This is an optimization exercise on Yosys and OpenROAD, whose aim is small area and a short achievable clock period, not a production implementation.
Where RTL was checked, it was by simulation tests only, not by an equivalence proof against the original.
Some runs may be left out. An edit can pass the tests and still lose a function that they never use.
For run 9, only the layout was checked, not whether the RTL still works.
Power is estimated from default activity; no workload was simulated.

### flow/config.mk
export PLATFORM = sky130hd
export DESIGN_NAME = QRCODE_FINDER
export DESIGN_NICKNAME = QRCODE_FINDER
export VERILOG_FILES = /design/flow/design.v
export SDC_FILE = /design/flow/constraint.sdc
export NUM_CORES = 4
export LEC_CHECK = 0
export CAP_MARGIN = 20
export CORE_MARGIN = 2
export CORE_UTILIZATION = 45
export CTS_CLUSTER_DIAMETER = 100
export CTS_CLUSTER_SIZE = 30
export SETUP_SLACK_MARGIN = 5
export SLEW_MARGIN = 20
### flow/constraint.sdc
create_clock -name core_clock -period 9.0 [get_ports {iCLOCK}]
set_input_delay 1.8000 -clock core_clock [delete_from_list [all_inputs] [get_ports {iCLOCK}]]
set_output_delay 1.8000 -clock core_clock [all_outputs]
set_load 0.01 [all_outputs]
### flow/design.v
module QRCODE_FINDER (
input             iCLOCK,
input             iRESET,
input [23:0]      iVID_DATA,
input             iVID_START,
input             iVID_DATA_VALID,
input [10:0]      iADDRESS,
input [31:0]      iWRITE_DATA,
input             iWRITE,
input             iREAD,
output reg [31:0] oREAD_DATA,
output reg [23:0] oVID_DATA,
output            oVID_START,
output            oVID_DATA_VALID
);
localparam pTHRESHOLD = 60;
localparam stNONE  = 2'd0;
localparam stWHITE = 2'd1;
localparam stBLACK = 2'd2;
localparam dsIDLE   = 3'd0;
localparam dsFIRST  = 3'd1;
localparam dsCENTER = 3'd3;
localparam dsTHIRD  = 3'd4;
localparam dsFOURTH = 3'd5;
reg [6:0]  rHCNT;
reg [9:0]  rVCNT;
reg        rDSTART;
reg [2:0]  rVALID_PIPE;
reg [2:0]  rSTART_PIPE;
reg [2:0]  rDSTART_PIPE;
reg [23:0] rDATA0, rDATA1;
reg [6:0]  rHCNT_P0, rHCNT_P1;
reg [9:0]  rLUM;
reg [9:0]  rH0, rH1;
reg [19:0] rLBQ;
reg [11:0] rMAG;
reg        rPOS, rNEG;
reg [1:0]  rSTATE;
reg [9:0]  rPREV_CHANGE;
reg [1:0]  rPREV_STATE;
reg [6:0]  rHSTART;
reg [6:0]  rPREV_HSTART;
reg [6:0]  rPREV_DUR;
reg        rCHANGE;
reg        rFOUND;
reg [2:0]  rDECODE_STATE;
reg [7:0]  rREFBIT_DUR_MAX;
reg [6:0]  rREFBIT_DUR_MIN;
reg [8:0]  rREFBIT_3DUR_MAX;
reg [8:0]  rREFBIT_3DUR_MIN;
reg [6:0]  rPREV_CENT_HSTART;
reg [6:0]  rPREV_CENT_HEND;
reg        rUPDATE, rREFRESH;
reg signed [12:0] rTHRESHOLD;
reg [1:0]  rOUTMODE;
reg [4:0]  rDETECT_ADDR;
reg        rDETECT_WRITE;
reg [4:0]  rEND_ADDR;
assign oVID_START      = rSTART_PIPE[2];
assign oVID_DATA_VALID = rVALID_PIPE[2];
wire [9:0] wLUM      = {2'b0,iVID_DATA[7:0]} + {2'b0,iVID_DATA[15:8]} + {2'b0,iVID_DATA[23:16]};
wire [9:0] wLUM_NORM = rLUM + rLUM[9:2] + rLUM[9:4] + rLUM[9:6] + rLUM[9:8];
wire        wFLAG1   = rDSTART_PIPE[0];
reg  [10:0] rHDIFF;
wire [10:0] wLUM_DIFF = wFLAG1 ? 11'd0 : rHDIFF;
reg  [20*128-1:0] rLINE_BUF;
reg  [7:0]  rCOL_HI, rCOLW_HI;
reg  [15:0] rCOL_LO, rCOLW_LO;
wire [6:0]  wHCNT_NEXT = iRESET ? 7'd0 :
                         !iVID_DATA_VALID ? rHCNT :
                         rDSTART ? 7'd0 : rHCNT + 1'b1;
wire [19:0] wLB_WDATA = {rLBQ[9:0], wLUM_DIFF[10:1]};
integer k;
always @(posedge iCLOCK) begin
  rCOL_HI  <= 8'd1 << wHCNT_NEXT[6:4];
  rCOL_LO  <= 16'd1 << wHCNT_NEXT[3:0];
  rCOLW_HI <= rCOL_HI;
  rCOLW_LO <= rCOL_LO;
  for (k = 1; k < 127; k = k + 1)
    if (rVALID_PIPE[0] && rCOLW_HI[k/16] && rCOLW_LO[k%16])
      rLINE_BUF[k*20 +: 20] <= wLB_WDATA;
  rLBQ <= wLB_RD;
end
reg [19:0] wLB_RD;
reg [19:0] wLB_GRP;
integer g;
always @* begin
  wLB_RD = 20'd0;
  for (g = 0; g < 8; g = g + 1) begin
    wLB_GRP = 20'd0;
    for (k = 16*g; k < 16*g + 16; k = k + 1)
      if (k != 0 && k != 127)
        wLB_GRP = wLB_GRP | ({20{rCOL_LO[k%16]}} & rLINE_BUF[k*20 +: 20]);
    wLB_RD = wLB_RD | ({20{rCOL_HI[g]}} & wLB_GRP);
  end
end
wire [13:0] wD  = {{3{wLUM_DIFF[10]}}, wLUM_DIFF};
wire [13:0] wL1 = {{2{rLBQ[9]}},  rLBQ[9:0],   2'b0};
wire [13:0] wL2 = {{3{rLBQ[19]}}, rLBQ[19:10], 1'b0};
wire [13:0] wS  = wD + wL1 + wL2;
wire [13:0] wSN = 14'd1 - wD - wL1 - wL2;
always @(posedge iCLOCK) begin
  rMAG <= wS[13] ? wSN[12:1] : wS[12:1];
  rPOS <= !wS[13] && (wS[12:1] != 0);
  rNEG <= wS[13];
end
wire wGT_TH = rTHRESHOLD[12] | (rMAG > rTHRESHOLD[11:0]);
wire wRISE  = rPOS && wGT_TH;
wire wFALL  = rNEG && wGT_TH;
wire wPC_LT = {2'b0, rPREV_CHANGE} < rMAG;
wire [6:0] wDUR      = rPREV_DUR;
wire [4:0] wDUR_T1   = {1'b0, wDUR[6:3]} + 5'd1;
wire [5:0] wDUR_T3   = {1'b0, wDUR[6:2]} + {2'b0, wDUR[6:3]} + 6'd3;
wire [8:0] wDUR_X3   = {1'b0, wDUR, 1'b0} + {2'b0, wDUR};
wire [7:0] wDUR_MAX  = {1'b0, wDUR} + {3'b0, wDUR_T1};
wire [6:0] wDUR_MIN  = wDUR - wDUR_T1[4:0];
wire [8:0] w3DUR_MAX = wDUR_X3 + {3'b0, wDUR_T3};
wire [8:0] w3DUR_MIN = wDUR_X3 - {3'b0, wDUR_T3};
wire wIN1 = (rREFBIT_DUR_MAX  >= {1'b0, wDUR}) && (rREFBIT_DUR_MIN  <= wDUR);
wire wIN3 = (rREFBIT_3DUR_MAX >= {2'b0, wDUR}) && (rREFBIT_3DUR_MIN <= {2'b0, wDUR});
reg [24*32-1:0] rRESULTS;
integer j;
always @(posedge iCLOCK) begin
  if (rDETECT_WRITE) begin
    if (rUPDATE)
      rEND_ADDR <= rDETECT_ADDR;
    for (j = 0; j < 32; j = j + 1)
      if (!rUPDATE && rDETECT_ADDR == j)
        rRESULTS[j*24 +: 24] <= {rVCNT, rPREV_CENT_HSTART, rPREV_CENT_HEND};
  end
end
reg [23:0] wRES;
always @* begin
  wRES = 24'd0;
  for (j = 0; j < 32; j = j + 1)
    wRES = wRES | ({24{iADDRESS[4:0] == j}} & rRESULTS[j*24 +: 24]);
end
wire [2:0]  wCTRL = (iADDRESS == 11'd0) ? {rOUTMODE, rUPDATE} : 3'd0;
reg  [2:0]  rCTRL;
always @(posedge iCLOCK) begin
  if (iADDRESS[10])
    oREAD_DATA <= (iADDRESS[4:0] == rEND_ADDR) ? 32'hFFFFFFFF :
                  {2'b0, wRES[23:14], 3'b0, wRES[13:7], 3'b0, wRES[6:0]};
  else
    oREAD_DATA <= iREAD ? {29'b0, wCTRL} : {29'b0, rCTRL};
  if (iREAD)
    rCTRL <= wCTRL;
end
always @(posedge iCLOCK) begin
  if (iRESET) begin
    rTHRESHOLD <= pTHRESHOLD;
    rOUTMODE <= 0;
    rREFRESH <= 0;
  end
  if (iWRITE) begin
    case (iADDRESS)
      0: {rOUTMODE,rREFRESH} <= iWRITE_DATA[2:0];
      1: rTHRESHOLD <= iWRITE_DATA[12:0];
    endcase
  end
  if (rREFRESH & !rUPDATE)
    rREFRESH <= 0;
end
always @(posedge iCLOCK) begin
  rDETECT_WRITE <= 0;
  if (rDETECT_WRITE)
    rDETECT_ADDR <= rDETECT_ADDR + 1'b1;
  rDATA0 <= iVID_DATA;
  rDATA1 <= rDATA0;
  rVALID_PIPE  <= {rVALID_PIPE[1:0], iVID_DATA_VALID};
  rSTART_PIPE  <= {rSTART_PIPE[1:0], iVID_START};
  rDSTART_PIPE <= {rDSTART_PIPE[1:0], rDSTART};
  rHCNT_P0 <= rHCNT;
  rHCNT_P1 <= rHCNT_P0;
  rLUM <= wLUM;
  if (iVID_DATA_VALID) begin
    rDSTART <= iVID_START;
    rHCNT   <= rHCNT + 1'b1;
    if (rHCNT == 7'd127) begin
      rSTATE <= stNONE;
      rVCNT <= rVCNT + 1'b1;
      rDSTART_PIPE[0] <= 1'b1;
    end
    if (rDSTART) begin
      rHCNT <= 0;
      rVCNT <= 0;
      if (rUPDATE && rREFRESH) begin
        rUPDATE <= 0;
        rDETECT_ADDR <= 0;
      end
      if (!rUPDATE) begin
        rUPDATE <= 1;
        rDETECT_WRITE <= 1;
      end
      rSTATE <= stNONE;
    end
  end
  if (rVALID_PIPE[0]) begin
    if (wFLAG1) begin
      rH0 <= wLUM_NORM;
      rH1 <= wLUM_NORM;
      rHDIFF <= 0;
    end else begin
      rH0 <= wLUM_NORM;
      rH1 <= rH0;
      rHDIFF <= {1'b0,rLUM} + {3'b0,rLUM[9:2]} + {5'b0,rLUM[9:4]} +
                {7'b0,rLUM[9:6]} + {9'b0,rLUM[9:8]} - {1'b0,rH1};
    end
  end
  oVID_DATA <= rOUTMODE == 0 ? rDATA1 :
                 rOUTMODE == 1 ? {3{rH0[9:2]}} :
                 rOUTMODE == 2 ? ((rSTATE == stNONE)  ? {3{8'h80}} :
                                  (rSTATE == stBLACK) ? {3{8'h00}} : {3{8'hFF}}) :
                 24'd0;
  if (rVALID_PIPE[1] && rOUTMODE != 0) begin
    if (rFOUND)
      oVID_DATA <= 24'h00FF00;
    else if (wRISE && rSTATE != stWHITE)
      oVID_DATA <= 24'hff0000;
    else if (wFALL && rSTATE != stBLACK)
      oVID_DATA <= 24'h0000ff;
  end
  if (rVALID_PIPE[1]) begin
    rCHANGE <= 0;
    if (wRISE && (rSTATE != stWHITE || wPC_LT)) begin
      rHSTART <= rHCNT_P1;
      rPREV_CHANGE <= rMAG[9:0];
      if (rSTATE != stWHITE) begin
        rSTATE <= stWHITE;
        rPREV_STATE <= rSTATE;
        rPREV_HSTART <= rHSTART;
        rCHANGE <= 1;
        rPREV_DUR <= rHCNT_P0 - rHSTART;
      end
    end
    if (wFALL && (rSTATE != stBLACK || wPC_LT)) begin
      rHSTART <= rHCNT_P1;
      rPREV_CHANGE <= rMAG[9:0];
      if (rSTATE != stBLACK) begin
        rSTATE <= stBLACK;
        rPREV_STATE <= rSTATE;
        rPREV_HSTART <= rHSTART;
        rCHANGE <= 1;
        rPREV_DUR <= rHCNT_P0 - rHSTART;
      end
    end
    if (rDSTART_PIPE[1]) begin
      rPREV_STATE <= stNONE;
      rHSTART <= 0;
      rCHANGE <= 0;
    end
    rFOUND <= 0;
  end
  if (rVALID_PIPE[2]) begin
    if (rDSTART_PIPE[2])
      rDECODE_STATE <= dsIDLE;
    else if (rCHANGE) begin
      case (rDECODE_STATE)
        dsIDLE: begin
          if (rPREV_STATE == stBLACK) begin
            rREFBIT_DUR_MAX  <= wDUR_MAX;
            rREFBIT_DUR_MIN  <= wDUR_MIN;
            rREFBIT_3DUR_MAX <= w3DUR_MAX;
            rREFBIT_3DUR_MIN <= w3DUR_MIN;
            rDECODE_STATE <= dsFIRST;
          end
        end
        dsFIRST: begin
          if (wIN1)
            rDECODE_STATE <= dsCENTER;
          else
            rDECODE_STATE <= dsIDLE;
        end
        dsCENTER: begin
          if (wIN3) begin
            rDECODE_STATE <= dsTHIRD;
            rPREV_CENT_HSTART <= rPREV_HSTART;
          end else begin
            rREFBIT_DUR_MAX  <= wDUR_MAX;
            rREFBIT_DUR_MIN  <= wDUR_MIN;
            rREFBIT_3DUR_MAX <= w3DUR_MAX;
            rREFBIT_3DUR_MIN <= w3DUR_MIN;
            rDECODE_STATE <= dsFIRST;
          end
        end
        dsTHIRD: begin
          if (wIN1) begin
            rDECODE_STATE <= dsFOURTH;
            rPREV_CENT_HEND <= rPREV_HSTART;
          end else
            rDECODE_STATE <= dsIDLE;
        end
        dsFOURTH: begin
          if (wIN1) begin
            rDECODE_STATE <= dsIDLE;
            rFOUND <= 1;
            rDETECT_WRITE <= !rUPDATE;
          end else begin
            rREFBIT_DUR_MAX  <= wDUR_MAX;
            rREFBIT_DUR_MIN  <= wDUR_MIN;
            rREFBIT_3DUR_MAX <= w3DUR_MAX;
            rREFBIT_3DUR_MIN <= w3DUR_MIN;
            rDECODE_STATE <= dsFIRST;
          end
        end
        default: ;
      endcase
    end
  end
  if (iRESET) begin
    rHCNT <= 0;
    rVALID_PIPE <= 0;
    rSTART_PIPE <= 0;
    rDSTART <= 0;
    rH0 <= 0;
    rH1 <= 0;
    rHDIFF <= 0;
    rSTATE <= stNONE;
    rHSTART <= 0;
    rDECODE_STATE <= dsIDLE;
    rUPDATE <= 0;
    rDETECT_ADDR <= 0;
    rDETECT_WRITE <= 0;
  end
end
endmodule
### flow/run.sh
#!/bin/bash
# synth_recipe.tcl (not shown) runs the flow's synth.tcl, then flattens the netlist and writes it again
# the make line also repeats each setting of config.mk as NAME=value (left out here)
make -C /OpenROAD-flow-scripts/flow DESIGN_CONFIG=/design/flow/config.mk WORK_HOME=/design/flow/orfs CLKGATE_MAP_FILE= SYNTH_SCRIPT=/design/flow/synth_recipe.tcl finish
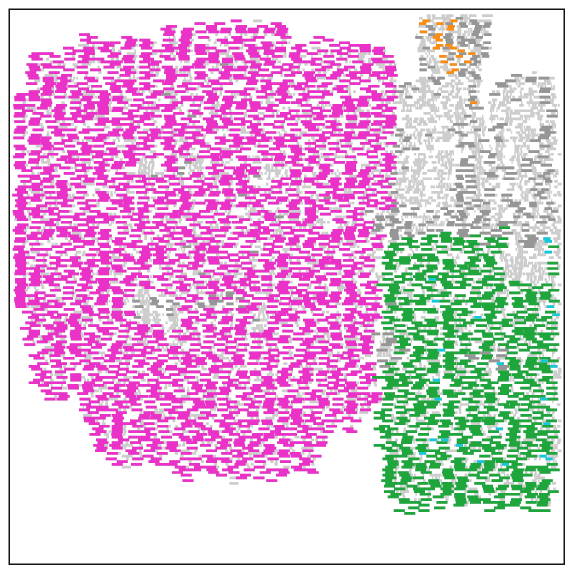
**Above:** run 1 (where the registers sit).
Scale: 1 px per µm.
`oREAD_DATA` -> cyan  # placed flops 25
`rLINE_BUF` -> magenta  # placed flops 2520
`rRESULTS` -> green  # placed flops 768
`rDATA0` -> orange  # placed flops 24, where north-east
sequential share of cell area: 72.48%
Sequential Area: 0.1073 mm²
Seq power: 19.2 mW
Finished Core Util: 49.29%

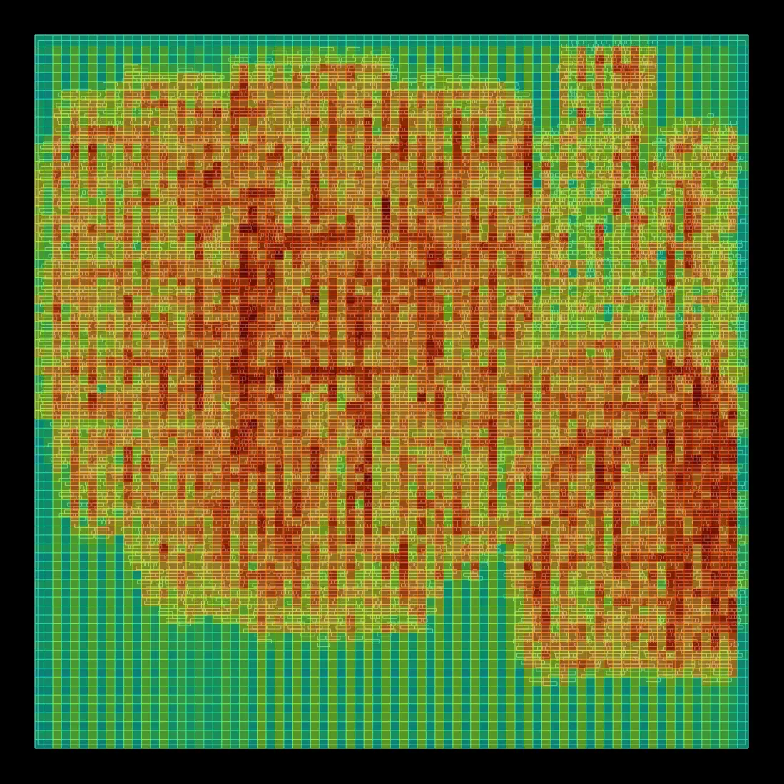
**Above:** run 1 (routing congestion).
met2 Usage GRT: 43.12%
met3 Use GR: 4.449%
met1 usage: 36.42%
Avg WL per Cell: 35.11 µm

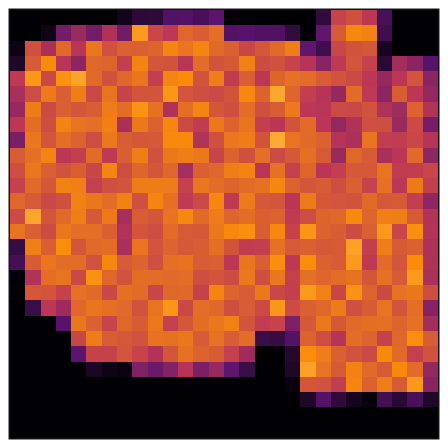
**Above:** run 1 (placement density heat map).
The die is cut into 28 by 28 equal tiles; black is low, pale yellow is high, 0 to 100% covered.
tiles over 75% full = 3.6%
mean over tiles = 47%
nearly empty tiles = 18%
fullest tile = 82%
emptiest ninth of the die = south-west
initial core utilization: 45.27%
core area: 0.3003 mm²

==> flow_summary.json, run 1 <==
{
  "worstSetupEndpoint": "rLBQ[11]$_DFF_P_",
  "yosys_warnings": 1,
  "gp_congestion": 0.8274,
  "synth-edff-count": 3378,
  "reg2regPathDepth": 8,
  "critPathKind": "flip-flop to flip-flop",
  "holdPathEnd": "rDATA1[5]$_DFF_P_",
  "r2r-start": "rCOL_LO[1]$_SDFF_PP0_",
  "ctsLongestPathBuffers": 4,
  "drt-total-wl_um": 420600,
  "status": "complete, no violations",
  "antenna_found_initial": 22,
  "start_kind": "flip-flop",
  "swShare_pct": 25.04,
  "pin_count": 131,
  "firstDrtPassIters": 8,
  "grt_pass1_wl_um": 577800,
  "portBuffers": 111,
  "async_reset_ff_share_pct": 0,
  "synthMuxAreaShare_pct": 0.2273,
  "hpwl_um": 224900,
  "vias": 78910,
  "fmax_mhz": 247.6,
  "yosys.area_share.adder_pct": 2.481,
  "syn2layout_area_growth_pct": 8.871,
  "dieArea_mm2": 0.3065,
  "dp_cells": 11700,
  "cp_max_fo": 61,
  "finalCritPeriodShare_pct": 44.87,
  "cts_num_sinks": 3664,
  "grt_pass1_vias": 75010,
  "holdBufCountCts": 0,
  "drc_errors": 0,
  "synth_compound_area_share_pct": 11.90,
  "grt_use_total_pct": 26.52,
  "drv_slew": 0,
  "fp-row-count": 201,
  "drive_gt1_share_pct": 8.435,
  "clock-root-buffer": "clkbuf_16",
  "antenna_left": 0,
  "hold_viol": 0,
  "power.share.clock_pct": 26.2,
  "setup_viol": 0,
  "syn_area_per_cell_um2": 17.50,
  "synth.cell_area_mm2": 0.1359,
  "final_cells": 11980,
  "final_nets": 8229,
  "required_ns": 9.64,
  "synthXorXnorAreaFrac_pct": 0.6378,
  "relSlewSlack_pct": 19.85,
  "synth_top_family_by_area": "compound AO/OA/AOI/OAI gates",
  "r2r_slack_ns": 4.96,
  "grt_start_max_net_pins": 114,
  "p_seq_share_pct": 59.9,
  "min_delay_path_depth": 0,
  "internal_power_mw": 24.03,
  "syn_inst": 7768,
  "startpoint": "rCOL_LO[1]$_SDFF_PP0_",
  "crit-reg2reg-capture": "rLBQ[11]$_DFF_P_",
  "synth-simple-area-share_pct": 4.154
}
==> run 1: Yosys cell counts, types with 13 or more instances <==
cell | count | area share (%)
nor3_1 | 73 | 0.27
a31oi_1 | 13 | 0.060
xnor2_1 | 56 | 0.36
a211oi_1 | 15 | 0.083
nor2b_1 | 29 | 0.13
buf_2 | 37 | 0.14
a221o_1 | 16 | 0.12
a21o_1 | 28 | 0.15
o21ai_0 | 120 | 0.44
a21oi_1 | 88 | 0.32
ha_1 | 172 | 1.6
nand4_1 | 219 | 1.0
mux2i_1 | 23 | 0.17
nand2_1 | 179 | 0.49
nand3_1 | 114 | 0.42
and2_1 | 28 | 0.13
and3_1 | 161 | 0.74
nand2b_1 | 27 | 0.12
a22oi_1 | 767 | 4.2
fa_1 | 61 | 0.90
nor2_1 | 186 | 0.51
dfxtp_1 | 286 | 4.2
a222oi_1 | 40 | 0.29
edfxtp_1 | 3378 | 75
a221oi_1 | 443 | 2.9
a22o_1 | 442 | 2.8
inv_1 | 181 | 0.50
buf_1 | 88 | 0.24
xor2_1 | 43 | 0.28
clkbuf_1 | 306 | 0.84
==> run 1: area by class of cell <==
cell class                      count  area [µm²]  share of cell area, %
Timing Repair Buffer              440        3931                  2.656
Antenna cell                       20       50.05                0.03382
Clock buffer                      218        4115                  2.781
Sequential cell                  3664      107300                  72.48
Multi-Input combinational cell   3483       26760                  18.08
Inverter                          182       706.9                 0.4777
Clock inverter                     15       216.5                 0.1463
Tap cell                         3958        4952                  3.346
==> run 1: routing by layer <==
layer  track usage (%)  up-vias  part of all wire [%]  wire, µm
li1                  -    32090                     -         -
met1             36.42    41320                    38    161700
met2             43.12     4800                    47    198100
met3             4.449      688                    11     45060
met4             8.717        2                   3.7     15700
met5                 0        -                0.0038        16
==> run 1: metrics by stage <==
stage          utilization [%]  hold slack [ns]  power [mW]  cell area (µm²)
6_report                 49.29           0.3390       32.06           148000
5_1_grt                  49.27           0.3439       33.19           148000
3_5_place_dp             47.66           0.3136       23.88           143100
4_1_cts                  49.15           0.3384       32.02           147600
2_1_floorplan                -           0.3096       22.62           136000
3_3_place_gp             47.65           0.3143       23.80           143100
==> run 1: critical path, stage by stage (launching register included) <==
cell and delay, ns:
dfxtp_4 0.46, buf_4 0.42, buf_12 0.34, a22o_1 0.30, a221oi_1 0.26, nand4_1 0.26
a22o_1 0.46, a221oi_2 0.79, nand4_1 0.36
==> run 1: cell families (layout without fill, tap and decap cells) <==
logic type                 Yosys count  after routing
buffers and inverters              621            855
adders and majority gates          233            233
and+or+nand+nor                   1072           1072
muxes                               30             30
DFF                               3664           3664
other                                0             20
AOI/OAI and AO/OA                 2049           2049
xor gates and xnor gates            99             99
==> run 1: flip-flops by register name (all words and copies together) (netlist names), 9 cells and up <==
name and flops:
rHDIFF 10, rRESULTS 768, oREAD_DATA 25, rMAG 12, rLUM 10, rTHRESHOLD 13
rDATA0 24, rREFBIT_3DUR_MAX 9, rLINE_BUF 2520, rCOL_LO 16, rCOLW_LO 16, rH1 10
rDATA1 24, oVID_DATA 24, rLBQ 20, rH0 10, rVCNT 10, rPREV_CHANGE 10
==> run 1: layout by cell type (no fill, tap or decap), types with 43 or more instances in the layout <==
master | synthesis | final
edfxtp_1 | 3378 | 3378
a22oi_1 | 767 | 767
a22o_1 | 442 | 442
a221oi_1 | 443 | 439
buf_4 | 7 | 296
dfxtp_1 | 286 | 256
nand4_1 | 219 | 219
nand2_1 | 179 | 179
inv_1 | 181 | 170
ha_1 | 172 | 168
clkbuf_16 | 0 | 155
and3_1 | 161 | 147
nor2_1 | 186 | 144
nand3_1 | 114 | 114
o21ai_0 | 120 | 112
clkdlybuf4s50_1 | 0 | 110
a21oi_1 | 88 | 85
nor3_1 | 73 | 68
clkbuf_1 | 306 | 63
fa_1 | 61 | 60
xnor2_1 | 56 | 56
xor2_1 | 43 | 43
==> run 1: power groups by stage <==
stage / Clock (mW) / Sequential, mW / Combinational, mW
2_1_floorplan: 0 / 19.6 / 3.04
3_3_place_gp: 0 / 19.6 / 4.17
3_5_place_dp: 0 / 19.6 / 4.24
4_1_cts: 8.45 / 19.2 / 4.34
5_1_grt: 8.99 / 19.2 / 4.96
6_report: 8.39 / 19.2 / 4.45
==> run 1: repair_timing <==
item | 4_1_cts | 5_1_grt
gates resized for setup | 10 | 16
endpoints found under the setup margin | 22 | 40
buffers inserted | 8 | 13
pin swaps | 0 | 2
==> run 1 -> run 2 <==
==> flow/flow/run.sh (new file) <==
#!/bin/bash
set -euo pipefail
MARGIN=$(cat flow/setup_margin)
sed "s|\"\${@:-finish}\"|SETUP_SLACK_MARGIN=${MARGIN} \"\${@:-finish}\"|" standard.sh > own_standard.sh
grep -q "SETUP_SLACK_MARGIN=${MARGIN}" own_standard.sh
bash own_standard.sh > make_finish.log 2>&1
==> flow/flow/setup_margin (new file) <==
5.5
==> flow/standard.sh (new file) <==
#!/bin/bash
# synth_recipe.tcl (not shown) runs the flow's synth.tcl, then flattens the netlist and writes it again
# the make line also repeats each setting of config.mk as NAME=value (left out here)
make -C /OpenROAD-flow-scripts/flow DESIGN_CONFIG=/design/flow/config.mk WORK_HOME=/design/flow/orfs CLKGATE_MAP_FILE= SYNTH_SCRIPT=/design/flow/synth_recipe.tcl "${@:-finish}"
--- a/flow/config.mk
+++ b/flow/config.mk
@@ -11,4 +11,3 @@
 export CTS_CLUSTER_DIAMETER = 100
-export CTS_CLUSTER_SIZE = 30
-export SETUP_SLACK_MARGIN = 5
+export CTS_CLUSTER_SIZE = 24
 export SLEW_MARGIN = 20
removed: flow/run.sh
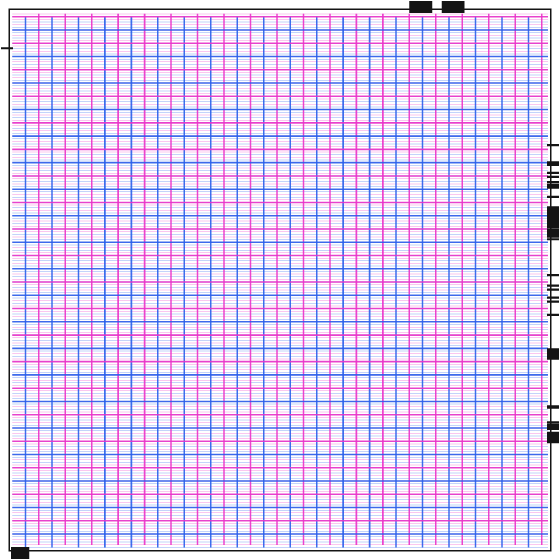
**Above:** run 2 (PDN straps and rails).
Pins as bars on the die edge.
VDD -> magenta
VSS -> blue
met4 straps = 40
met1 rails = 202
met5 straps = 40

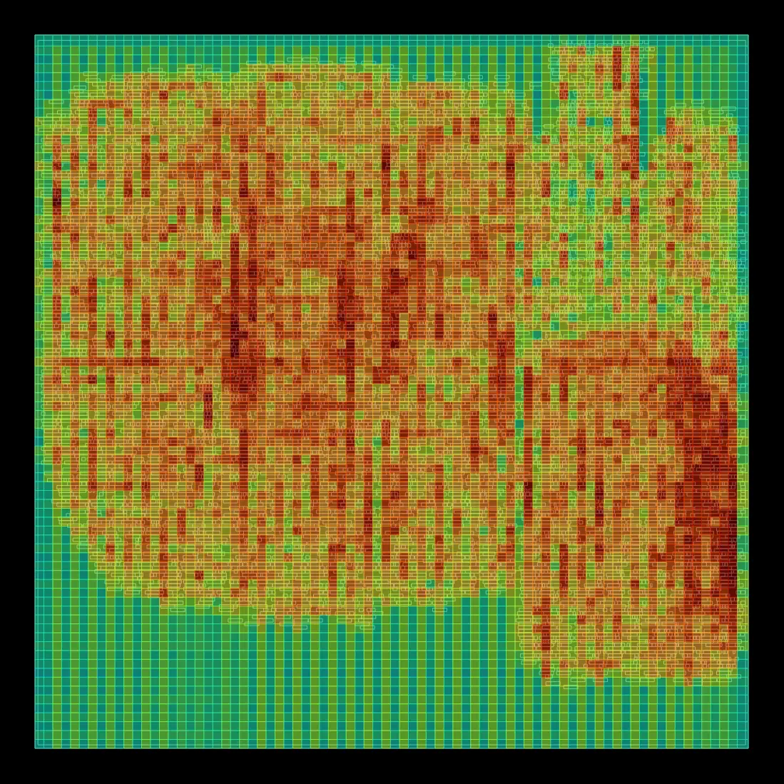
**Above:** run 2 (routing congestion).
met3 Use GR: 4.764%
Finished Core Util: 49.90%
Avg WL per Cell: 34.89 µm
met1 usage: 36.91%
met2 Usage GRT: 43.03%

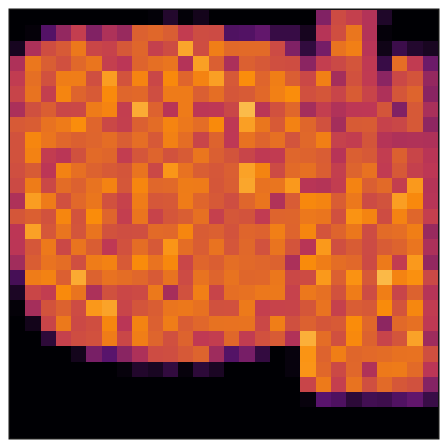
**Above:** run 2 (placement density heat map).
The die is cut into 28 by 28 equal tiles; black is low, pale yellow is high, 0 to 100% covered.
fullest tile = 85%
tiles over 75% full = 4.3%
mean over tiles = 47%

==> flow_summary.json, run 2 <==
{
  "min_delay_path_depth": 0,
  "grt_pass1_wl_um": 582800,
  "synth-edff-count": 3378,
  "synthTopCellsByArea": "edfxtp_1 (75%), a22oi_1 (4.2%), dfxtp_1 (4.2%)",
  "syn_area_per_cell_um2": 17.50,
  "layout_commonest_cell": "edfxtp_1",
  "grt_pass1_vias": 75400,
  "cp_max_fo": 3,
  "antenna_left": 0,
  "drive_gt1_share_pct": 10.42,
  "firstDrtPassIters": 8,
  "initial_core_util_pct": 45.27,
  "final_nets": 8319,
  "portBuffers": 111,
  "setup_viol": 0,
  "relSlewSlack_pct": 19.72,
  "drt-total-wl_um": 422300,
  "required_ns": 9.77,
  "critPathKind": "flip-flop to flip-flop",
  "synth.most_common_cell": "edfxtp_1",
  "yosys_warnings": 1,
  "fmax_mhz": 272.7,
  "holdPathEnd": "rDATA1[21]$_DFF_P_",
  "top_regs": "rLINE_BUF (2520), rRESULTS (768), oREAD_DATA (25)",
  "cts_num_sinks": 3664,
  "hold_viol": 0,
  "dp_cells": 11690,
  "ctsLongestPathBuffers": 4,
  "total_power_mw": 33.50,
  "gp_congestion": 0.8139,
  "r2r-start": "rLUM[2]$_DFF_P_",
  "grt_use_total_pct": 26.73,
  "whs_ns": 0.3303,
  "status": "complete, no violations",
  "reg2regPathDepth": 14,
  "vias": 79210,
  "synth_top_area_share_pct": 74.62,
  "largest_reg_flops": 2520,
  "finalCritPeriodShare_pct": 40.75,
  "hpwl_um": 216700,
  "syn2layout_area_growth_pct": 10.22,
  "dieArea_mm2": 0.3065,
  "clock-root-buffer": "clkbuf_16",
  "holdBufCountCts": 0,
  "crit-reg2reg-capture": "rH1[8]$_SDFFE_PP0P_",
  "synth.cell_area_mm2": 0.1359,
  "final_cells": 12100,
  "antenna_found_initial": 25
}
[run 2: per-layer routing]
layer | global-route usage, % | up-vias | wire [µm]
met5 | 0 | - | 69
met1 | 36.91 | 41220 | 163200
met3 | 4.764 | 790 | 45770
li1 | - | 32320 | -
met4 | 8.829 | 10 | 16300
met2 | 43.03 | 4867 | 197000
[run 2: worst max-delay path by stage]
stage / cells after the start / from / endpoint / slack, ns
CTS: 14 / rLUM[2]$_DFF_P_ / rH1[8]$_SDFFE_PP0P_ / 5.38
global placement: 8 / iADDRESS[1] / oREAD_DATA[5]$_SDFF_PN0_ / 4.10
finish: 14 / rLUM[2]$_DFF_P_ / rH1[8]$_SDFFE_PP0P_ / 5.33
global route: 15 / rLUM[2]$_DFF_P_ / rH0[8]$_SDFFE_PP0P_ / 5.17
floorplan: 14 / rDSTART_PIPE[0]$_DFF_P_ / rPOS$_DFF_P_ / 4.65
detailed placement: 8 / iADDRESS[1] / oREAD_DATA[5]$_SDFF_PN0_ / 4.03
[run 2: layout make-up]
class	count	area [µm²]
Antenna cell	17	42.54
Clock buffer	286	4987
Clock inverter	12	153.9
Fill cell	24440	150400
Inverter	182	720.7
Multi-Input combinational cell	3483	27180
Sequential cell	3664	107300
Tap cell	3958	4952
Timing Repair Buffer	501	4478
[run 2: kinds of logic (layout without fill, tap and decap cells)]
logic type,count (synthesis),in the layout,share of synthesized area (%)
XOR/XNOR,99,99,0.6378
multiplexers,30,30,0.2273
adder cells (fa/ha/maj),233,233,2.481
AND/OR/NAND/NOR,1072,1072,4.154
AO/OA/AOI/OAI,2049,2049,11.90
flip-flops,3664,3664,78.83
buffers and inverters,621,981,1.774
other,0,17,0
[run 2: power by group]
part / internal (mW) / switching (mW)
Sequential: 19.0 / 0.223
Clock: 3.89 / 5.22
Combinational: 2.17 / 3.01
[run 2: timing repair]
action / 4_1_cts / 5_1_grt
resized for setup: 176 / 53
cloned: 3 / 0
pin swaps: 26 / 30
endpoints found under the hold margin: 0 / 0
setup buffers: 55 / 32
endpoints found under the setup margin: 145 / 36
[run 2: worst max-delay path: stages (launching register included)]
cell and delay [ns]:
dfxtp_4 0.36, buf_6 0.11, fa_1 0.51, inv_1 0.05
fa_1 0.48, inv_1 0.05, fa_2 0.35, fa_2 0.40
a21o_1 0.18, a21oi_2 0.18, o21ai_2 0.10, o41ai_2 0.24
xnor2_1 0.19, mux2i_1 0.11, a211oi_1 0.24
==> run 2 -> run 3 <==
--- a/flow/config.mk
+++ b/flow/config.mk
@@ -9,3 +9,3 @@
 export CORE_MARGIN = 2
-export CORE_UTILIZATION = 45
+export CORE_UTILIZATION = 55
 export CTS_CLUSTER_DIAMETER = 100
==> flow_summary.json, run 3 <==
{
  "status": "complete, no violations",
  "fp-row-count": 182,
  "synth-edff-count": 3378,
  "holdBufCountCts": 0,
  "syn-num-nets": 8074,
  "top_register": "rLINE_BUF",
  "required_ns": 9.56,
  "nFillCells": 18080,
  "firstDrtPassIters": 7,
  "dieArea_mm2": 0.2512,
  "initial_core_util_pct": 55.27,
  "final_nets": 8318,
  "grt_overflow": 0,
  "dp_slack_ns": 3.803,
  "drc_errors": 0,
  "final_cells": 11380,
  "arrival_ns": 4.13,
  "cts_buffers": 172,
  "critPathKind": "flip-flop to flip-flop",
  "layout_commonest_cell": "edfxtp_1",
  "cts_tree": "built",
  "ctsLongestPathBuffers": 3,
  "hpwl_um": 219000,
  "layout_common_cells": "edfxtp_1 (3378), a22oi_1 (762), a22o_1 (441)",
  "drive_gt1_share_pct": 10.39,
  "power.leakage_nw": 48.06,
  "synthTopCellsByArea": "edfxtp_1 (75%), a22oi_1 (4.2%), dfxtp_1 (4.2%)",
  "syn_inst": 7768,
  "yosys_warnings": 1,
  "cp-end-kind": "flip-flop",
  "setup_viol": 0,
  "tightest_slew_ns": 1.146,
  "ys_top_cells_by_count": "edfxtp_1 (3378), a22oi_1 (767), a221oi_1 (443)",
  "vias": 78840,
  "syn2layout_area_growth_pct": 9.647,
  "antenna_found_initial": 10,
  "largest_reg_flops": 2520,
  "async_reset_ff_share_pct": 0,
  "clk_transition_reported_paths_ns": 0.10,
  "clock-root-buffer": "clkbuf_16",
  "drtIter0Drc": 12300,
  "setup_tns_ns": 0,
  "top_regs": "rLINE_BUF (2520), rRESULTS (768), oREAD_DATA (25)",
  "fmax_mhz": 279.9,
  "drt-total-wl_um": 418600,
  "grt_pass1_wl_um": 577700,
  "holdCritPathClass": "flip-flop to flip-flop",
  "drv_slew": 0,
  "relSlewSlack_pct": 23.63,
  "vias_per_cell": 6.926,
  "clock_skew_ns": 0.03563,
  "hold_viol": 0,
  "synthFlopType": "edfxtp_1",
  "cts_num_sinks": 3664,
  "ys_seq_area_share_pct": 78.83,
  "grt_start_max_net_pins": 100,
  "pin_count": 131,
  "worstSkewPairLatency_ns": 0.87,
  "synth-seq-cells": 3664,
  "synth.cell_area_mm2": 0.1359,
  "total_power_mw": 33.22,
  "grt_setup_unrepaired": "yes",
  "synth_top_area_share_pct": 74.62,
  "cts_max_level": 4,
  "timing.final.ws_setup_ns": 5.428,
  "powerDensity_mw_per_mm2": 222.9,
  "synth.most_common_cell": "edfxtp_1",
  "synth_top_area_cell": "edfxtp_1",
  "finalCritPeriodShare_pct": 39.69,
  "antenna_left": 0,
  "dp_cells": 10970,
  "portBuffers": 111,
  "maxCapViolations": 0,
  "gp_congestion": 0.8230,
  "syn_area_per_cell_um2": 17.50,
  "period_needed_ns": 3.572,
  "ys_types": 77,
  "cp_max_fo": 35,
  "grt_pass1_vias": 74630,
  "start_kind": "flip-flop"
}
==> run 3: cell families after synthesis <==
family / share of synthesized area [%]
AOI/OAI and AO/OA: 11.90
xor gates and xnor gates: 0.6378
adders and majority gates: 2.481
buffers and inverters: 1.774
DFF: 78.83
muxes: 0.2273
and+or+nand+nor: 4.154
==> run 3: path summary, 6_finish.rpt <==
kind	to	slack, ns	cells past startpoint	startpoint
max	rLBQ[16]$_DFF_P_	5.43	6	rCOL_LO[3]$_SDFF_PP0_
min	rDATA1[14]$_DFF_P_	0.33	0	rDATA0[14]$_DFF_P_
max reg2reg	rLBQ[16]$_DFF_P_	5.43	6	rCOL_LO[3]$_SDFF_PP0_
min reg2reg	rDATA1[14]$_DFF_P_	0.33	0	rDATA0[14]$_DFF_P_
==> run 3: layer usage <==
metal / track usage [%] / wire length [µm]
met5: 0 / 23
met4: 11.34 / 17230
met3: 4.754 / 41510
met2: 53.22 / 199800
met1: 45.75 / 160000
==> run 3: timing repair <==
item                                   CTS  global route
endpoints found under the hold margin    0             0
gates resized for setup                188            53
cloned                                   3             1
pin swaps                               28            20
buffers inserted                        55            28
setup endpoints to repair              121            69
==> run 3: through the flow <==
step                      utilization, %  hold WS [ns]  area (µm²)
final                              60.61        0.3333      149100
after floorplan                        -        0.3096      136100
after CTS                          60.39        0.3335      148500
after global placement             57.84        0.3105      142300
after detailed placement           57.85        0.3121      142300
after global routing               60.60        0.3394      149000
==> run 3: final cells by class <==
type	instances	area [µm²]	area share [%]
Multi-Input combinational cell	3484	27240	18.27
Clock buffer	299	4918	3.300
Clock inverter	17	235.2	0.1578
Inverter	182	734.5	0.4927
Antenna cell	9	22.52	0.01511
Timing Repair Buffer	508	4571	3.066
Sequential cell	3664	107300	71.99
Tap cell	3220	4029	2.703
==> run 3: critical path, cell delays in order, from the launching register on <==
cell	delay, ns
dfxtp_4	0.48
buf_4	0.42
buf_4	0.47
a221oi_1	0.36
nand3_1	0.09
o21ai_0	0.89
nand4_1	0.51
==> run 3: power breakdown <==
part	internal [mW]	leakage (nW)	switching, mW
Clock	3.80	2.45	5.21
Combinational	2.10	12.8	2.91
Sequential	19.0	32.8	0.218
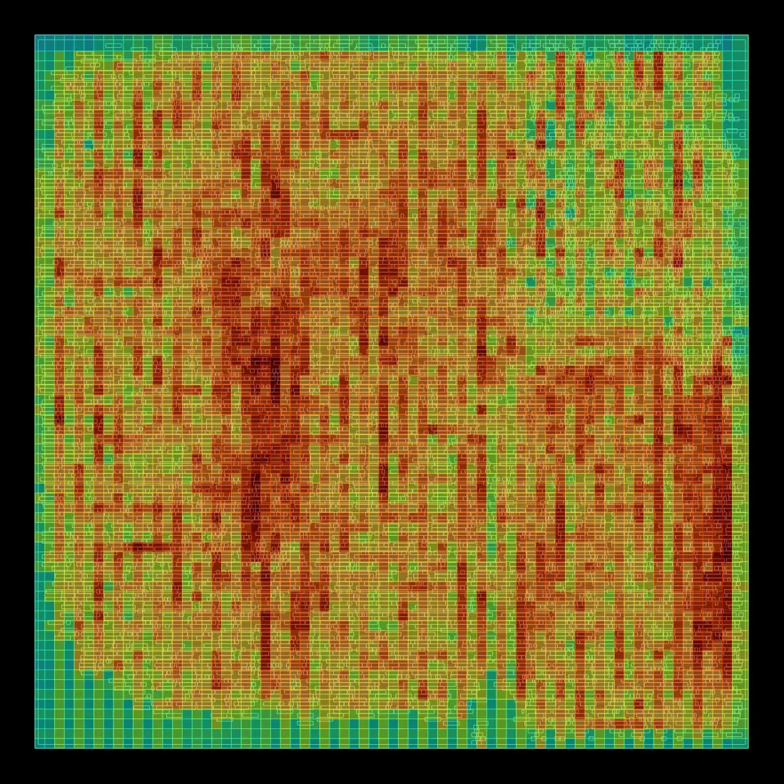
**Above:** run 3 (routing congestion).
Finished Core Util: 60.61%
met3 Use GR: 4.754%
Avg WL per Cell: 36.77 µm
overall routing resource usage: 32.77%
met2 Usage GRT: 53.22%

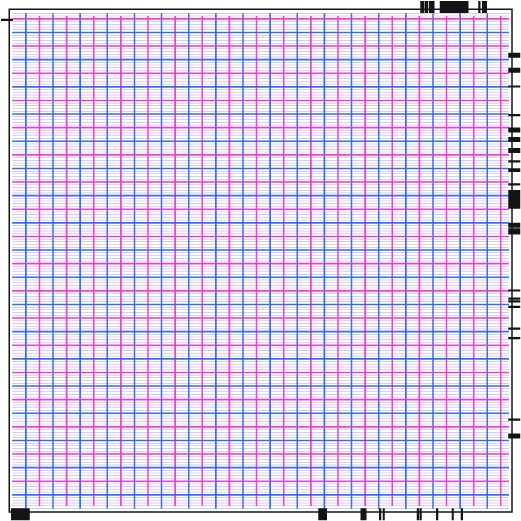
**Above:** run 3 (PDN straps and rails).
Scale: 1 px per µm. Pins as bars on the die edge.
VDD -> magenta
VSS -> blue
met1 rails = 183
met5 straps = 36
rows = 182
signal pins = 131
core area: 0.2459 mm²
chip height: 501.2 µm
Die W: 501.2 µm
VDD IR-drop max: 0.2240 mV

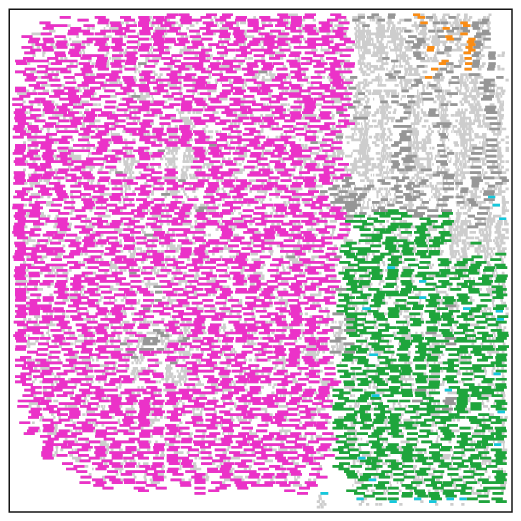
**Above:** run 3 (where the registers sit).
Scale: 1 px per µm.
`oREAD_DATA` -> cyan  # placed flops 25
`rRESULTS` -> green  # placed flops 768
`rDATA0` -> orange  # placed flops 24, where north-east
`rLINE_BUF` -> magenta  # placed flops 2520

**Run 3: placement density heat map**

The die is cut into 25 by 25 equal tiles; black is low, pale yellow is high, 0 to 100% covered.
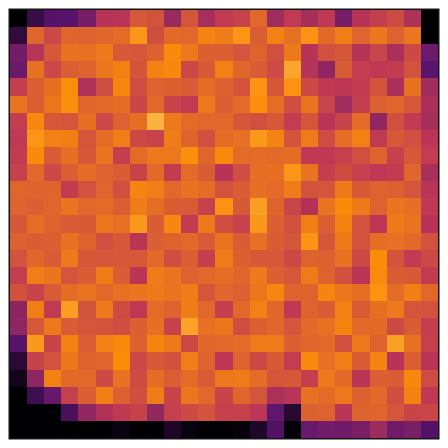

==> run 3 -> run 4 <==
--- a/flow/config.mk
+++ b/flow/config.mk
@@ -9,3 +9,3 @@
 export CORE_MARGIN = 2
-export CORE_UTILIZATION = 55
+export CORE_UTILIZATION = 65
 export CTS_CLUSTER_DIAMETER = 100
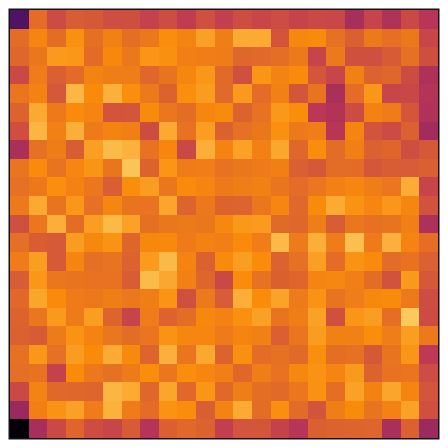
**Above:** run 4 (placement density heat map).
The die is cut into 23 by 23 equal tiles; black is low, pale yellow is high, 0 to 100% covered.
nearly empty tiles = 0.20%
tiles over 75% full = 22%
fullest tile = 88%
mean over tiles = 68%

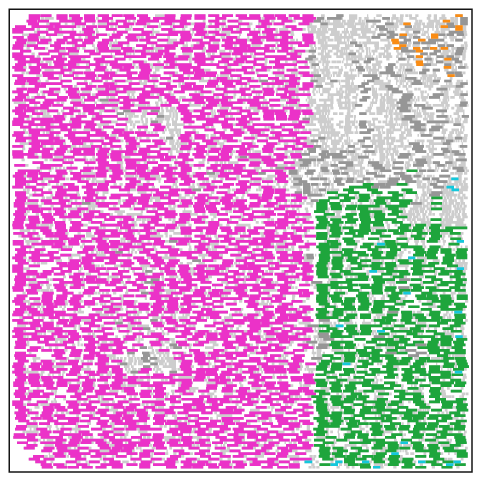
**Above:** run 4 (where the registers sit).
Scale: 1 px per µm.
`rDATA0` -> orange  # placed flops 24, where north-east
`rRESULTS` -> green  # placed flops 768
`rLINE_BUF` -> magenta  # placed flops 2520
`oREAD_DATA` -> cyan  # placed flops 25
not colored = 327
Finished Core Util: 71.39%
sequential share of cell area: 72.45%
Sequential Area: 0.1073 mm²

==> flow_summary.json, run 4 <==
{
  "synth.most_common_cell": "edfxtp_1",
  "ys_top_cells_by_count": "edfxtp_1 (3378), a22oi_1 (767), a221oi_1 (443)",
  "die_height_um": 461.3,
  "cts_tree": "built",
  "worstSkewPairLatency_ns": 0.89,
  "pin_count": 131,
  "top_register": "rLINE_BUF",
  "initial_core_util_pct": 65.52,
  "ys_types": 77,
  "synth_top_area_share_pct": 74.62,
  "whs_ns": 0.3264,
  "critPathKind": "flip-flop to flip-flop",
  "synth_top_area_cell": "edfxtp_1",
  "synthTopCellsByArea": "edfxtp_1 (75%), a22oi_1 (4.2%), dfxtp_1 (4.2%)",
  "holdBufCountCts": 0,
  "timing.final.ws_setup_ns": 5.421,
  "start_kind": "flip-flop",
  "largest_reg_flops": 2520,
  "fp-row-count": 167,
  "drt-total-wl_um": 405000,
  "synth-edff-count": 3378,
  "drive_gt1_share_pct": 10.27,
  "yosys_warnings": 1,
  "drtIter0Drc": 13500,
  "antenna_left": 0,
  "setup_tns_ns": 0,
  "path_cells": "buf_4 -> buf_4 -> a22oi_1 -> and3_1 -> nand4_1 -> a22oi_1 -> nand4_1",
  "cp-end-kind": "flip-flop",
  "portBuffers": 111,
  "final_nets": 8308,
  "syn_inst": 7768,
  "powerDensity_mw_per_mm2": 224.6,
  "fmax_mhz": 279.4,
  "ys_seq_area_share_pct": 78.83,
  "dieArea_mm2": 0.2128,
  "ir_worst_vdd_mv": 0.3340,
  "dp_slack_ns": 3.994,
  "r2r-start": "rCOL_LO[2]$_SDFF_PP0_",
  "drc_errors": 0,
  "wl_per_cell_um": 37.05,
  "synth-seq-cells": 3664,
  "die_x_um": 461.3,
  "antenna_found_initial": 12,
  "firstDrtPassIters": 11,
  "cts_num_sinks": 3664,
  "crit-reg2reg-capture": "rLBQ[18]$_DFF_P_",
  "grt_pass1_wl_um": 561200,
  "gp_congestion": 0.8358,
  "reg2regPathDepth": 7,
  "fin_area_mm2": 0.1481,
  "cts_buffers": 171,
  "top_regs": "rLINE_BUF (2520), rRESULTS (768), oREAD_DATA (25)",
  "finalCritPeriodShare_pct": 39.77,
  "grt_setup_unrepaired": "yes",
  "power.leakage_nw": 47.90,
  "layout_commonest_cell": "edfxtp_1",
  "core_region_area_mm2": 0.2075,
  "arrival_ns": 4.20,
  "synthFlopType": "edfxtp_1",
  "syn2layout_area_growth_pct": 8.962,
  "vias_per_cell": 7.276,
  "min_delay_path_depth": 0,
  "cp_max_fo": 29,
  "clock-root-buffer": "clkbuf_16",
  "grt_overflow": 0,
  "holdPathEnd": "rDATA1[7]$_DFF_P_",
  "vias": 79540,
  "hp-start": "rDATA0[7]$_DFF_P_",
  "grt_start_max_net_pins": 100,
  "cts_max_level": 4,
  "drv_slew": 0,
  "relSlewSlack_pct": 14.55,
  "hpwl_um": 212900,
  "maxCapViolations": 0,
  "clk_transition_reported_paths_ns": 0.10,
  "syn-num-nets": 8074,
  "hold_viol": 0,
  "ctsLongestPathBuffers": 3,
  "r2r_slack_ns": 5.42,
  "syn_area_per_cell_um2": 17.50,
  "grt_pass1_vias": 74760,
  "async_reset_ff_share_pct": 0,
  "clock_skew_ns": 0.04275,
  "period_needed_ns": 3.579,
  "layout_common_cells": "edfxtp_1 (3378), a22oi_1 (765), a22o_1 (440)",
  "holdCritPathClass": "flip-flop to flip-flop",
  "max_stage_delay_ns": 0.88,
  "required_ns": 9.62,
  "status": "complete, no violations",
  "tightest_slew_ns": 1.282,
  "setup_viol": 0,
  "crit_buf_inv": 2,
  "placed_area_mm2": 0.1417,
  "synth.cell_area_mm2": 0.1359,
  "path_delay_family": "compound AO/OA/AOI/OAI gates",
  "cp_slowest_cell": "a22oi_1"
}
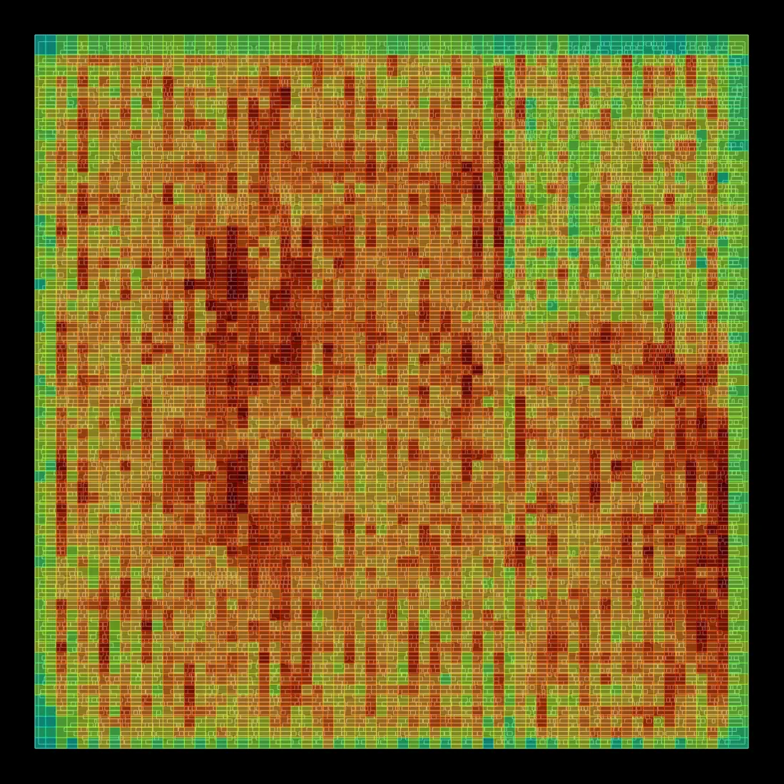
**Above:** run 4 (routing congestion).
met2 Usage GRT: 59.33%
most used routing layer: met2
met1 usage: 53.05%
overall routing resource usage: 37.86%
met3 Use GR: 7.102%

run 4: cell counts after synthesis:
No cell type changed its count.
run 4: per-stage QoR:
step           power (mW)  std cells
2_1_floorplan       22.65       7768
3_3_place_gp        23.81      10530
4_1_cts             32.94      10890
5_1_grt             34.37      10930
6_report            33.27      10930
3_5_place_dp        23.91      10530
run 4: layout make-up:
cell class | count | area [µm²]
antenna | 7 | 17.52
timing repair buffer | 498 | 4369
multi-input combinational | 3485 | 27210
fill | 13160 | 59360
sequential | 3664 | 107300
clock inverter | 17 | 235.2
tap | 2788 | 3488
clock buffer | 291 | 4772
inverter | 182 | 726.9
run 4: timing repair:
| action | CTS | global route |
|---|---|---|
| cloned | 3 | 0 |
| endpoints found under the hold margin | 0 | 0 |
| buffers inserted | 48 | 33 |
| pin swaps | 30 | 37 |
| resized for setup | 171 | 57 |
| setup endpoints to repair | 118 | 82 |
run 4: worst max-delay path by stage:
stage / start / end / slack [ns] / cells after the start
after global placement: iADDRESS[3] / oREAD_DATA[3]$_SDFF_PN0_ / 4.01 / 8
after floorplan: rDSTART_PIPE[0]$_DFF_P_ / rPOS$_DFF_P_ / 4.65 / 14
final: rCOL_LO[2]$_SDFF_PP0_ / rLBQ[18]$_DFF_P_ / 5.42 / 7
after detailed placement: iADDRESS[3] / oREAD_DATA[3]$_SDFF_PN0_ / 3.99 / 8
after CTS: rLUM[2]$_DFF_P_ / rHDIFF[8]$_SDFFE_PP0P_ / 5.43 / 13
after global routing: rLUM[1]$_DFF_P_ / rHDIFF[8]$_SDFFE_PP0P_ / 5.26 / 14
run 4: report_power, final:
part	internal, mW	switching, mW
Sequential	19.0	0.238
Clock	3.72	5.15
Combinational	2.17	3.00
run 4: cells by family after synthesis:
group	synth area share, %
compound gates	11.90
buf+inv	1.774
mux	0.2273
fa+ha+maj	2.481
xor+xnor	0.6378
simple gates	4.154
flops	78.83
run 4: metal layers:
metal / GRT usage, % / vias up / part of all wire [%]
met1: 53.05 / 40490 / 36
met3: 7.102 / 828 / 13
met2: 59.33 / 5899 / 47
li1: - / 32320 / -
met5: 0 / - / 0.018
met4: 15.68 / 10 / 5.0
**Run 4: PDN straps and rails**

Scale: 1 px per µm. Pins as bars on the die edge.
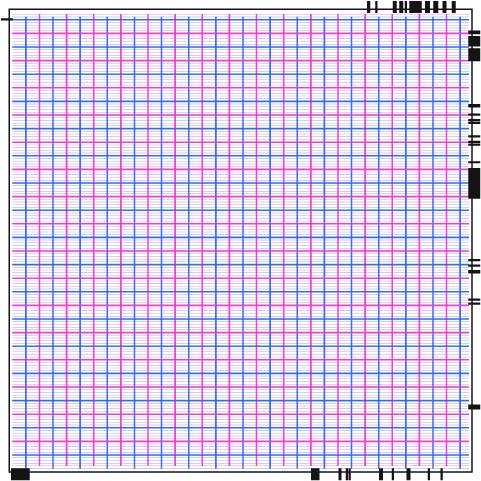

==> run 4 -> run 5 <==
--- a/flow/design.v
+++ b/flow/design.v
@@ -66,4 +66,6 @@
 reg  [20*128-1:0] rLINE_BUF;
-reg  [7:0]  rCOL_HI, rCOLW_HI;
-reg  [15:0] rCOL_LO, rCOLW_LO;
+reg  [3:0]  rCOL_HI;
+reg  [31:0] rCOL_LO;
+reg  [7:0]  rCOLW_HI;
+reg  [15:0] rCOLW_LO;
 wire [6:0]  wHCNT_NEXT = iRESET ? 7'd0 :
@@ -74,6 +76,6 @@
 always @(posedge iCLOCK) begin
-  rCOL_HI  <= 8'd1 << wHCNT_NEXT[6:4];
-  rCOL_LO  <= 16'd1 << wHCNT_NEXT[3:0];
-  rCOLW_HI <= rCOL_HI;
-  rCOLW_LO <= rCOL_LO;
+  rCOL_HI  <= 4'd1 << wHCNT_NEXT[5:4];
+  rCOL_LO  <= 32'd1 << {wHCNT_NEXT[6], wHCNT_NEXT[3:0]};
+  rCOLW_HI <= 8'd1 << rHCNT[6:4];
+  rCOLW_LO <= 16'd1 << rHCNT[3:0];
   for (k = 1; k < 127; k = k + 1)
@@ -92,4 +94,4 @@
       if (k != 0 && k != 127)
-        wLB_GRP = wLB_GRP | ({20{rCOL_LO[k%16]}} & rLINE_BUF[k*20 +: 20]);
-    wLB_RD = wLB_RD | ({20{rCOL_HI[g]}} & wLB_GRP);
+        wLB_GRP = wLB_GRP | ({20{rCOL_LO[(k/64)*16 + k%16]}} & rLINE_BUF[k*20 +: 20]);
+    wLB_RD = wLB_RD | ({20{rCOL_HI[g%4]}} & wLB_GRP);
   end
--- a/flow/config.mk
+++ b/flow/config.mk
@@ -9,3 +9,3 @@
 export CORE_MARGIN = 2
-export CORE_UTILIZATION = 65
+export CORE_UTILIZATION = 45
 export CTS_CLUSTER_DIAMETER = 100
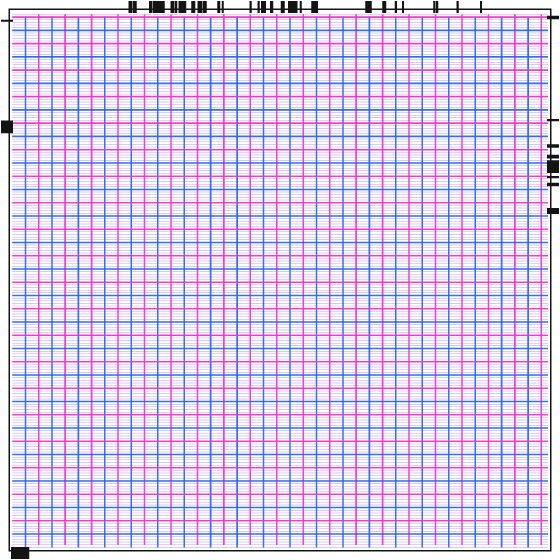
**Above:** run 5 (PDN straps and rails).
Pins as bars on the die edge.
VSS -> blue
VDD -> magenta
signal pins = 131
met5 straps = 40
rows = 201
met1 rails = 202
met4 straps = 40
VDD IR-drop max: 0.2888 mV
core area: 0.3005 mm²
chip height: 554 µm
Die W: 554 µm

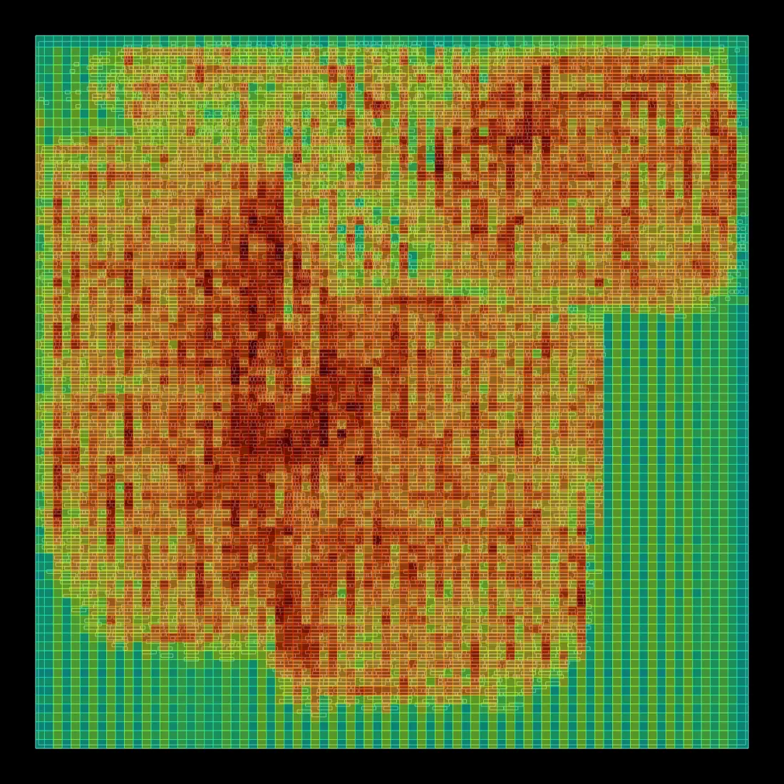
**Above:** run 5 (routing congestion).
overall routing resource usage: 29.11%
met1 usage: 40.20%
Finished Core Util: 50.09%

==> flow_summary.json, run 5 <==
{
  "layout_commonest_cell": "edfxtp_1",
  "final_nets": 8374,
  "largest_reg_flops": 2520,
  "syn_inst": 7783,
  "internal_power_mw": 25.19,
  "cts_tree": "built",
  "fin_area_mm2": 0.1505,
  "ctsLongestPathBuffers": 4,
  "hold_viol": 0,
  "cts_max_level": 4,
  "holdBufCountCts": 0,
  "synthFlopType": "edfxtp_1",
  "power.share.clock_pct": 27.0,
  "syn_area_per_cell_um2": 17.49,
  "wl_per_cell_um": 38.23,
  "p_sw_mw": 8.615,
  "arrival_ns": 4.40,
  "fmax_mhz": 274.5,
  "ys_seq_area_share_pct": 78.90,
  "synth_top_area_cell": "edfxtp_1",
  "drc_errors": 0,
  "cts_buffers": 181,
  "firstDrtPassIters": 9,
  "cts_num_sinks": 3676,
  "maxCapViolations": 0,
  "worstSkewPairLatency_ns": 0.92,
  "drtIter0Drc": 14780,
  "setup_tns_ns": 0,
  "layout_common_cells": "edfxtp_1 (3378), a22oi_1 (835), a22o_1 (380)",
  "drv_slew": 0,
  "pin_count": 131,
  "cp_max_fo": 2,
  "clock_skew_ns": 0.07456,
  "drive_gt1_share_pct": 11.16,
  "period_needed_ns": 3.643,
  "top_register": "rLINE_BUF",
  "start_kind": "flip-flop",
  "grt_start_max_net_pins": 127,
  "required_ns": 9.75,
  "tightest_slew_ns": 1.256,
  "clock-root-buffer": "clkbuf_16",
  "top_regs": "rLINE_BUF (2520), rRESULTS (768), rCOL_LO (32)",
  "syn2layout_area_growth_pct": 10.58,
  "clk_transition_reported_paths_ns": 0.10,
  "cp-end-kind": "flip-flop",
  "synth_top_area_share_pct": 74.52,
  "async_reset_ff_share_pct": 0,
  "ys_types": 79,
  "relSlewSlack_pct": 15.40,
  "syn-num-nets": 8094,
  "synth-seq-cells": 3676,
  "vias_per_cell": 6.818,
  "critPathKind": "flip-flop to flip-flop",
  "synth.most_common_cell": "edfxtp_1",
  "finalCritPeriodShare_pct": 40.48,
  "synth-edff-count": 3378,
  "fp-row-count": 201,
  "gp_congestion": 0.8249,
  "grt_pass1_vias": 77030,
  "synth.cell_area_mm2": 0.1361,
  "power.leakage_nw": 49.09,
  "drt-total-wl_um": 463500,
  "grt_pass1_wl_um": 622300,
  "placed_area_mm2": 0.1437,
  "powerDensity_mw_per_mm2": 224.6,
  "dieArea_mm2": 0.3069,
  "grt_setup_unrepaired": "yes",
  "ys_top_cells_by_count": "edfxtp_1 (3378), a22oi_1 (835), a22o_1 (380)",
  "power_frac_comb_pct": 15.7,
  "antenna_found_initial": 14,
  "grt_overflow": 0,
  "p_seq_share_pct": 57.3,
  "whs_ns": 0.3204,
  "status": "complete, no violations",
  "holdCritPathClass": "flip-flop to flip-flop",
  "synthTopCellsByArea": "edfxtp_1 (75%), a22oi_1 (4.6%), dfxtp_1 (4.4%)",
  "swShare_pct": 25.48,
  "nFillCells": 24310,
  "vias": 82670,
  "setup_viol": 0,
  "portBuffers": 111,
  "yosys_warnings": 1,
  "antenna_left": 0,
  "hpwl_um": 236300
}
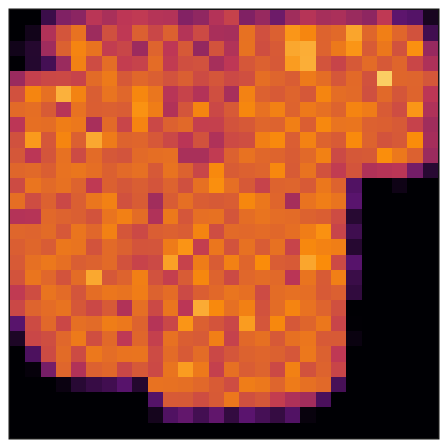
**Above:** run 5 (placement density heat map).
The die is cut into 28 by 28 equal tiles; black is low, pale yellow is high, 0 to 100% covered.
tiles over 75% full = 3.3%
emptiest ninth of the die = south-east
fullest tile = 89%
mean over tiles = 47%
nearly empty tiles = 19%
initial core utilization: 45.29%

run 5: cells by family after synthesis:
logic type	after synthesis	synth area share (%)
AO/OA/AOI/OAI	2035	11.73
buffers and inverters	623	1.791
flip-flops	3676	78.90
XOR/XNOR	98	0.6305
multiplexers	34	0.2555
adder cells (fa/ha/maj)	238	2.524
AND/OR/NAND/NOR	1079	4.170
run 5: what timing repair did:
action / CTS / global route
setup endpoints to repair: 161 / 92
buffers inserted: 29 / 61
gates resized for setup: 182 / 73
pin swaps: 21 / 46
cloned: 4 / 6
run 5: through the flow:
stage | worst slack (ns) | power (mW) | instances
final | 5.357 | 33.81 | 12130
after global routing | 5.226 | 34.94 | 12120
after CTS | 5.337 | 33.31 | 12050
after detailed placement | 3.698 | 24.28 | 11730
after global placement | 3.841 | 24.17 | 11730
after floorplan | 4.803 | 22.96 | 7783
run 5: layer usage:
metal	up-vias	GRT usage (%)	wire (µm)
li1	32390	-	-
met1	42890	40.20	170900
met2	6358	45.30	210100
met3	1023	6.463	61680
met4	12	10.79	20800
met5	-	0	58
run 5: path summary, 6_finish.rpt:
path                                    startpoint  slack, ns  cells past startpoint             endpoint
worst min register to register  rDATA0[23]$_DFF_P_       0.32                      0   rDATA1[23]$_DFF_P_
worst max-delay path               rLUM[2]$_DFF_P_       5.36                     14  rH1[8]$_SDFFE_PP0P_
worst min-delay path            rDATA0[23]$_DFF_P_       0.32                      0   rDATA1[23]$_DFF_P_
worst max register to register     rLUM[2]$_DFF_P_       5.36                     14  rH1[8]$_SDFFE_PP0P_
run 5: power by group through the flow:
stage | combinational (mW) | clock (mW) | sequential [mW]
6_report | 5.30 | 9.12 | 19.4
5_1_grt | 5.84 | 9.70 | 19.4
4_1_cts | 4.76 | 9.14 | 19.4
3_5_place_dp | 4.47 | 0 | 19.8
3_3_place_gp | 4.37 | 0 | 19.8
2_1_floorplan | 3.23 | 0 | 19.7
run 5: cell type report:
cell class	count	area (µm²)	area share, %
multi-input cells	3486	27390	18.19
flip-flops and latches	3676	107600	71.49
diodes	6	15.01	0.009974
well taps	3958	4952	3.290
repair buffers	539	4772	3.170
clock inverters	14	162.7	0.1081
inverters	179	704.4	0.4680
clock buffers	268	4920	3.268
run 5: worst max-delay path: stages (launching register included):
cell and delay [ns]:
dfxtp_4 0.35, buf_6 0.11, fa_1 0.49, inv_1 0.05
fa_1 0.50, inv_2 0.04, fa_2 0.36, fa_2 0.37
a21o_1 0.19, a21oi_2 0.18, o21ai_2 0.10, o41ai_2 0.28
xnor2_1 0.15, mux2i_1 0.24, a211oi_2 0.10
==> run 5 -> run 6 <==
--- a/flow/config.mk
+++ b/flow/config.mk
@@ -9,3 +9,3 @@
 export CORE_MARGIN = 2
-export CORE_UTILIZATION = 45
+export CORE_UTILIZATION = 60
 export CTS_CLUSTER_DIAMETER = 100
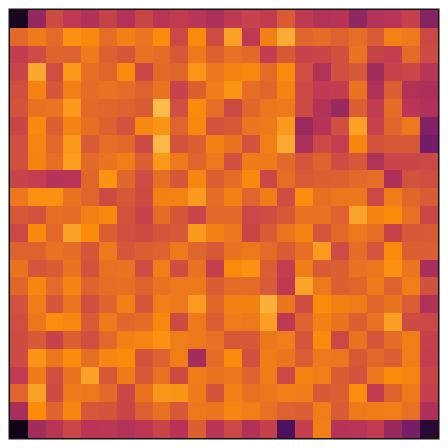
**Above:** run 6 (placement density heat map).
The die is cut into 24 by 24 equal tiles; black is low, pale yellow is high, 0 to 100% covered.
fullest tile = 85%
emptiest ninth of the die = north-east
mean over tiles = 63%
tiles over 75% full = 7.3%

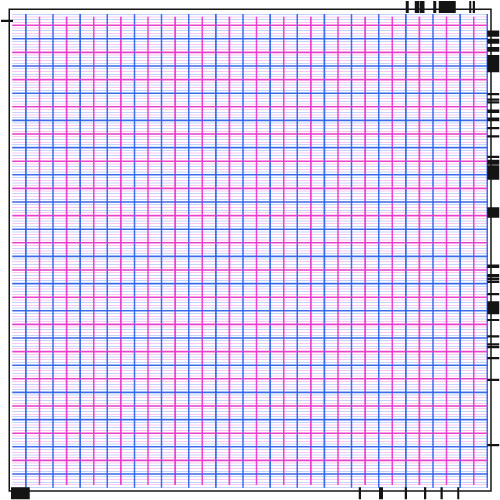
**Above:** run 6 (PDN straps and rails).
Scale: 1 px per µm. Pins as bars on the die edge.
VSS -> blue
VDD -> magenta
signal pins = 131
met4 straps = 35
rows = 174
Die W: 480.3 µm
VDD IR-drop max: 0.3314 mV

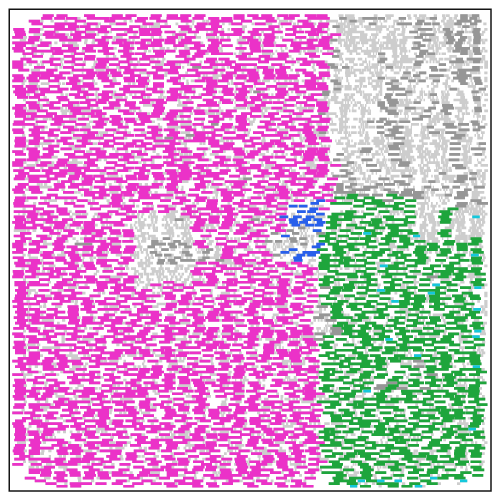
**Above:** run 6 (where the registers sit).
Scale: 1 px per µm.
`rLINE_BUF` -> magenta  # placed flops 2520
`oREAD_DATA` -> cyan  # placed flops 25
`rCOL_LO` -> blue  # placed flops 32
`rRESULTS` -> green  # placed flops 768

==> flow_summary.json, run 6 <==
{
  "cts_tree": "built",
  "grt_pass1_vias": 75710,
  "portBuffers": 111,
  "power.leakage_nw": 48.74,
  "arrival_ns": 4.39,
  "final_nets": 8310,
  "drv_slew": 0,
  "hpwl_um": 227400,
  "synthTopCellsByArea": "edfxtp_1 (75%), a22oi_1 (4.6%), dfxtp_1 (4.4%)",
  "fp-row-count": 174,
  "synth-seq-cells": 3676,
  "timing.final.ws_setup_ns": 5.301,
  "gp_congestion": 0.8429,
  "syn_area_per_cell_um2": 17.49,
  "ys_top_cells_by_count": "edfxtp_1 (3378), a22oi_1 (835), a22o_1 (380)",
  "dieArea_mm2": 0.2307,
  "drive_gt1_share_pct": 10.35,
  "period_needed_ns": 3.699,
  "synthMuxAreaShare_pct": 0.2555,
  "cp-end-kind": "flip-flop",
  "hold_viol": 0,
  "vias_per_cell": 7.354,
  "yosys.area_share.adder_pct": 2.524,
  "synth_top_area_cell": "edfxtp_1",
  "start_kind": "flip-flop",
  "path_delay_family": "compound AO/OA/AOI/OAI gates",
  "drtIter0Drc": 13960,
  "synth.most_common_cell": "edfxtp_1",
  "top_register": "rLINE_BUF",
  "clk_transition_reported_paths_ns": 0.10,
  "setup_viol": 0,
  "cp_max_fo": 41,
  "yosys_warnings": 1,
  "layout_commonest_cell": "edfxtp_1",
  "synth_top_area_share_pct": 74.52,
  "syn_inst": 7783,
  "vias": 81670,
  "worst_path_most_repeated_cell": "buf_4",
  "worstSkewPairLatency_ns": 0.89,
  "core_region_area_mm2": 0.2251,
  "r2r_slack_ns": 5.30,
  "internal_power_mw": 25.12,
  "cts_max_level": 4,
  "grt_pass1_wl_um": 610200,
  "syn2layout_area_growth_pct": 9.120,
  "ys_types": 79,
  "status": "complete, no violations",
  "synth_compound_area_share_pct": 11.73,
  "relSlewSlack_pct": 18.06,
  "grt_use_total_pct": 38.59,
  "p_sw_mw": 8.591,
  "grt_setup_unrepaired": "yes",
  "largest_reg_flops": 2520,
  "holdBufCountCts": 0,
  "antenna_found_initial": 19,
  "powerDensity_mw_per_mm2": 227.0,
  "path_cells": "buf_4 -> buf_4 -> a22o_1 -> a221oi_1 -> nand3_1 -> o41ai_2 -> nand4_1",
  "required_ns": 9.69,
  "synthXorXnorAreaFrac_pct": 0.6305,
  "maxCapViolations": 0,
  "nFillCells": 15520,
  "synth-simple-area-share_pct": 4.170,
  "pin_count": 131,
  "layout_common_cells": "edfxtp_1 (3378), a22oi_1 (835), a22o_1 (380)",
  "cp_slowest_cell": "o41ai_2",
  "clock-root-buffer": "clkbuf_16",
  "swShare_pct": 25.48,
  "firstDrtPassIters": 6,
  "wl_per_cell_um": 40.85,
  "tightest_slew_ns": 1.216,
  "synthFlopType": "edfxtp_1"
}
==> run 6: cell counts after synthesis <==
Identical to the previous run, type by type.
==> run 6: area by class of cell <==
cell class | count | area [µm²] | area share, %
diodes | 5 | 12.51 | 0.008423
clock buffers | 267 | 4746 | 3.195
clock inverters | 18 | 250.2 | 0.1685
inverters | 179 | 703.2 | 0.4734
multi-input cells | 3484 | 27260 | 18.35
flip-flops and latches | 3676 | 107600 | 72.44
well taps | 2992 | 3744 | 2.520
repair buffers | 485 | 4227 | 2.845
==> run 6: final timing paths <==
kind | start | endpoint | cells past startpoint
max | rCOL_LO[9]$_SDFF_PP0_ | rLBQ[1]$_DFF_P_ | 7
min | rDATA0[7]$_DFF_P_ | rDATA1[7]$_DFF_P_ | 0
max reg2reg | rCOL_LO[9]$_SDFF_PP0_ | rLBQ[1]$_DFF_P_ | 7
min reg2reg | rDATA0[7]$_DFF_P_ | rDATA1[7]$_DFF_P_ | 0
==> run 6: power by group through the flow <==
stage / Combinational, mW / Sequential, mW / Clock, mW
3_3_place_gp: 4.31 / 19.8 / 0
2_1_floorplan: 3.23 / 19.7 / 0
4_1_cts: 4.76 / 19.4 / 8.98
3_5_place_dp: 4.41 / 19.8 / 0
5_1_grt: 5.90 / 19.4 / 9.55
6_report: 5.35 / 19.4 / 8.98
==> run 6: kinds of logic (layout without fill, tap and decap cells) <==
| family | after synthesis | after routing |
|---|---|---|
| flip-flops | 3676 | 3676 |
| AO/OA/AOI/OAI | 2035 | 2035 |
| AND/OR/NAND/NOR | 1079 | 1079 |
| buffers and inverters | 623 | 949 |
| adder cells (fa/ha/maj) | 238 | 238 |
| XOR/XNOR | 98 | 98 |
| multiplexers | 34 | 34 |
| other | 0 | 5 |
==> run 6: timing repair <==
action | in CTS | in global routing
buffers inserted | 34 | 32
gates cloned | 0 | 2
setup endpoints to repair | 165 | 101
pin swaps | 14 | 35
gates resized for setup | 143 | 59
==> run 6: stage by stage <==
step / instances / util [%] / instance area (µm²) / hold WS (ns)
4_1_cts: 11060 / 65.69 / 147900 / 0.3339
3_3_place_gp: 10740 / 63.20 / 142300 / 0.3104
6_report: 11110 / 65.99 / 148500 / 0.3347
3_5_place_dp: 10740 / 63.23 / 142300 / 0.3121
5_1_grt: 11100 / 65.98 / 148500 / 0.3423
2_1_floorplan: 7783 / - / 136300 / 0.3096
==> run 6: routing by layer <==
metal	part of all wire, %	vias to the layer above	GRT usage, %
li1	-	32260	-
met1	36	42070	52.55
met2	47	6158	61.15
met3	13	1161	8.039
met4	5.2	16	16.32
met5	0.023	-	0
==> run 6 -> run 7 <==
--- a/flow/design.v
+++ b/flow/design.v
@@ -34,2 +34,4 @@
 reg [9:0]  rH0, rH1;
+reg        rH1_IS_H0;
+wire [9:0] wH1 = rH1_IS_H0 ? rH0 : rH1;
 reg [19:0] rLBQ;
@@ -61,6 +63,20 @@
 wire [9:0] wLUM      = {2'b0,iVID_DATA[7:0]} + {2'b0,iVID_DATA[15:8]} + {2'b0,iVID_DATA[23:16]};
-wire [9:0] wLUM_NORM = rLUM + rLUM[9:2] + rLUM[9:4] + rLUM[9:6] + rLUM[9:8];
+wire [10:0] wN_A0 = {1'b0, rLUM};
+wire [10:0] wN_A1 = {3'b0, rLUM[9:2]};
+wire [10:0] wN_A2 = {5'b0, rLUM[9:4]};
+wire [10:0] wN_A34 = {7'b0, rLUM[9:6]} + {9'b0, rLUM[9:8]};
+wire [10:0] wN_S1 = wN_A0 ^ wN_A1 ^ wN_A2;
+wire [10:0] wN_C1 = {(wN_A0[9:0] & wN_A1[9:0]) | (wN_A0[9:0] & wN_A2[9:0]) | (wN_A1[9:0] & wN_A2[9:0]), 1'b0};
+wire [10:0] wN_S2 = wN_S1 ^ wN_C1 ^ wN_A34;
+wire [10:0] wN_C2 = {(wN_S1[9:0] & wN_C1[9:0]) | (wN_S1[9:0] & wN_A34[9:0]) | (wN_C1[9:0] & wN_A34[9:0]), 1'b0};
+wire [10:0] wN_SUB = ~{1'b0, wH1};
+wire [10:0] wN_S3 = wN_S2 ^ wN_C2 ^ wN_SUB;
+wire [10:0] wN_C3 = {(wN_S2[9:0] & wN_C2[9:0]) | (wN_S2[9:0] & wN_SUB[9:0]) | (wN_C2[9:0] & wN_SUB[9:0]), 1'b1};
+wire [10:0] wLUM_NORM11 = wN_S2 + wN_C2;
+wire [9:0]  wLUM_NORM = wLUM_NORM11[9:0];
+wire [10:0] wNORM_MINUS_H1 = wN_S3 + wN_C3;
 wire        wFLAG1   = rDSTART_PIPE[0];
 reg  [10:0] rHDIFF;
-wire [10:0] wLUM_DIFF = wFLAG1 ? 11'd0 : rHDIFF;
+wire        wFLAGN   = rHCNT == 7'd127 || rDSTART;
+wire [10:0] wLUM_DIFF = rHDIFF;
 reg  [20*128-1:0] rLINE_BUF;
@@ -176,5 +192,5 @@
   rHCNT_P1 <= rHCNT_P0;
-  rLUM <= wLUM;
   if (iVID_DATA_VALID) begin
     rDSTART <= iVID_START;
+    rLUM    <= wLUM;
     rHCNT   <= rHCNT + 1'b1;
@@ -199,12 +215,12 @@
   end
+  rH0 <= wLUM_NORM;
   if (rVALID_PIPE[0]) begin
-    if (wFLAG1) begin
-      rH0 <= wLUM_NORM;
-      rH1 <= wLUM_NORM;
+    rH1_IS_H0 <= wFLAG1;
+    if (wFLAG1 || wFLAGN) begin
       rHDIFF <= 0;
     end else begin
-      rH0 <= wLUM_NORM;
+      rHDIFF <= wNORM_MINUS_H1;
+    end
+    if (!wFLAG1) begin
       rH1 <= rH0;
-      rHDIFF <= {1'b0,rLUM} + {3'b0,rLUM[9:2]} + {5'b0,rLUM[9:4]} +
-                {7'b0,rLUM[9:6]} + {9'b0,rLUM[9:8]} - {1'b0,rH1};
     end
@@ -316,5 +332,2 @@
     rDSTART <= 0;
-    rH0 <= 0;
-    rH1 <= 0;
-    rHDIFF <= 0;
     rSTATE <= stNONE;
--- a/flow/config.mk
+++ b/flow/config.mk
@@ -9,3 +9,3 @@
 export CORE_MARGIN = 2
-export CORE_UTILIZATION = 60
+export CORE_UTILIZATION = 45
 export CTS_CLUSTER_DIAMETER = 100
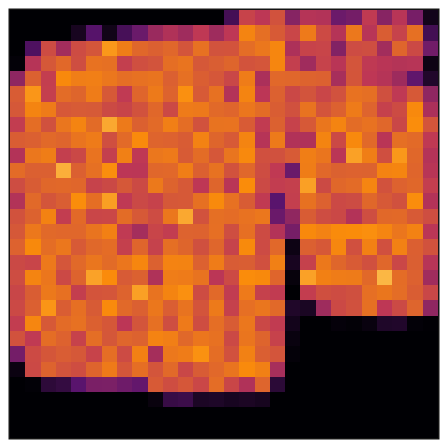
**Above:** run 7 (placement density heat map).
The die is cut into 28 by 28 equal tiles; black is low, pale yellow is high, 0 to 100% covered.
mean over tiles = 47%
nearly empty tiles = 19%
tiles over 75% full = 2.9%
fullest tile = 84%

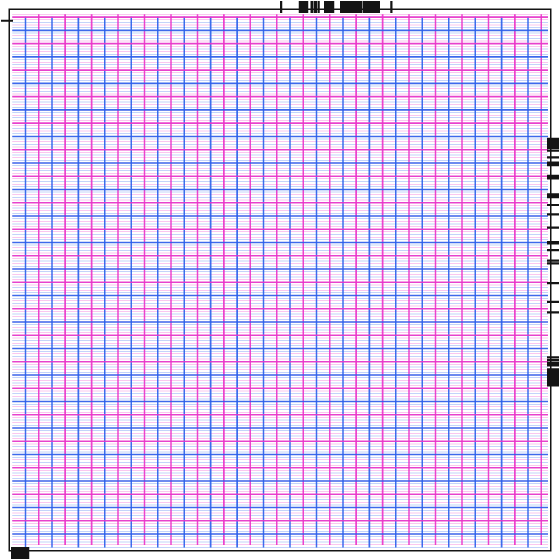
**Above:** run 7 (PDN straps and rails).
Pins as bars on the die edge.
VSS -> blue
VDD -> magenta
met4 straps = 40
signal pins = 131
met1 rails = 202
rows = 201
met5 straps = 40

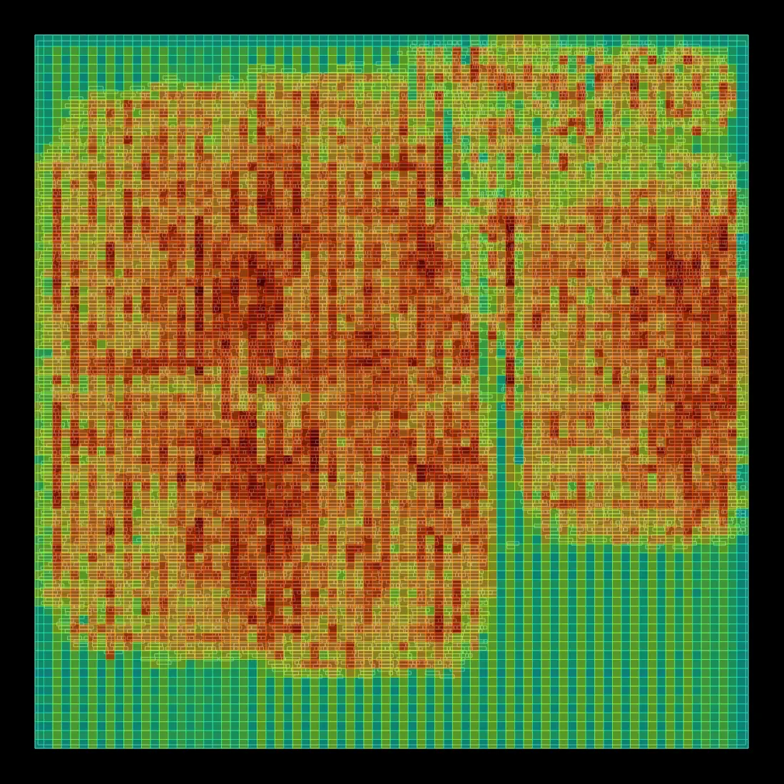
**Above:** run 7 (routing congestion).
met3 Use GR: 5.655%
overall routing resource usage: 29.11%
met1 usage: 39.10%
Finished Core Util: 50.01%
Avg WL per Cell: 38.25 µm

==> flow_summary.json, run 7 <==
{
  "die_x_um": 554.0,
  "vias": 81920,
  "vias_per_cell": 6.775,
  "gp_congestion": 0.8449,
  "critPathKind": "flip-flop to flip-flop",
  "top_regs": "rLINE_BUF (2520), rRESULTS (768), rCOL_LO (32)",
  "cts_buffers": 182,
  "synthFlopType": "edfxtp_1",
  "cp_slowest_cell": "fa_1",
  "placed_area_mm2": 0.1436,
  "hold_viol": 0,
  "async_reset_ff_share_pct": 0,
  "layout_commonest_cell": "edfxtp_1",
  "nFillCells": 24370,
  "syn_area_per_cell_um2": 17.53,
  "maxCapViolations": 0,
  "ys_types": 78,
  "setup_tns_ns": 0,
  "max_stage_delay_ns": 0.58,
  "cp-end-kind": "flip-flop",
  "firstDrtPassIters": 6,
  "drv_slew": 0,
  "synth_top_area_share_pct": 75.20,
  "finalCritPeriodShare_pct": 42.14,
  "worst_path_most_repeated_cell": "fa_2",
  "fin_area_mm2": 0.1503,
  "ys_seq_area_share_pct": 79.14,
  "hpwl_um": 239900,
  "initial_core_util_pct": 45.30,
  "drtIter0Drc": 14180,
  "layout_common_cells": "edfxtp_1 (3409), a22oi_1 (1009), buf_4 (340)",
  "syn2layout_area_growth_pct": 10.40,
  "synth-seq-cells": 3677,
  "total_power_mw": 34.92,
  "die_height_um": 554.0,
  "setup_viol": 0,
  "grt_start_max_net_pins": 126,
  "synth_top_area_cell": "edfxtp_1",
  "fp-row-count": 201,
  "cts_max_level": 4,
  "drive_gt1_share_pct": 10.63,
  "cts_num_sinks": 3677,
  "grt_setup_unrepaired": "yes",
  "powerDensity_mw_per_mm2": 232.3,
  "dieArea_mm2": 0.3069,
  "relSlewSlack_pct": 12.30,
  "start_kind": "flip-flop",
  "yosys_warnings": 1,
  "status": "complete, no violations",
  "final_nets": 8304,
  "reg2regPathDepth": 12,
  "synth.cell_area_mm2": 0.1361,
  "holdCritPathClass": "flip-flop to flip-flop",
  "cp_max_fo": 2,
  "largest_reg_flops": 2520,
  "core_region_area_mm2": 0.3005,
  "drt-total-wl_um": 462500,
  "min_delay_path_depth": 0,
  "tightest_slew_ns": 1.301,
  "cts_tree": "built",
  "pin_count": 131,
  "syn_inst": 7766,
  "synth-edff-count": 3409,
  "ys_top_cells_by_count": "edfxtp_1 (3409), a22oi_1 (1009), clkbuf_1 (369)",
  "fmax_mhz": 263.6,
  "syn-num-nets": 8060,
  "synth.most_common_cell": "edfxtp_1",
  "required_ns": 9.62,
  "path_cells": "ha_4 -> fa_2 -> fa_2 -> fa_1 -> inv_2 -> fa_2 -> nor2b_4 -> o2111ai_2 -> a31oi_2 -> a31oi_1 -> xnor2_1 -> nor2_1",
  "ir_worst_vdd_mv": 0.3161,
  "grt_pass1_vias": 76900,
  "whs_ns": 0.3278
}
-- run 7: cell type report --
class	instances	area [µm²]	share of cell area (%)
inverters	180	688.2	0.4579
repair buffers	503	4484	2.984
well taps	3958	4952	3.295
clock buffers	293	5056	3.364
diodes	3	7.507	0.004995
clock inverters	11	158.9	0.1057
flip-flops and latches	3677	107900	71.80
multi-input cells	3466	27030	17.99
-- run 7: final timing paths --
| path | start | to | slack [ns] |
|---|---|---|---|
| setup / recovery | rLUM[6]$_DFFE_PP_ | rHDIFF[10]$_SDFFCE_PP0P_ | 5.21 |
| hold / removal | rDATA0[14]$_DFF_P_ | rDATA1[14]$_DFF_P_ | 0.33 |
| setup reg to reg | rLUM[6]$_DFFE_PP_ | rHDIFF[10]$_SDFFCE_PP0P_ | 5.21 |
| hold reg to reg | rDATA0[14]$_DFF_P_ | rDATA1[14]$_DFF_P_ | 0.33 |
-- run 7: where the power goes --
part / total [mW] / internal [mW] / switching [mW]
combinational: 5.60 / 2.13 / 3.48
sequential: 20.1 / 19.8 / 0.243
clock: 9.23 / 3.94 / 5.29
-- run 7: per-stage QoR --
stage | std cells | setup WS, ns
final | 12090 | 5.207
after global placement | 11700 | 3.606
after detailed placement | 11700 | 3.457
after floorplan | 7766 | 4.710
after CTS | 12050 | 5.214
after global routing | 12090 | 5.075
-- run 7: metal layers --
layer,up-vias,wire (µm),track usage (%)
li1,32330,-,-
met1,42570,167800,39.10
met2,5968,216300,47.02
met3,1032,57100,5.655
met4,20,21180,11.00
met5,-,139,0
-- run 7: cell families (layout without fill, tap and decap cells) --
family	after synthesis	after routing	synth area share (%)
buffers and inverters	624	987	1.780
AOI/OAI and AO/OA	2035	2036	11.58
muxes	41	41	0.3162
DFF	3677	3677	79.14
xor gates and xnor gates	85	85	0.5469
adders and majority gates	221	221	2.324
and+or+nand+nor	1083	1083	4.308
other	0	3	0
-- run 7: timing repair --
action	4_1_cts	5_1_grt
hold buffers	0	0
cloned	1	1
pin swaps	40	27
gates resized for setup	151	76
endpoints found under the setup margin	206	97
buffers inserted	52	27
-- run 7: worst max-delay path: cells and delay by family (launching register included) --
family | cells | cell delay (ns)
adder cells (fa/ha/maj) | 5 | 2.21
flip-flops | 1 | 0.46
AO/OA/AOI/OAI | 3 | 0.45
AND/OR/NAND/NOR | 2 | 0.18
XOR/XNOR | 1 | 0.18
buffers and inverters | 1 | 0.05
==> run 7 -> run 8 <==
==> flow/flow/setup_margin (replaced) <==
5.8
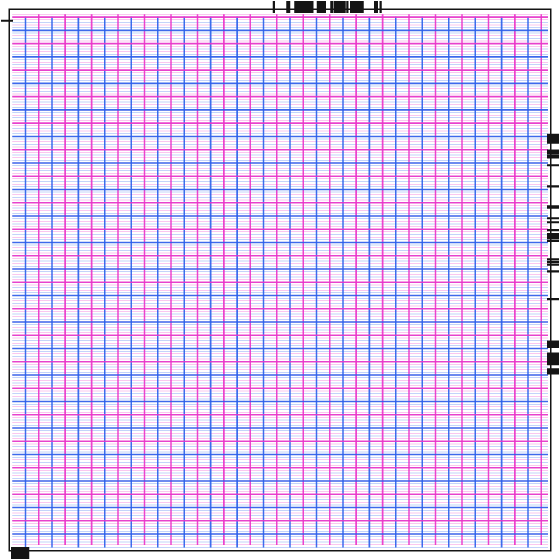
**Above:** run 8 (PDN straps and rails).
Pins as bars on the die edge.
VDD -> magenta
VSS -> blue
signal pins = 131
met4 straps = 40
met1 rails = 202
VDD IR-drop max: 0.3740 mV
Die W: 554.0 µm
chip height: 554.0 µm

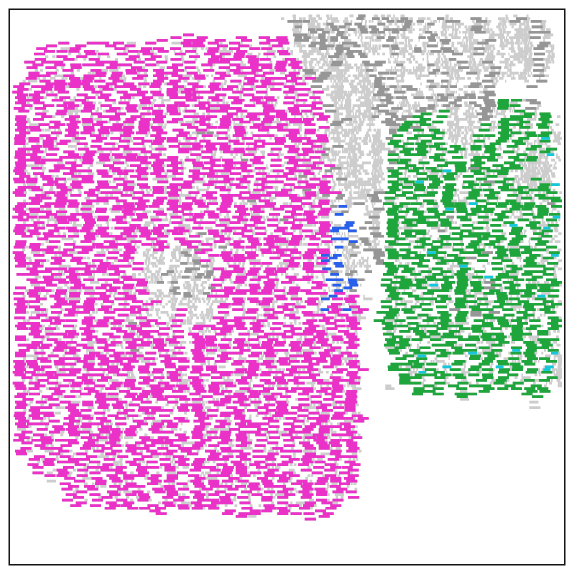
**Above:** run 8 (where the registers sit).
Scale: 1 px per µm.
`rCOL_LO` -> blue  # placed flops 32, where center
`oREAD_DATA` -> cyan  # placed flops 25, where east
`rRESULTS` -> green  # placed flops 768
`rLINE_BUF` -> magenta  # placed flops 2520
not colored = 332

==> flow_summary.json, run 8 <==
{
  "antenna_found_initial": 23,
  "hp-start": "rDATA0[3]$_DFF_P_",
  "synth_compound_area_share_pct": 11.58,
  "worstSkewPairLatency_ns": 0.92,
  "synthXorXnorAreaFrac_pct": 0.5469,
  "ys_top_cells_by_count": "edfxtp_1 (3409), a22oi_1 (1009), clkbuf_1 (369)",
  "hold_viol": 0,
  "start_kind": "flip-flop",
  "vias": 82370,
  "synth.cell_area_mm2": 0.1361,
  "tightest_slew_ns": 1.195,
  "grt_pass1_vias": 77260,
  "grt_use_total_pct": 29.47,
  "wl_per_cell_um": 38.64,
  "cts_buffers": 182,
  "grt_start_max_net_pins": 127,
  "gp_congestion": 0.8518,
  "power.leakage_nw": 48.81,
  "dp_slack_ns": 3.791,
  "grt_util_met3_pct": 6.106,
  "syn_area_per_cell_um2": 17.53,
  "met2_usage_pct": 47.45,
  "cts_tree": "built",
  "period_needed_ns": 3.776,
  "crit-reg2reg-capture": "rHDIFF[8]$_SDFFCE_PP0P_",
  "syn_inst": 7766,
  "min_delay_path_depth": 0,
  "synthMuxAreaShare_pct": 0.3162,
  "synth_top_area_share_pct": 75.20,
  "cts_max_level": 4,
  "drc_errors": 0,
  "synth-simple-area-share_pct": 4.308,
  "grt_use_met1_pct": 39.22,
  "timing.final.ws_setup_ns": 5.224,
  "final_nets": 8407,
  "cp-end-kind": "flip-flop",
  "grt_pass1_wl_um": 628300,
  "r2r-start": "rLUM[8]$_DFFE_PP_",
  "setup_viol": 0,
  "powerDensity_mw_per_mm2": 236.7,
  "r2r_slack_ns": 5.22,
  "drv_slew": 0,
  "drive_gt1_share_pct": 13.35,
  "synth_top_area_cell": "edfxtp_1",
  "firstDrtPassIters": 7,
  "yosys.area_share.adder_pct": 2.324,
  "largest_reg_flops": 2520,
  "fp-row-count": 201,
  "top_regs": "rLINE_BUF (2520), rRESULTS (768), rCOL_LO (32)",
  "ys_seq_area_share_pct": 79.14,
  "antenna_left": 0,
  "clk_transition_reported_paths_ns": 0.09,
  "cp_max_fo": 2,
  "ys_types": 78,
  "required_ns": 9.61,
  "synth.most_common_cell": "edfxtp_1",
  "status": "complete, no violations",
  "synth_top_family_by_area": "compound AO/OA/AOI/OAI gates",
  "portBuffers": 111,
  "ctsLongestPathBuffers": 4,
  "layout_commonest_cell": "edfxtp_1"
}
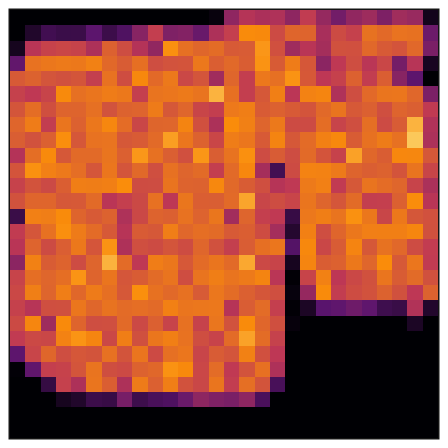
**Above:** run 8 (placement density heat map).
The die is cut into 28 by 28 equal tiles; black is low, pale yellow is high, 0 to 100% covered.
fullest tile = 88%
nearly empty tiles = 18%
mean over tiles = 48%
Finished Core Util: 50.47%
initial core utilization: 45.30%

run 8: cells by family after synthesis:
group / count (synthesis)
flip-flops: 3677
AO/OA/AOI/OAI: 2035
AND/OR/NAND/NOR: 1083
buffers and inverters: 624
adder cells (fa/ha/maj): 221
XOR/XNOR: 85
multiplexers: 41
run 8: how the worst max path moves through the flow:
stage / startpoint / endpoint / slack [ns] / cells past startpoint
after floorplan: rHDIFF[2]$_SDFFCE_PP0P_ / rMAG[11]$_DFF_P_ / 4.71 / 12
after global placement: iADDRESS[4] / oREAD_DATA[13]$_SDFF_PN0_ / 3.81 / 8
after detailed placement: iADDRESS[4] / oREAD_DATA[13]$_SDFF_PN0_ / 3.79 / 8
after CTS: rLUM[6]$_DFFE_PP_ / rHDIFF[10]$_SDFFCE_PP0P_ / 5.24 / 12
after global routing: rLUM[8]$_DFFE_PP_ / rHDIFF[9]$_SDFFCE_PP0P_ / 5.08 / 14
final: rLUM[8]$_DFFE_PP_ / rHDIFF[8]$_SDFFCE_PP0P_ / 5.22 / 12
run 8: power by group:
group / switching, mW / total, mW / internal (mW)
registers: 0.228 / 20.1 / 19.8
clock network: 5.26 / 9.09 / 3.83
logic: 3.96 / 6.74 / 2.79
run 8: per-layer routing:
layer | share of wire [%] | up-vias
li1 | - | 32530
met1 | 36 | 42840
met2 | 47 | 5932
met3 | 12 | 1048
met4 | 4.8 | 14
met5 | 0.017 | -
run 8: critical path, cell delays in order, from the launching register on:
cell       delay, ns
edfxtp_1        0.46
ha_4            0.19
fa_2            0.56
fa_2            0.46
fa_1            0.53
inv_1           0.06
fa_2            0.36
nor2b_4         0.15
o2111ai_4       0.13
a31oi_2         0.25
buf_4           0.15
xnor2_1         0.12
nor2_1          0.08
run 8: layout make-up:
class                           count  area, µm²
Multi-Input combinational cell   3468      27410
Antenna cell                        5      12.51
Sequential cell                  3677     108000
Fill cell                       24330     148900
Tap cell                         3958       4952
Clock inverter                     12      173.9
Timing Repair Buffer              604       5562
Clock buffer                      266       4901
Inverter                          180      693.2
run 8: what timing repair did:
| item | in CTS | in global routing |
|---|---|---|
| gates resized for setup | 486 | 119 |
| cloned | 8 | 8 |
| pin swaps | 58 | 77 |
| hold buffers | 0 | 0 |
| setup endpoints to repair | 219 | 121 |
| setup buffers | 82 | 67 |
run 8: per-stage QoR:
step | hold WS (ns) | cells | instance area, µm² | power (mW) | utilization [%]
detailed placement | 0.3121 | 11720 | 143800 | 25.48 | 47.86
finish | 0.3310 | 12170 | 151700 | 35.90 | 50.47
global placement | 0.3116 | 11720 | 143800 | 25.33 | 47.84
CTS | 0.3270 | 12090 | 150300 | 35.05 | 50.02
global route | 0.3383 | 12170 | 151700 | 36.97 | 50.47
floorplan | 0.3096 | 7766 | 136600 | 23.85 | -
**Run 8: routing congestion**

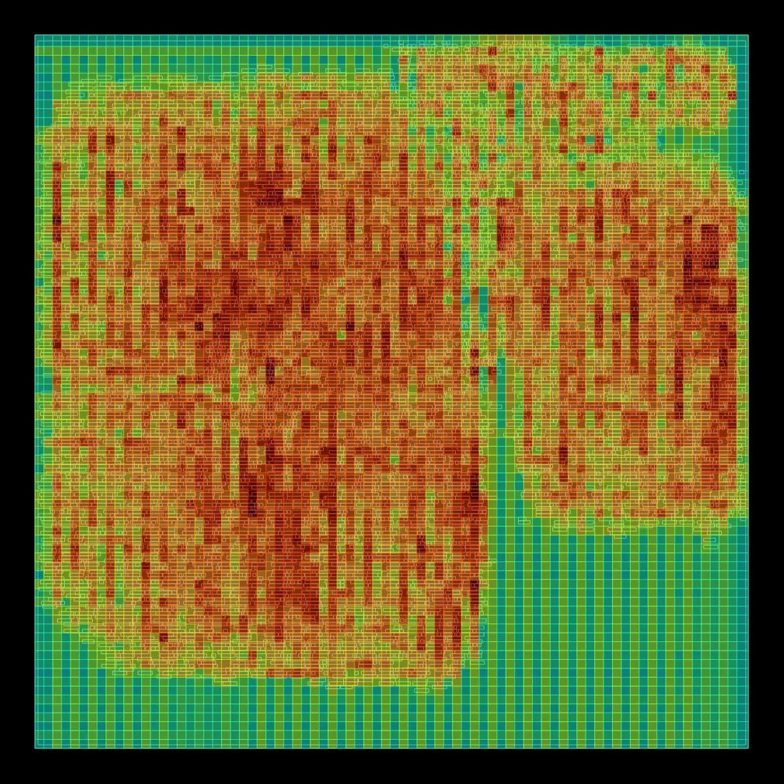

==> run 9: a larger rewrite; changed files in full <==
removed: flow/flow/run.sh
removed: flow/flow/setup_margin
removed: flow/standard.sh
==> flow/design.v <==
module QRCODE_FINDER (
input             iCLOCK,
input             iRESET,
input [23:0]      iVID_DATA,
input             iVID_START,
input             iVID_DATA_VALID,
input [10:0]      iADDRESS,
input [31:0]      iWRITE_DATA,
input             iWRITE,
input             iREAD,
output reg [31:0] oREAD_DATA,
output reg [23:0] oVID_DATA,
output            oVID_START,
output            oVID_DATA_VALID
);
localparam pTHRESHOLD = 60;
localparam stNONE  = 2'd0;
localparam stWHITE = 2'd1;
localparam stBLACK = 2'd2;
localparam dsIDLE   = 3'd0;
localparam dsFIRST  = 3'd1;
localparam dsCENTER = 3'd3;
localparam dsTHIRD  = 3'd4;
localparam dsFOURTH = 3'd5;
reg [6:0]  rHCNT;
reg [9:0]  rVCNT;
reg        rDSTART;
reg [2:0]  rVALID_PIPE;
reg [2:0]  rSTART_PIPE;
reg [2:0]  rDSTART_PIPE;
reg [23:0] rDATA0, rDATA1;
reg [6:0]  rHCNT_P0, rHCNT_P1;
reg [9:0]  rLUM;
reg [9:0]  rH0, rH1, rH2;
reg [19:0] rLBQ;
reg [11:0] rMAG;
reg        rPOS, rNEG;
reg [1:0]  rSTATE;
reg [9:0]  rPREV_CHANGE;
reg [1:0]  rPREV_STATE;
reg [6:0]  rHSTART;
reg [6:0]  rPREV_HSTART;
reg [7:0]  rPREV_DUR;
reg        rCHANGE;
reg        rFOUND;
reg [2:0]  rDECODE_STATE;
reg [9:0]  rREFBIT_DUR_MAX;
reg [9:0]  rREFBIT_DUR_MIN;
reg [9:0]  rREFBIT_3DUR_MAX;
reg [9:0]  rREFBIT_3DUR_MIN;
reg [6:0]  rPREV_CENT_HSTART;
reg [6:0]  rPREV_CENT_HEND;
reg        rUPDATE, rREFRESH;
reg signed [12:0] rTHRESHOLD;
reg [1:0]  rOUTMODE;
reg [4:0]  rDETECT_ADDR;
reg        rDETECT_WRITE;
reg [4:0]  rEND_ADDR;
assign oVID_START      = rSTART_PIPE[2];
assign oVID_DATA_VALID = rVALID_PIPE[2];
wire [9:0] wLUM      = {2'b0,iVID_DATA[7:0]} + {2'b0,iVID_DATA[15:8]} + {2'b0,iVID_DATA[23:16]};
wire [9:0] wLUM_NORM = rLUM + rLUM[9:2] + rLUM[9:4] + rLUM[9:6] + rLUM[9:8];
wire        wFLAG1   = rDSTART_PIPE[0];
wire [10:0] wLUM_DIFF = wFLAG1 ? 11'd0 : {1'b0,rH0} - {1'b0,rH2};
reg [19:0] rLINE_BUF [0:127];
wire [19:0] wLB_WDATA = {rLBQ[9:0], wLUM_DIFF[10:1]};
always @(posedge iCLOCK) begin
  if (rVALID_PIPE[0])
    rLINE_BUF[rHCNT_P0] <= wLB_WDATA;
  rLBQ <= (rVALID_PIPE[0] && rHCNT_P0 == rHCNT) ? wLB_WDATA : rLINE_BUF[rHCNT];
end
wire [13:0] wA  = wFLAG1 ? 14'd0 : {4'b0, rH0};
wire [13:0] wB  = wFLAG1 ? 14'd0 : {4'b0, rH2};
wire [13:0] wL1 = {{2{rLBQ[9]}},  rLBQ[9:0],   2'b0};
wire [13:0] wL2 = {{3{rLBQ[19]}}, rLBQ[19:10], 1'b0};
wire [13:0] wS  = wA - wB + wL1 + wL2;
wire [13:0] wSN = wB - wA - wL1 - wL2 + 14'd1;
always @(posedge iCLOCK) begin
  rMAG <= wS[13] ? wSN[12:1] : wS[12:1];
  rPOS <= !wS[13] && (wS[12:1] != 0);
  rNEG <= wS[13];
end
wire wGT_TH = $signed({1'b0, rMAG}) > rTHRESHOLD;
wire wRISE  = rPOS && wGT_TH;
wire wFALL  = rNEG && wGT_TH;
wire wPC_LT = {2'b0, rPREV_CHANGE} < rMAG;
wire [9:0] wDUR = {{2{rPREV_DUR[7]}}, rPREV_DUR};
wire [9:0] wDUR_MAX  = wDUR + (wDUR>>3) + 10'd1;
wire [9:0] wDUR_MIN  = wDUR - (wDUR>>3) - 10'd1;
wire [9:0] w3DUR_MAX = (wDUR<<1) + wDUR + (wDUR>>2) + (wDUR>>3) + 10'd3;
wire [9:0] w3DUR_MIN = (wDUR<<1) + wDUR - (wDUR>>2) - (wDUR>>3) - 10'd3;
wire wIN1 = (rREFBIT_DUR_MAX  >= wDUR) && (rREFBIT_DUR_MIN  <= wDUR);
wire wIN3 = (rREFBIT_3DUR_MAX >= wDUR) && (rREFBIT_3DUR_MIN <= wDUR);
reg [23:0] rRESULTS [0:31];
always @(posedge iCLOCK) begin
  if (rDETECT_WRITE) begin
    if (rUPDATE)
      rEND_ADDR <= rDETECT_ADDR;
    else
      rRESULTS[rDETECT_ADDR] <= {rVCNT, rPREV_CENT_HSTART, rPREV_CENT_HEND};
  end
end
wire [23:0] wRES = rRESULTS[iADDRESS[4:0]];
wire [2:0]  wCTRL = (iADDRESS == 11'd0) ? {rOUTMODE, rUPDATE} : 3'd0;
reg  [2:0]  rCTRL;
always @(posedge iCLOCK) begin
  if (iADDRESS[10])
    oREAD_DATA <= (iADDRESS[4:0] == rEND_ADDR) ? 32'hFFFFFFFF :
                  {2'b0, wRES[23:14], 3'b0, wRES[13:7], 3'b0, wRES[6:0]};
  else
    oREAD_DATA <= iREAD ? {29'b0, wCTRL} : {29'b0, rCTRL};
  if (iREAD)
    rCTRL <= wCTRL;
end
always @(posedge iCLOCK) begin
  if (iRESET) begin
    rTHRESHOLD <= pTHRESHOLD;
    rOUTMODE <= 0;
    rREFRESH <= 0;
  end
  if (iWRITE) begin
    case (iADDRESS)
      0: {rOUTMODE,rREFRESH} <= iWRITE_DATA[2:0];
      1: rTHRESHOLD <= iWRITE_DATA[12:0];
    endcase
  end
  if (rREFRESH & !rUPDATE)
    rREFRESH <= 0;
end
always @(posedge iCLOCK) begin
  rDETECT_WRITE <= 0;
  if (rDETECT_WRITE)
    rDETECT_ADDR <= rDETECT_ADDR + 1'b1;
  rDATA0 <= iVID_DATA;
  rDATA1 <= rDATA0;
  rVALID_PIPE  <= {rVALID_PIPE[1:0], iVID_DATA_VALID};
  rSTART_PIPE  <= {rSTART_PIPE[1:0], iVID_START};
  rDSTART_PIPE <= {rDSTART_PIPE[1:0], rDSTART};
  rHCNT_P0 <= rHCNT;
  rHCNT_P1 <= rHCNT_P0;
  rLUM <= wLUM;
  if (iVID_DATA_VALID) begin
    rDSTART <= iVID_START;
    rHCNT   <= rHCNT + 1'b1;
    if (rHCNT == 7'd127) begin
      rSTATE <= stNONE;
      rVCNT <= rVCNT + 1'b1;
      rDSTART_PIPE[0] <= 1'b1;
    end
    if (rDSTART) begin
      rHCNT <= 0;
      rVCNT <= 0;
      if (rUPDATE && rREFRESH) begin
        rUPDATE <= 0;
        rDETECT_ADDR <= 0;
      end
      if (!rUPDATE) begin
        rUPDATE <= 1;
        rDETECT_WRITE <= 1;
      end
      rSTATE <= stNONE;
    end
  end
  if (rVALID_PIPE[0]) begin
    if (wFLAG1) begin
      rH0 <= wLUM_NORM;
      rH1 <= wLUM_NORM;
      rH2 <= wLUM_NORM;
    end else begin
      rH0 <= wLUM_NORM;
      rH1 <= rH0;
      rH2 <= rH1;
    end
  end
  if (rVALID_PIPE[1]) begin
    rCHANGE <= 0;
    oVID_DATA <= rOUTMODE == 0 ? rDATA1 :
                 rOUTMODE == 1 ? {3{rH0[9:2]}} :
                 rOUTMODE == 2 ? ((rSTATE == stNONE)  ? {3{8'h80}} :
                                  (rSTATE == stBLACK) ? {3{8'h00}} : {3{8'hFF}}) :
                 24'd0;
    if (wRISE && (rSTATE != stWHITE || wPC_LT)) begin
      rHSTART <= rHCNT_P1;
      rPREV_CHANGE <= rMAG[9:0];
      if (rSTATE != stWHITE) begin
        rSTATE <= stWHITE;
        rPREV_STATE <= rSTATE;
        rPREV_HSTART <= rHSTART;
        rCHANGE <= 1;
        if (rOUTMODE != 0) oVID_DATA <= 24'hff0000;
        rPREV_DUR <= rHCNT_P0 - rHSTART;
      end
    end
    if (wFALL && (rSTATE != stBLACK || wPC_LT)) begin
      rHSTART <= rHCNT_P1;
      rPREV_CHANGE <= rMAG[9:0];
      if (rSTATE != stBLACK) begin
        rSTATE <= stBLACK;
        rPREV_STATE <= rSTATE;
        rPREV_HSTART <= rHSTART;
        rCHANGE <= 1;
        if (rOUTMODE != 0) oVID_DATA <= 24'h0000ff;
        rPREV_DUR <= rHCNT_P0 - rHSTART;
      end
    end
    if (rDSTART_PIPE[1]) begin
      rPREV_STATE <= stNONE;
      rHSTART <= 0;
      rCHANGE <= 0;
    end
    rFOUND <= 0;
    if (rFOUND && rOUTMODE != 0)
      oVID_DATA <= 24'h00FF00;
  end
  if (rVALID_PIPE[2]) begin
    if (rDSTART_PIPE[2])
      rDECODE_STATE <= dsIDLE;
    else if (rCHANGE) begin
      case (rDECODE_STATE)
        dsIDLE: begin
          if (rPREV_STATE == stBLACK) begin
            rREFBIT_DUR_MAX  <= wDUR_MAX;
            rREFBIT_DUR_MIN  <= wDUR_MIN;
            rREFBIT_3DUR_MAX <= w3DUR_MAX;
            rREFBIT_3DUR_MIN <= w3DUR_MIN;
            rDECODE_STATE <= dsFIRST;
          end
        end
        dsFIRST: begin
          if (wIN1)
            rDECODE_STATE <= dsCENTER;
          else
            rDECODE_STATE <= dsIDLE;
        end
        dsCENTER: begin
          if (wIN3) begin
            rDECODE_STATE <= dsTHIRD;
            rPREV_CENT_HSTART <= rPREV_HSTART;
          end else begin
            rREFBIT_DUR_MAX  <= wDUR_MAX;
            rREFBIT_DUR_MIN  <= wDUR_MIN;
            rREFBIT_3DUR_MAX <= w3DUR_MAX;
            rREFBIT_3DUR_MIN <= w3DUR_MIN;
            rDECODE_STATE <= dsFIRST;
          end
        end
        dsTHIRD: begin
          if (wIN1) begin
            rDECODE_STATE <= dsFOURTH;
            rPREV_CENT_HEND <= rPREV_HSTART;
          end else
            rDECODE_STATE <= dsIDLE;
        end
        dsFOURTH: begin
          if (wIN1) begin
            rDECODE_STATE <= dsIDLE;
            rFOUND <= 1;
            rDETECT_WRITE <= !rUPDATE;
          end else begin
            rREFBIT_DUR_MAX  <= wDUR_MAX;
            rREFBIT_DUR_MIN  <= wDUR_MIN;
            rREFBIT_3DUR_MAX <= w3DUR_MAX;
            rREFBIT_3DUR_MIN <= w3DUR_MIN;
            rDECODE_STATE <= dsFIRST;
          end
        end
        default: ;
      endcase
    end
  end
  if (iRESET) begin
    rHCNT <= 0;
    rVCNT <= 0;
    rVALID_PIPE <= 0;
    rSTART_PIPE <= 0;
    rDSTART_PIPE <= 0;
    rDSTART <= 0;
    rH0 <= 0;
    rH1 <= 0;
    rH2 <= 0;
    rSTATE <= stNONE;
    rPREV_STATE <= stNONE;
    rHSTART <= 0;
    rCHANGE <= 0;
    rFOUND <= 0;
    rDECODE_STATE <= dsIDLE;
    rUPDATE <= 0;
    rDETECT_ADDR <= 0;
    rDETECT_WRITE <= 0;
  end
end
endmodule
==> flow/run.sh <==
#!/bin/bash
# synth_recipe.tcl (not shown) runs the flow's synth.tcl, then flattens the netlist and writes it again
# the make line also repeats each setting of config.mk as NAME=value (left out here)
make -C /OpenROAD-flow-scripts/flow DESIGN_CONFIG=/design/flow/config.mk WORK_HOME=/design/flow/orfs CLKGATE_MAP_FILE= SYNTH_SCRIPT=/design/flow/synth_recipe.tcl finish
==> flow/config.mk <==
export PLATFORM = sky130hd
export DESIGN_NAME = QRCODE_FINDER
export DESIGN_NICKNAME = QRCODE_FINDER
export VERILOG_FILES = /design/flow/design.v
export SDC_FILE = /design/flow/constraint.sdc
export NUM_CORES = 4
export LEC_CHECK = 0
export CAP_MARGIN = 20
export CORE_MARGIN = 2
export CORE_UTILIZATION = 45
export SLEW_MARGIN = 20
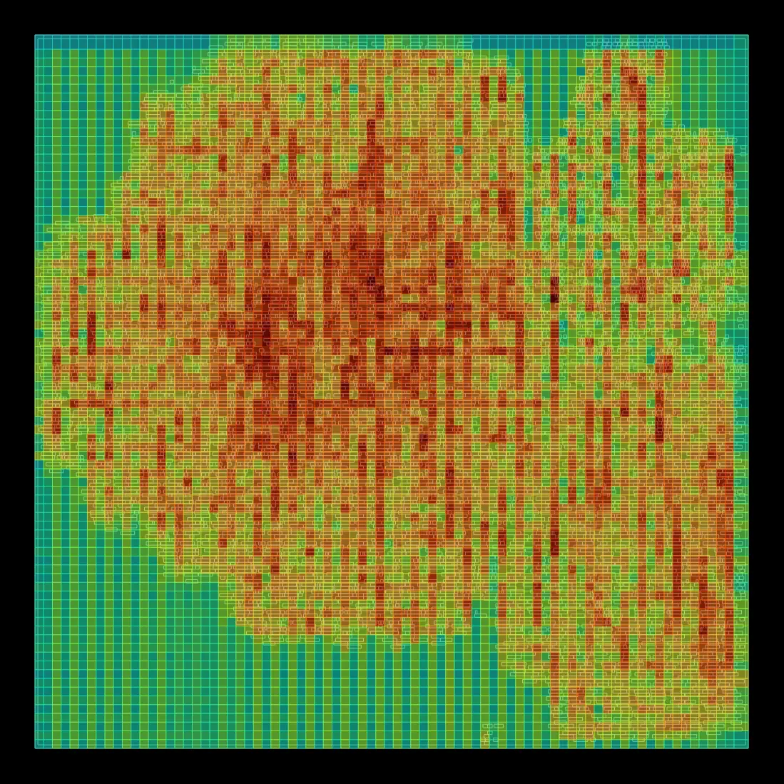
**Above:** run 9 (routing congestion).
met1 usage: 34.27%
met3 Use GR: 4.476%

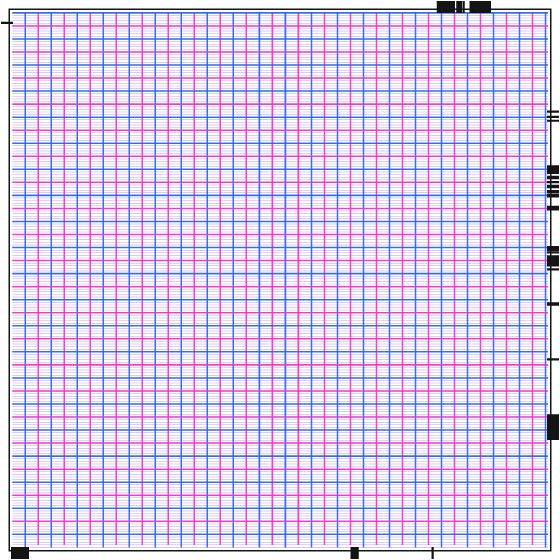
**Above:** run 9 (PDN straps and rails).
Pins as bars on the die edge.
VSS -> blue
VDD -> magenta
met4 straps = 41
met5 straps = 41
signal pins = 131
met1 rails = 206
core area: 0.3116 mm²
VDD IR-drop max: 0.3411 mV
Die W: 563.3 µm

==> flow_summary.json, run 9 <==
{
  "status": "complete, no violations",
  "p_sw_mw": 11.91,
  "hold_viol": 0,
  "power_frac_comb_pct": 17.3,
  "cp_max_fo": 44,
  "synth-edff-count": 3438,
  "fmax_mhz": 134.4,
  "vias_per_cell": 6.276,
  "ctsLongestPathBuffers": 4,
  "arrival_ns": 8.21,
  "cts_tree": "built",
  "holdBufCountCts": 0,
  "cts_max_level": 5,
  "synthTopCellsByArea": "edfxtp_1 (73%), a22oi_1 (4.1%), mux4_2 (4.0%)",
  "power.share.clock_pct": 35.3,
  "grt_overflow": 0,
  "r2r_slack_ns": 1.56,
  "power.leakage_nw": 50.80,
  "dp_cells": 11960,
  "swShare_pct": 27.23,
  "drtIter0Drc": 11190,
  "setup_tns_ns": 0,
  "syn_area_per_cell_um2": 17.96,
  "final_nets": 8538,
  "fin_area_mm2": 0.1611,
  "path_cells": "buf_4 -> and3b_4 -> buf_4 -> a22oi_1 -> nand4_1 -> mux4_2 -> nand2_1 -> nand4_1 -> a31o_4 -> fa_1 -> ha_1 -> o21ai_0 -> nor2_1 -> o31a_1 -> o22ai_1 -> o21ai_0 -> o221a_2 -> inv_1 -> mux2_2",
  "top_register": "rLINE_BUF",
  "clock_skew_ns": 0.08883,
  "hpwl_um": 242100,
  "synth.cell_area_mm2": 0.1408,
  "ys_top_cells_by_count": "edfxtp_1 (3438), a22oi_1 (773), nor2_1 (318)",
  "drive_gt1_share_pct": 16.85,
  "initial_core_util_pct": 45.17,
  "synth.most_common_cell": "edfxtp_1",
  "tightest_slew_ns": 1.291,
  "clock-root-buffer": "clkbuf_16",
  "yosys_warnings": 1,
  "cts_buffers": 376,
  "pin_count": 131,
  "dieArea_mm2": 0.3173,
  "start_kind": "flip-flop",
  "required_ns": 9.77,
  "grt_start_max_net_pins": 107,
  "gp_congestion": 0.9287,
  "cp-end-kind": "flip-flop",
  "grt_pass1_wl_um": 576200,
  "maxCapViolations": 0,
  "holdCritPathClass": "flip-flop to flip-flop",
  "antenna_left": 0,
  "top_regs": "rLINE_BUF (2560), rRESULTS (768), oREAD_DATA (25)",
  "worstSkewPairLatency_ns": 0.97,
  "internal_power_mw": 31.84,
  "max_stage_delay_ns": 0.90,
  "cp_slowest_cell": "and3b_4",
  "synth-seq-cells": 3645,
  "syn2layout_area_growth_pct": 14.42,
  "layout_common_cells": "edfxtp_1 (3438), a22oi_1 (773), clkbuf_16 (381)",
  "layout_commonest_cell": "edfxtp_1",
  "p_seq_share_pct": 47.4,
  "syn_inst": 7837,
  "period_needed_ns": 7.440,
  "antenna_found_initial": 25,
  "grt_use_total_pct": 25.35,
  "cts_setup_buffers": 0,
  "grt_pass1_vias": 77120,
  "ys_types": 88,
  "setup_viol": 0,
  "final_cells": 12660,
  "async_reset_ff_share_pct": 0,
  "synth_top_area_cell": "edfxtp_1"
}
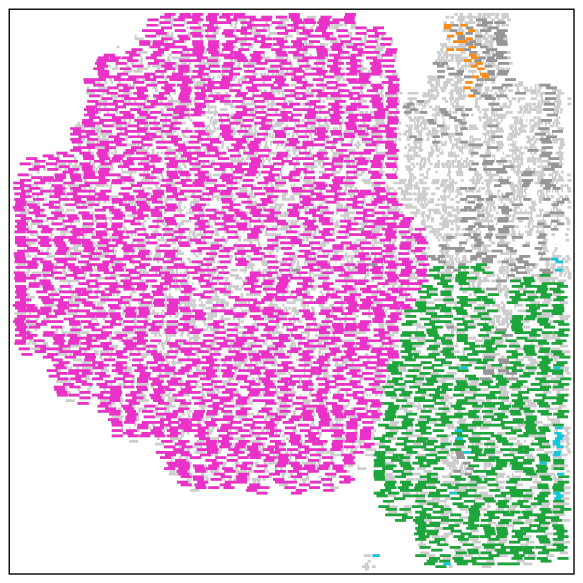
**Above:** run 9 (where the registers sit).
Scale: 1 px per µm.
`oREAD_DATA` -> cyan  # placed flops 25, where south-east
`rRESULTS` -> green  # placed flops 768
`rDATA0` -> orange  # placed flops 24, where north-east
`rLINE_BUF` -> magenta  # placed flops 2560
Seq power: 20.7 mW
sequential share of cell area: 66.69%
Finished Core Util: 51.68%
Sequential Area: 0.1074 mm²

==> run 9: stage by stage <==
stage | worst slack, ns | utilization, % | hold WS [ns]
final | 1.560 | 51.68 | 0.2981
after global routing | 1.451 | 51.68 | 0.3162
after CTS | 1.702 | 51.67 | 0.2990
after detailed placement | 1.713 | 47.74 | 0.3121
after global placement | 1.627 | 47.73 | 0.3106
after floorplan | 0.5724 | - | 0.3096
==> run 9: final cells by class <==
type	count	area [µm²]
clock buffer	463	9922
sequential	3645	107400
tap	4140	5180
inverter	170	643.1
timing repair buffer	450	3964
clock inverter	222	2316
antenna	16	40.04
fill	24800	150600
multi-input combinational	3550	31590
==> run 9: worst max-delay path: cells and delay by family (launching register included) <==
family          cells  cell delay, ns
fa+ha+maj           2            0.86
compound gates      7            1.84
mux                 2            0.76
simple gates        5            1.63
buf+inv             3            1.30
flops               1            0.76
==> run 9: path summary, 6_finish.rpt <==
path | startpoint | to | cells after the start
hold / removal | rDATA0[19]$_DFF_P_ | rDATA1[19]$_DFF_P_ | 0
setup / recovery | rHCNT_P0[1]$_DFF_P_ | rMAG[6]$_DFF_P_ | 19
hold reg to reg | rDATA0[19]$_DFF_P_ | rDATA1[19]$_DFF_P_ | 0
setup reg to reg | rHCNT_P0[1]$_DFF_P_ | rMAG[6]$_DFF_P_ | 19
==> run 9: metal layers <==
layer	vias to the layer above	global-route usage (%)	share of wire (%)
met5	-	0	0.024
met4	14	9.382	4.0
met3	724	4.476	9.5
met2	4330	41.23	48
met1	41280	34.27	39
li1	33080	-	-
==> run 9: kinds of logic after synthesis <==
family / Yosys count / share of synthesized area (%)
fa+ha+maj: 272 / 2.737
flops: 3645 / 76.28
mux: 378 / 4.975
buf+inv: 642 / 1.954
compound gates: 1948 / 10.41
simple gates: 842 / 2.955
xor+xnor: 110 / 0.6844
==> run 9: power groups by stage <==
stage,logic [mW],clock network (mW),registers [mW]
3_3_place_gp,7.31,0,21.1
2_1_floorplan,4.74,0,21.3
5_1_grt,8.28,16.2,20.8
3_5_place_dp,7.51,0,21.1
6_report,7.56,15.4,20.7
4_1_cts,7.55,15.6,20.7

==> afterwards: timing with drivers on the ports <==
Ports are ideal in the flow. The routed layouts listed here were re-timed in OpenROAD.
Step 1 (the two cells are an assumption about what drives the block):
set clk [get_ports {iCLOCK}]
set_driving_cell -lib_cell sky130_fd_sc_hd__clkbuf_16 $clk
set_driving_cell -lib_cell sky130_fd_sc_hd__buf_2 [delete_from_list [all_inputs] $clk]
Step 2 adds t to the input delays and takes it off the output delays; t is the mean of the earliest and latest rising clock arrival at the registers after step 1. Input paths then give back, and output paths get back, about the clock's delay inside the block.
Three values: ideal ports, drivers, drivers and shift; two values: the first two.
run | t, ns | setup slack, ns | worst setup path at the end | worst slew at a driven data input, ns
run 1 | 0.973 | 4.961 / 4.961 / 4.094 | input to register | 0.06
run 2 | 0.968 | 5.333 / 5.333 / 4.723 | input to register | 0.06
run 3 | 0.941 | 5.428 / 5.428 / 4.719 | input to register | 0.06
run 4 | 0.962 | 5.421 / 5.421 / 4.628 | input to register | 0.13
run 5 | 0.992 | 5.357 / 5.357 / 4.568 | input to register | 0.11
run 6 | 0.954 | 5.301 / 5.301 / 4.657 | input to register | 0.06
run 7 | 0.989 | 5.207 / 5.207 / 4.635 | input to register | 0.08
run 8 | 0.976 | 5.224 / 5.224 / 4.853 | input to register | 0.07
run 9 | 1.028 | 1.560 / 1.560 / 1.560 | register to register | 0.08
After both steps every run listed still meets setup and hold. The setup slack of run 1, which loses most, moves by 0.000 ns with the drivers and by -0.867 ns with both steps.
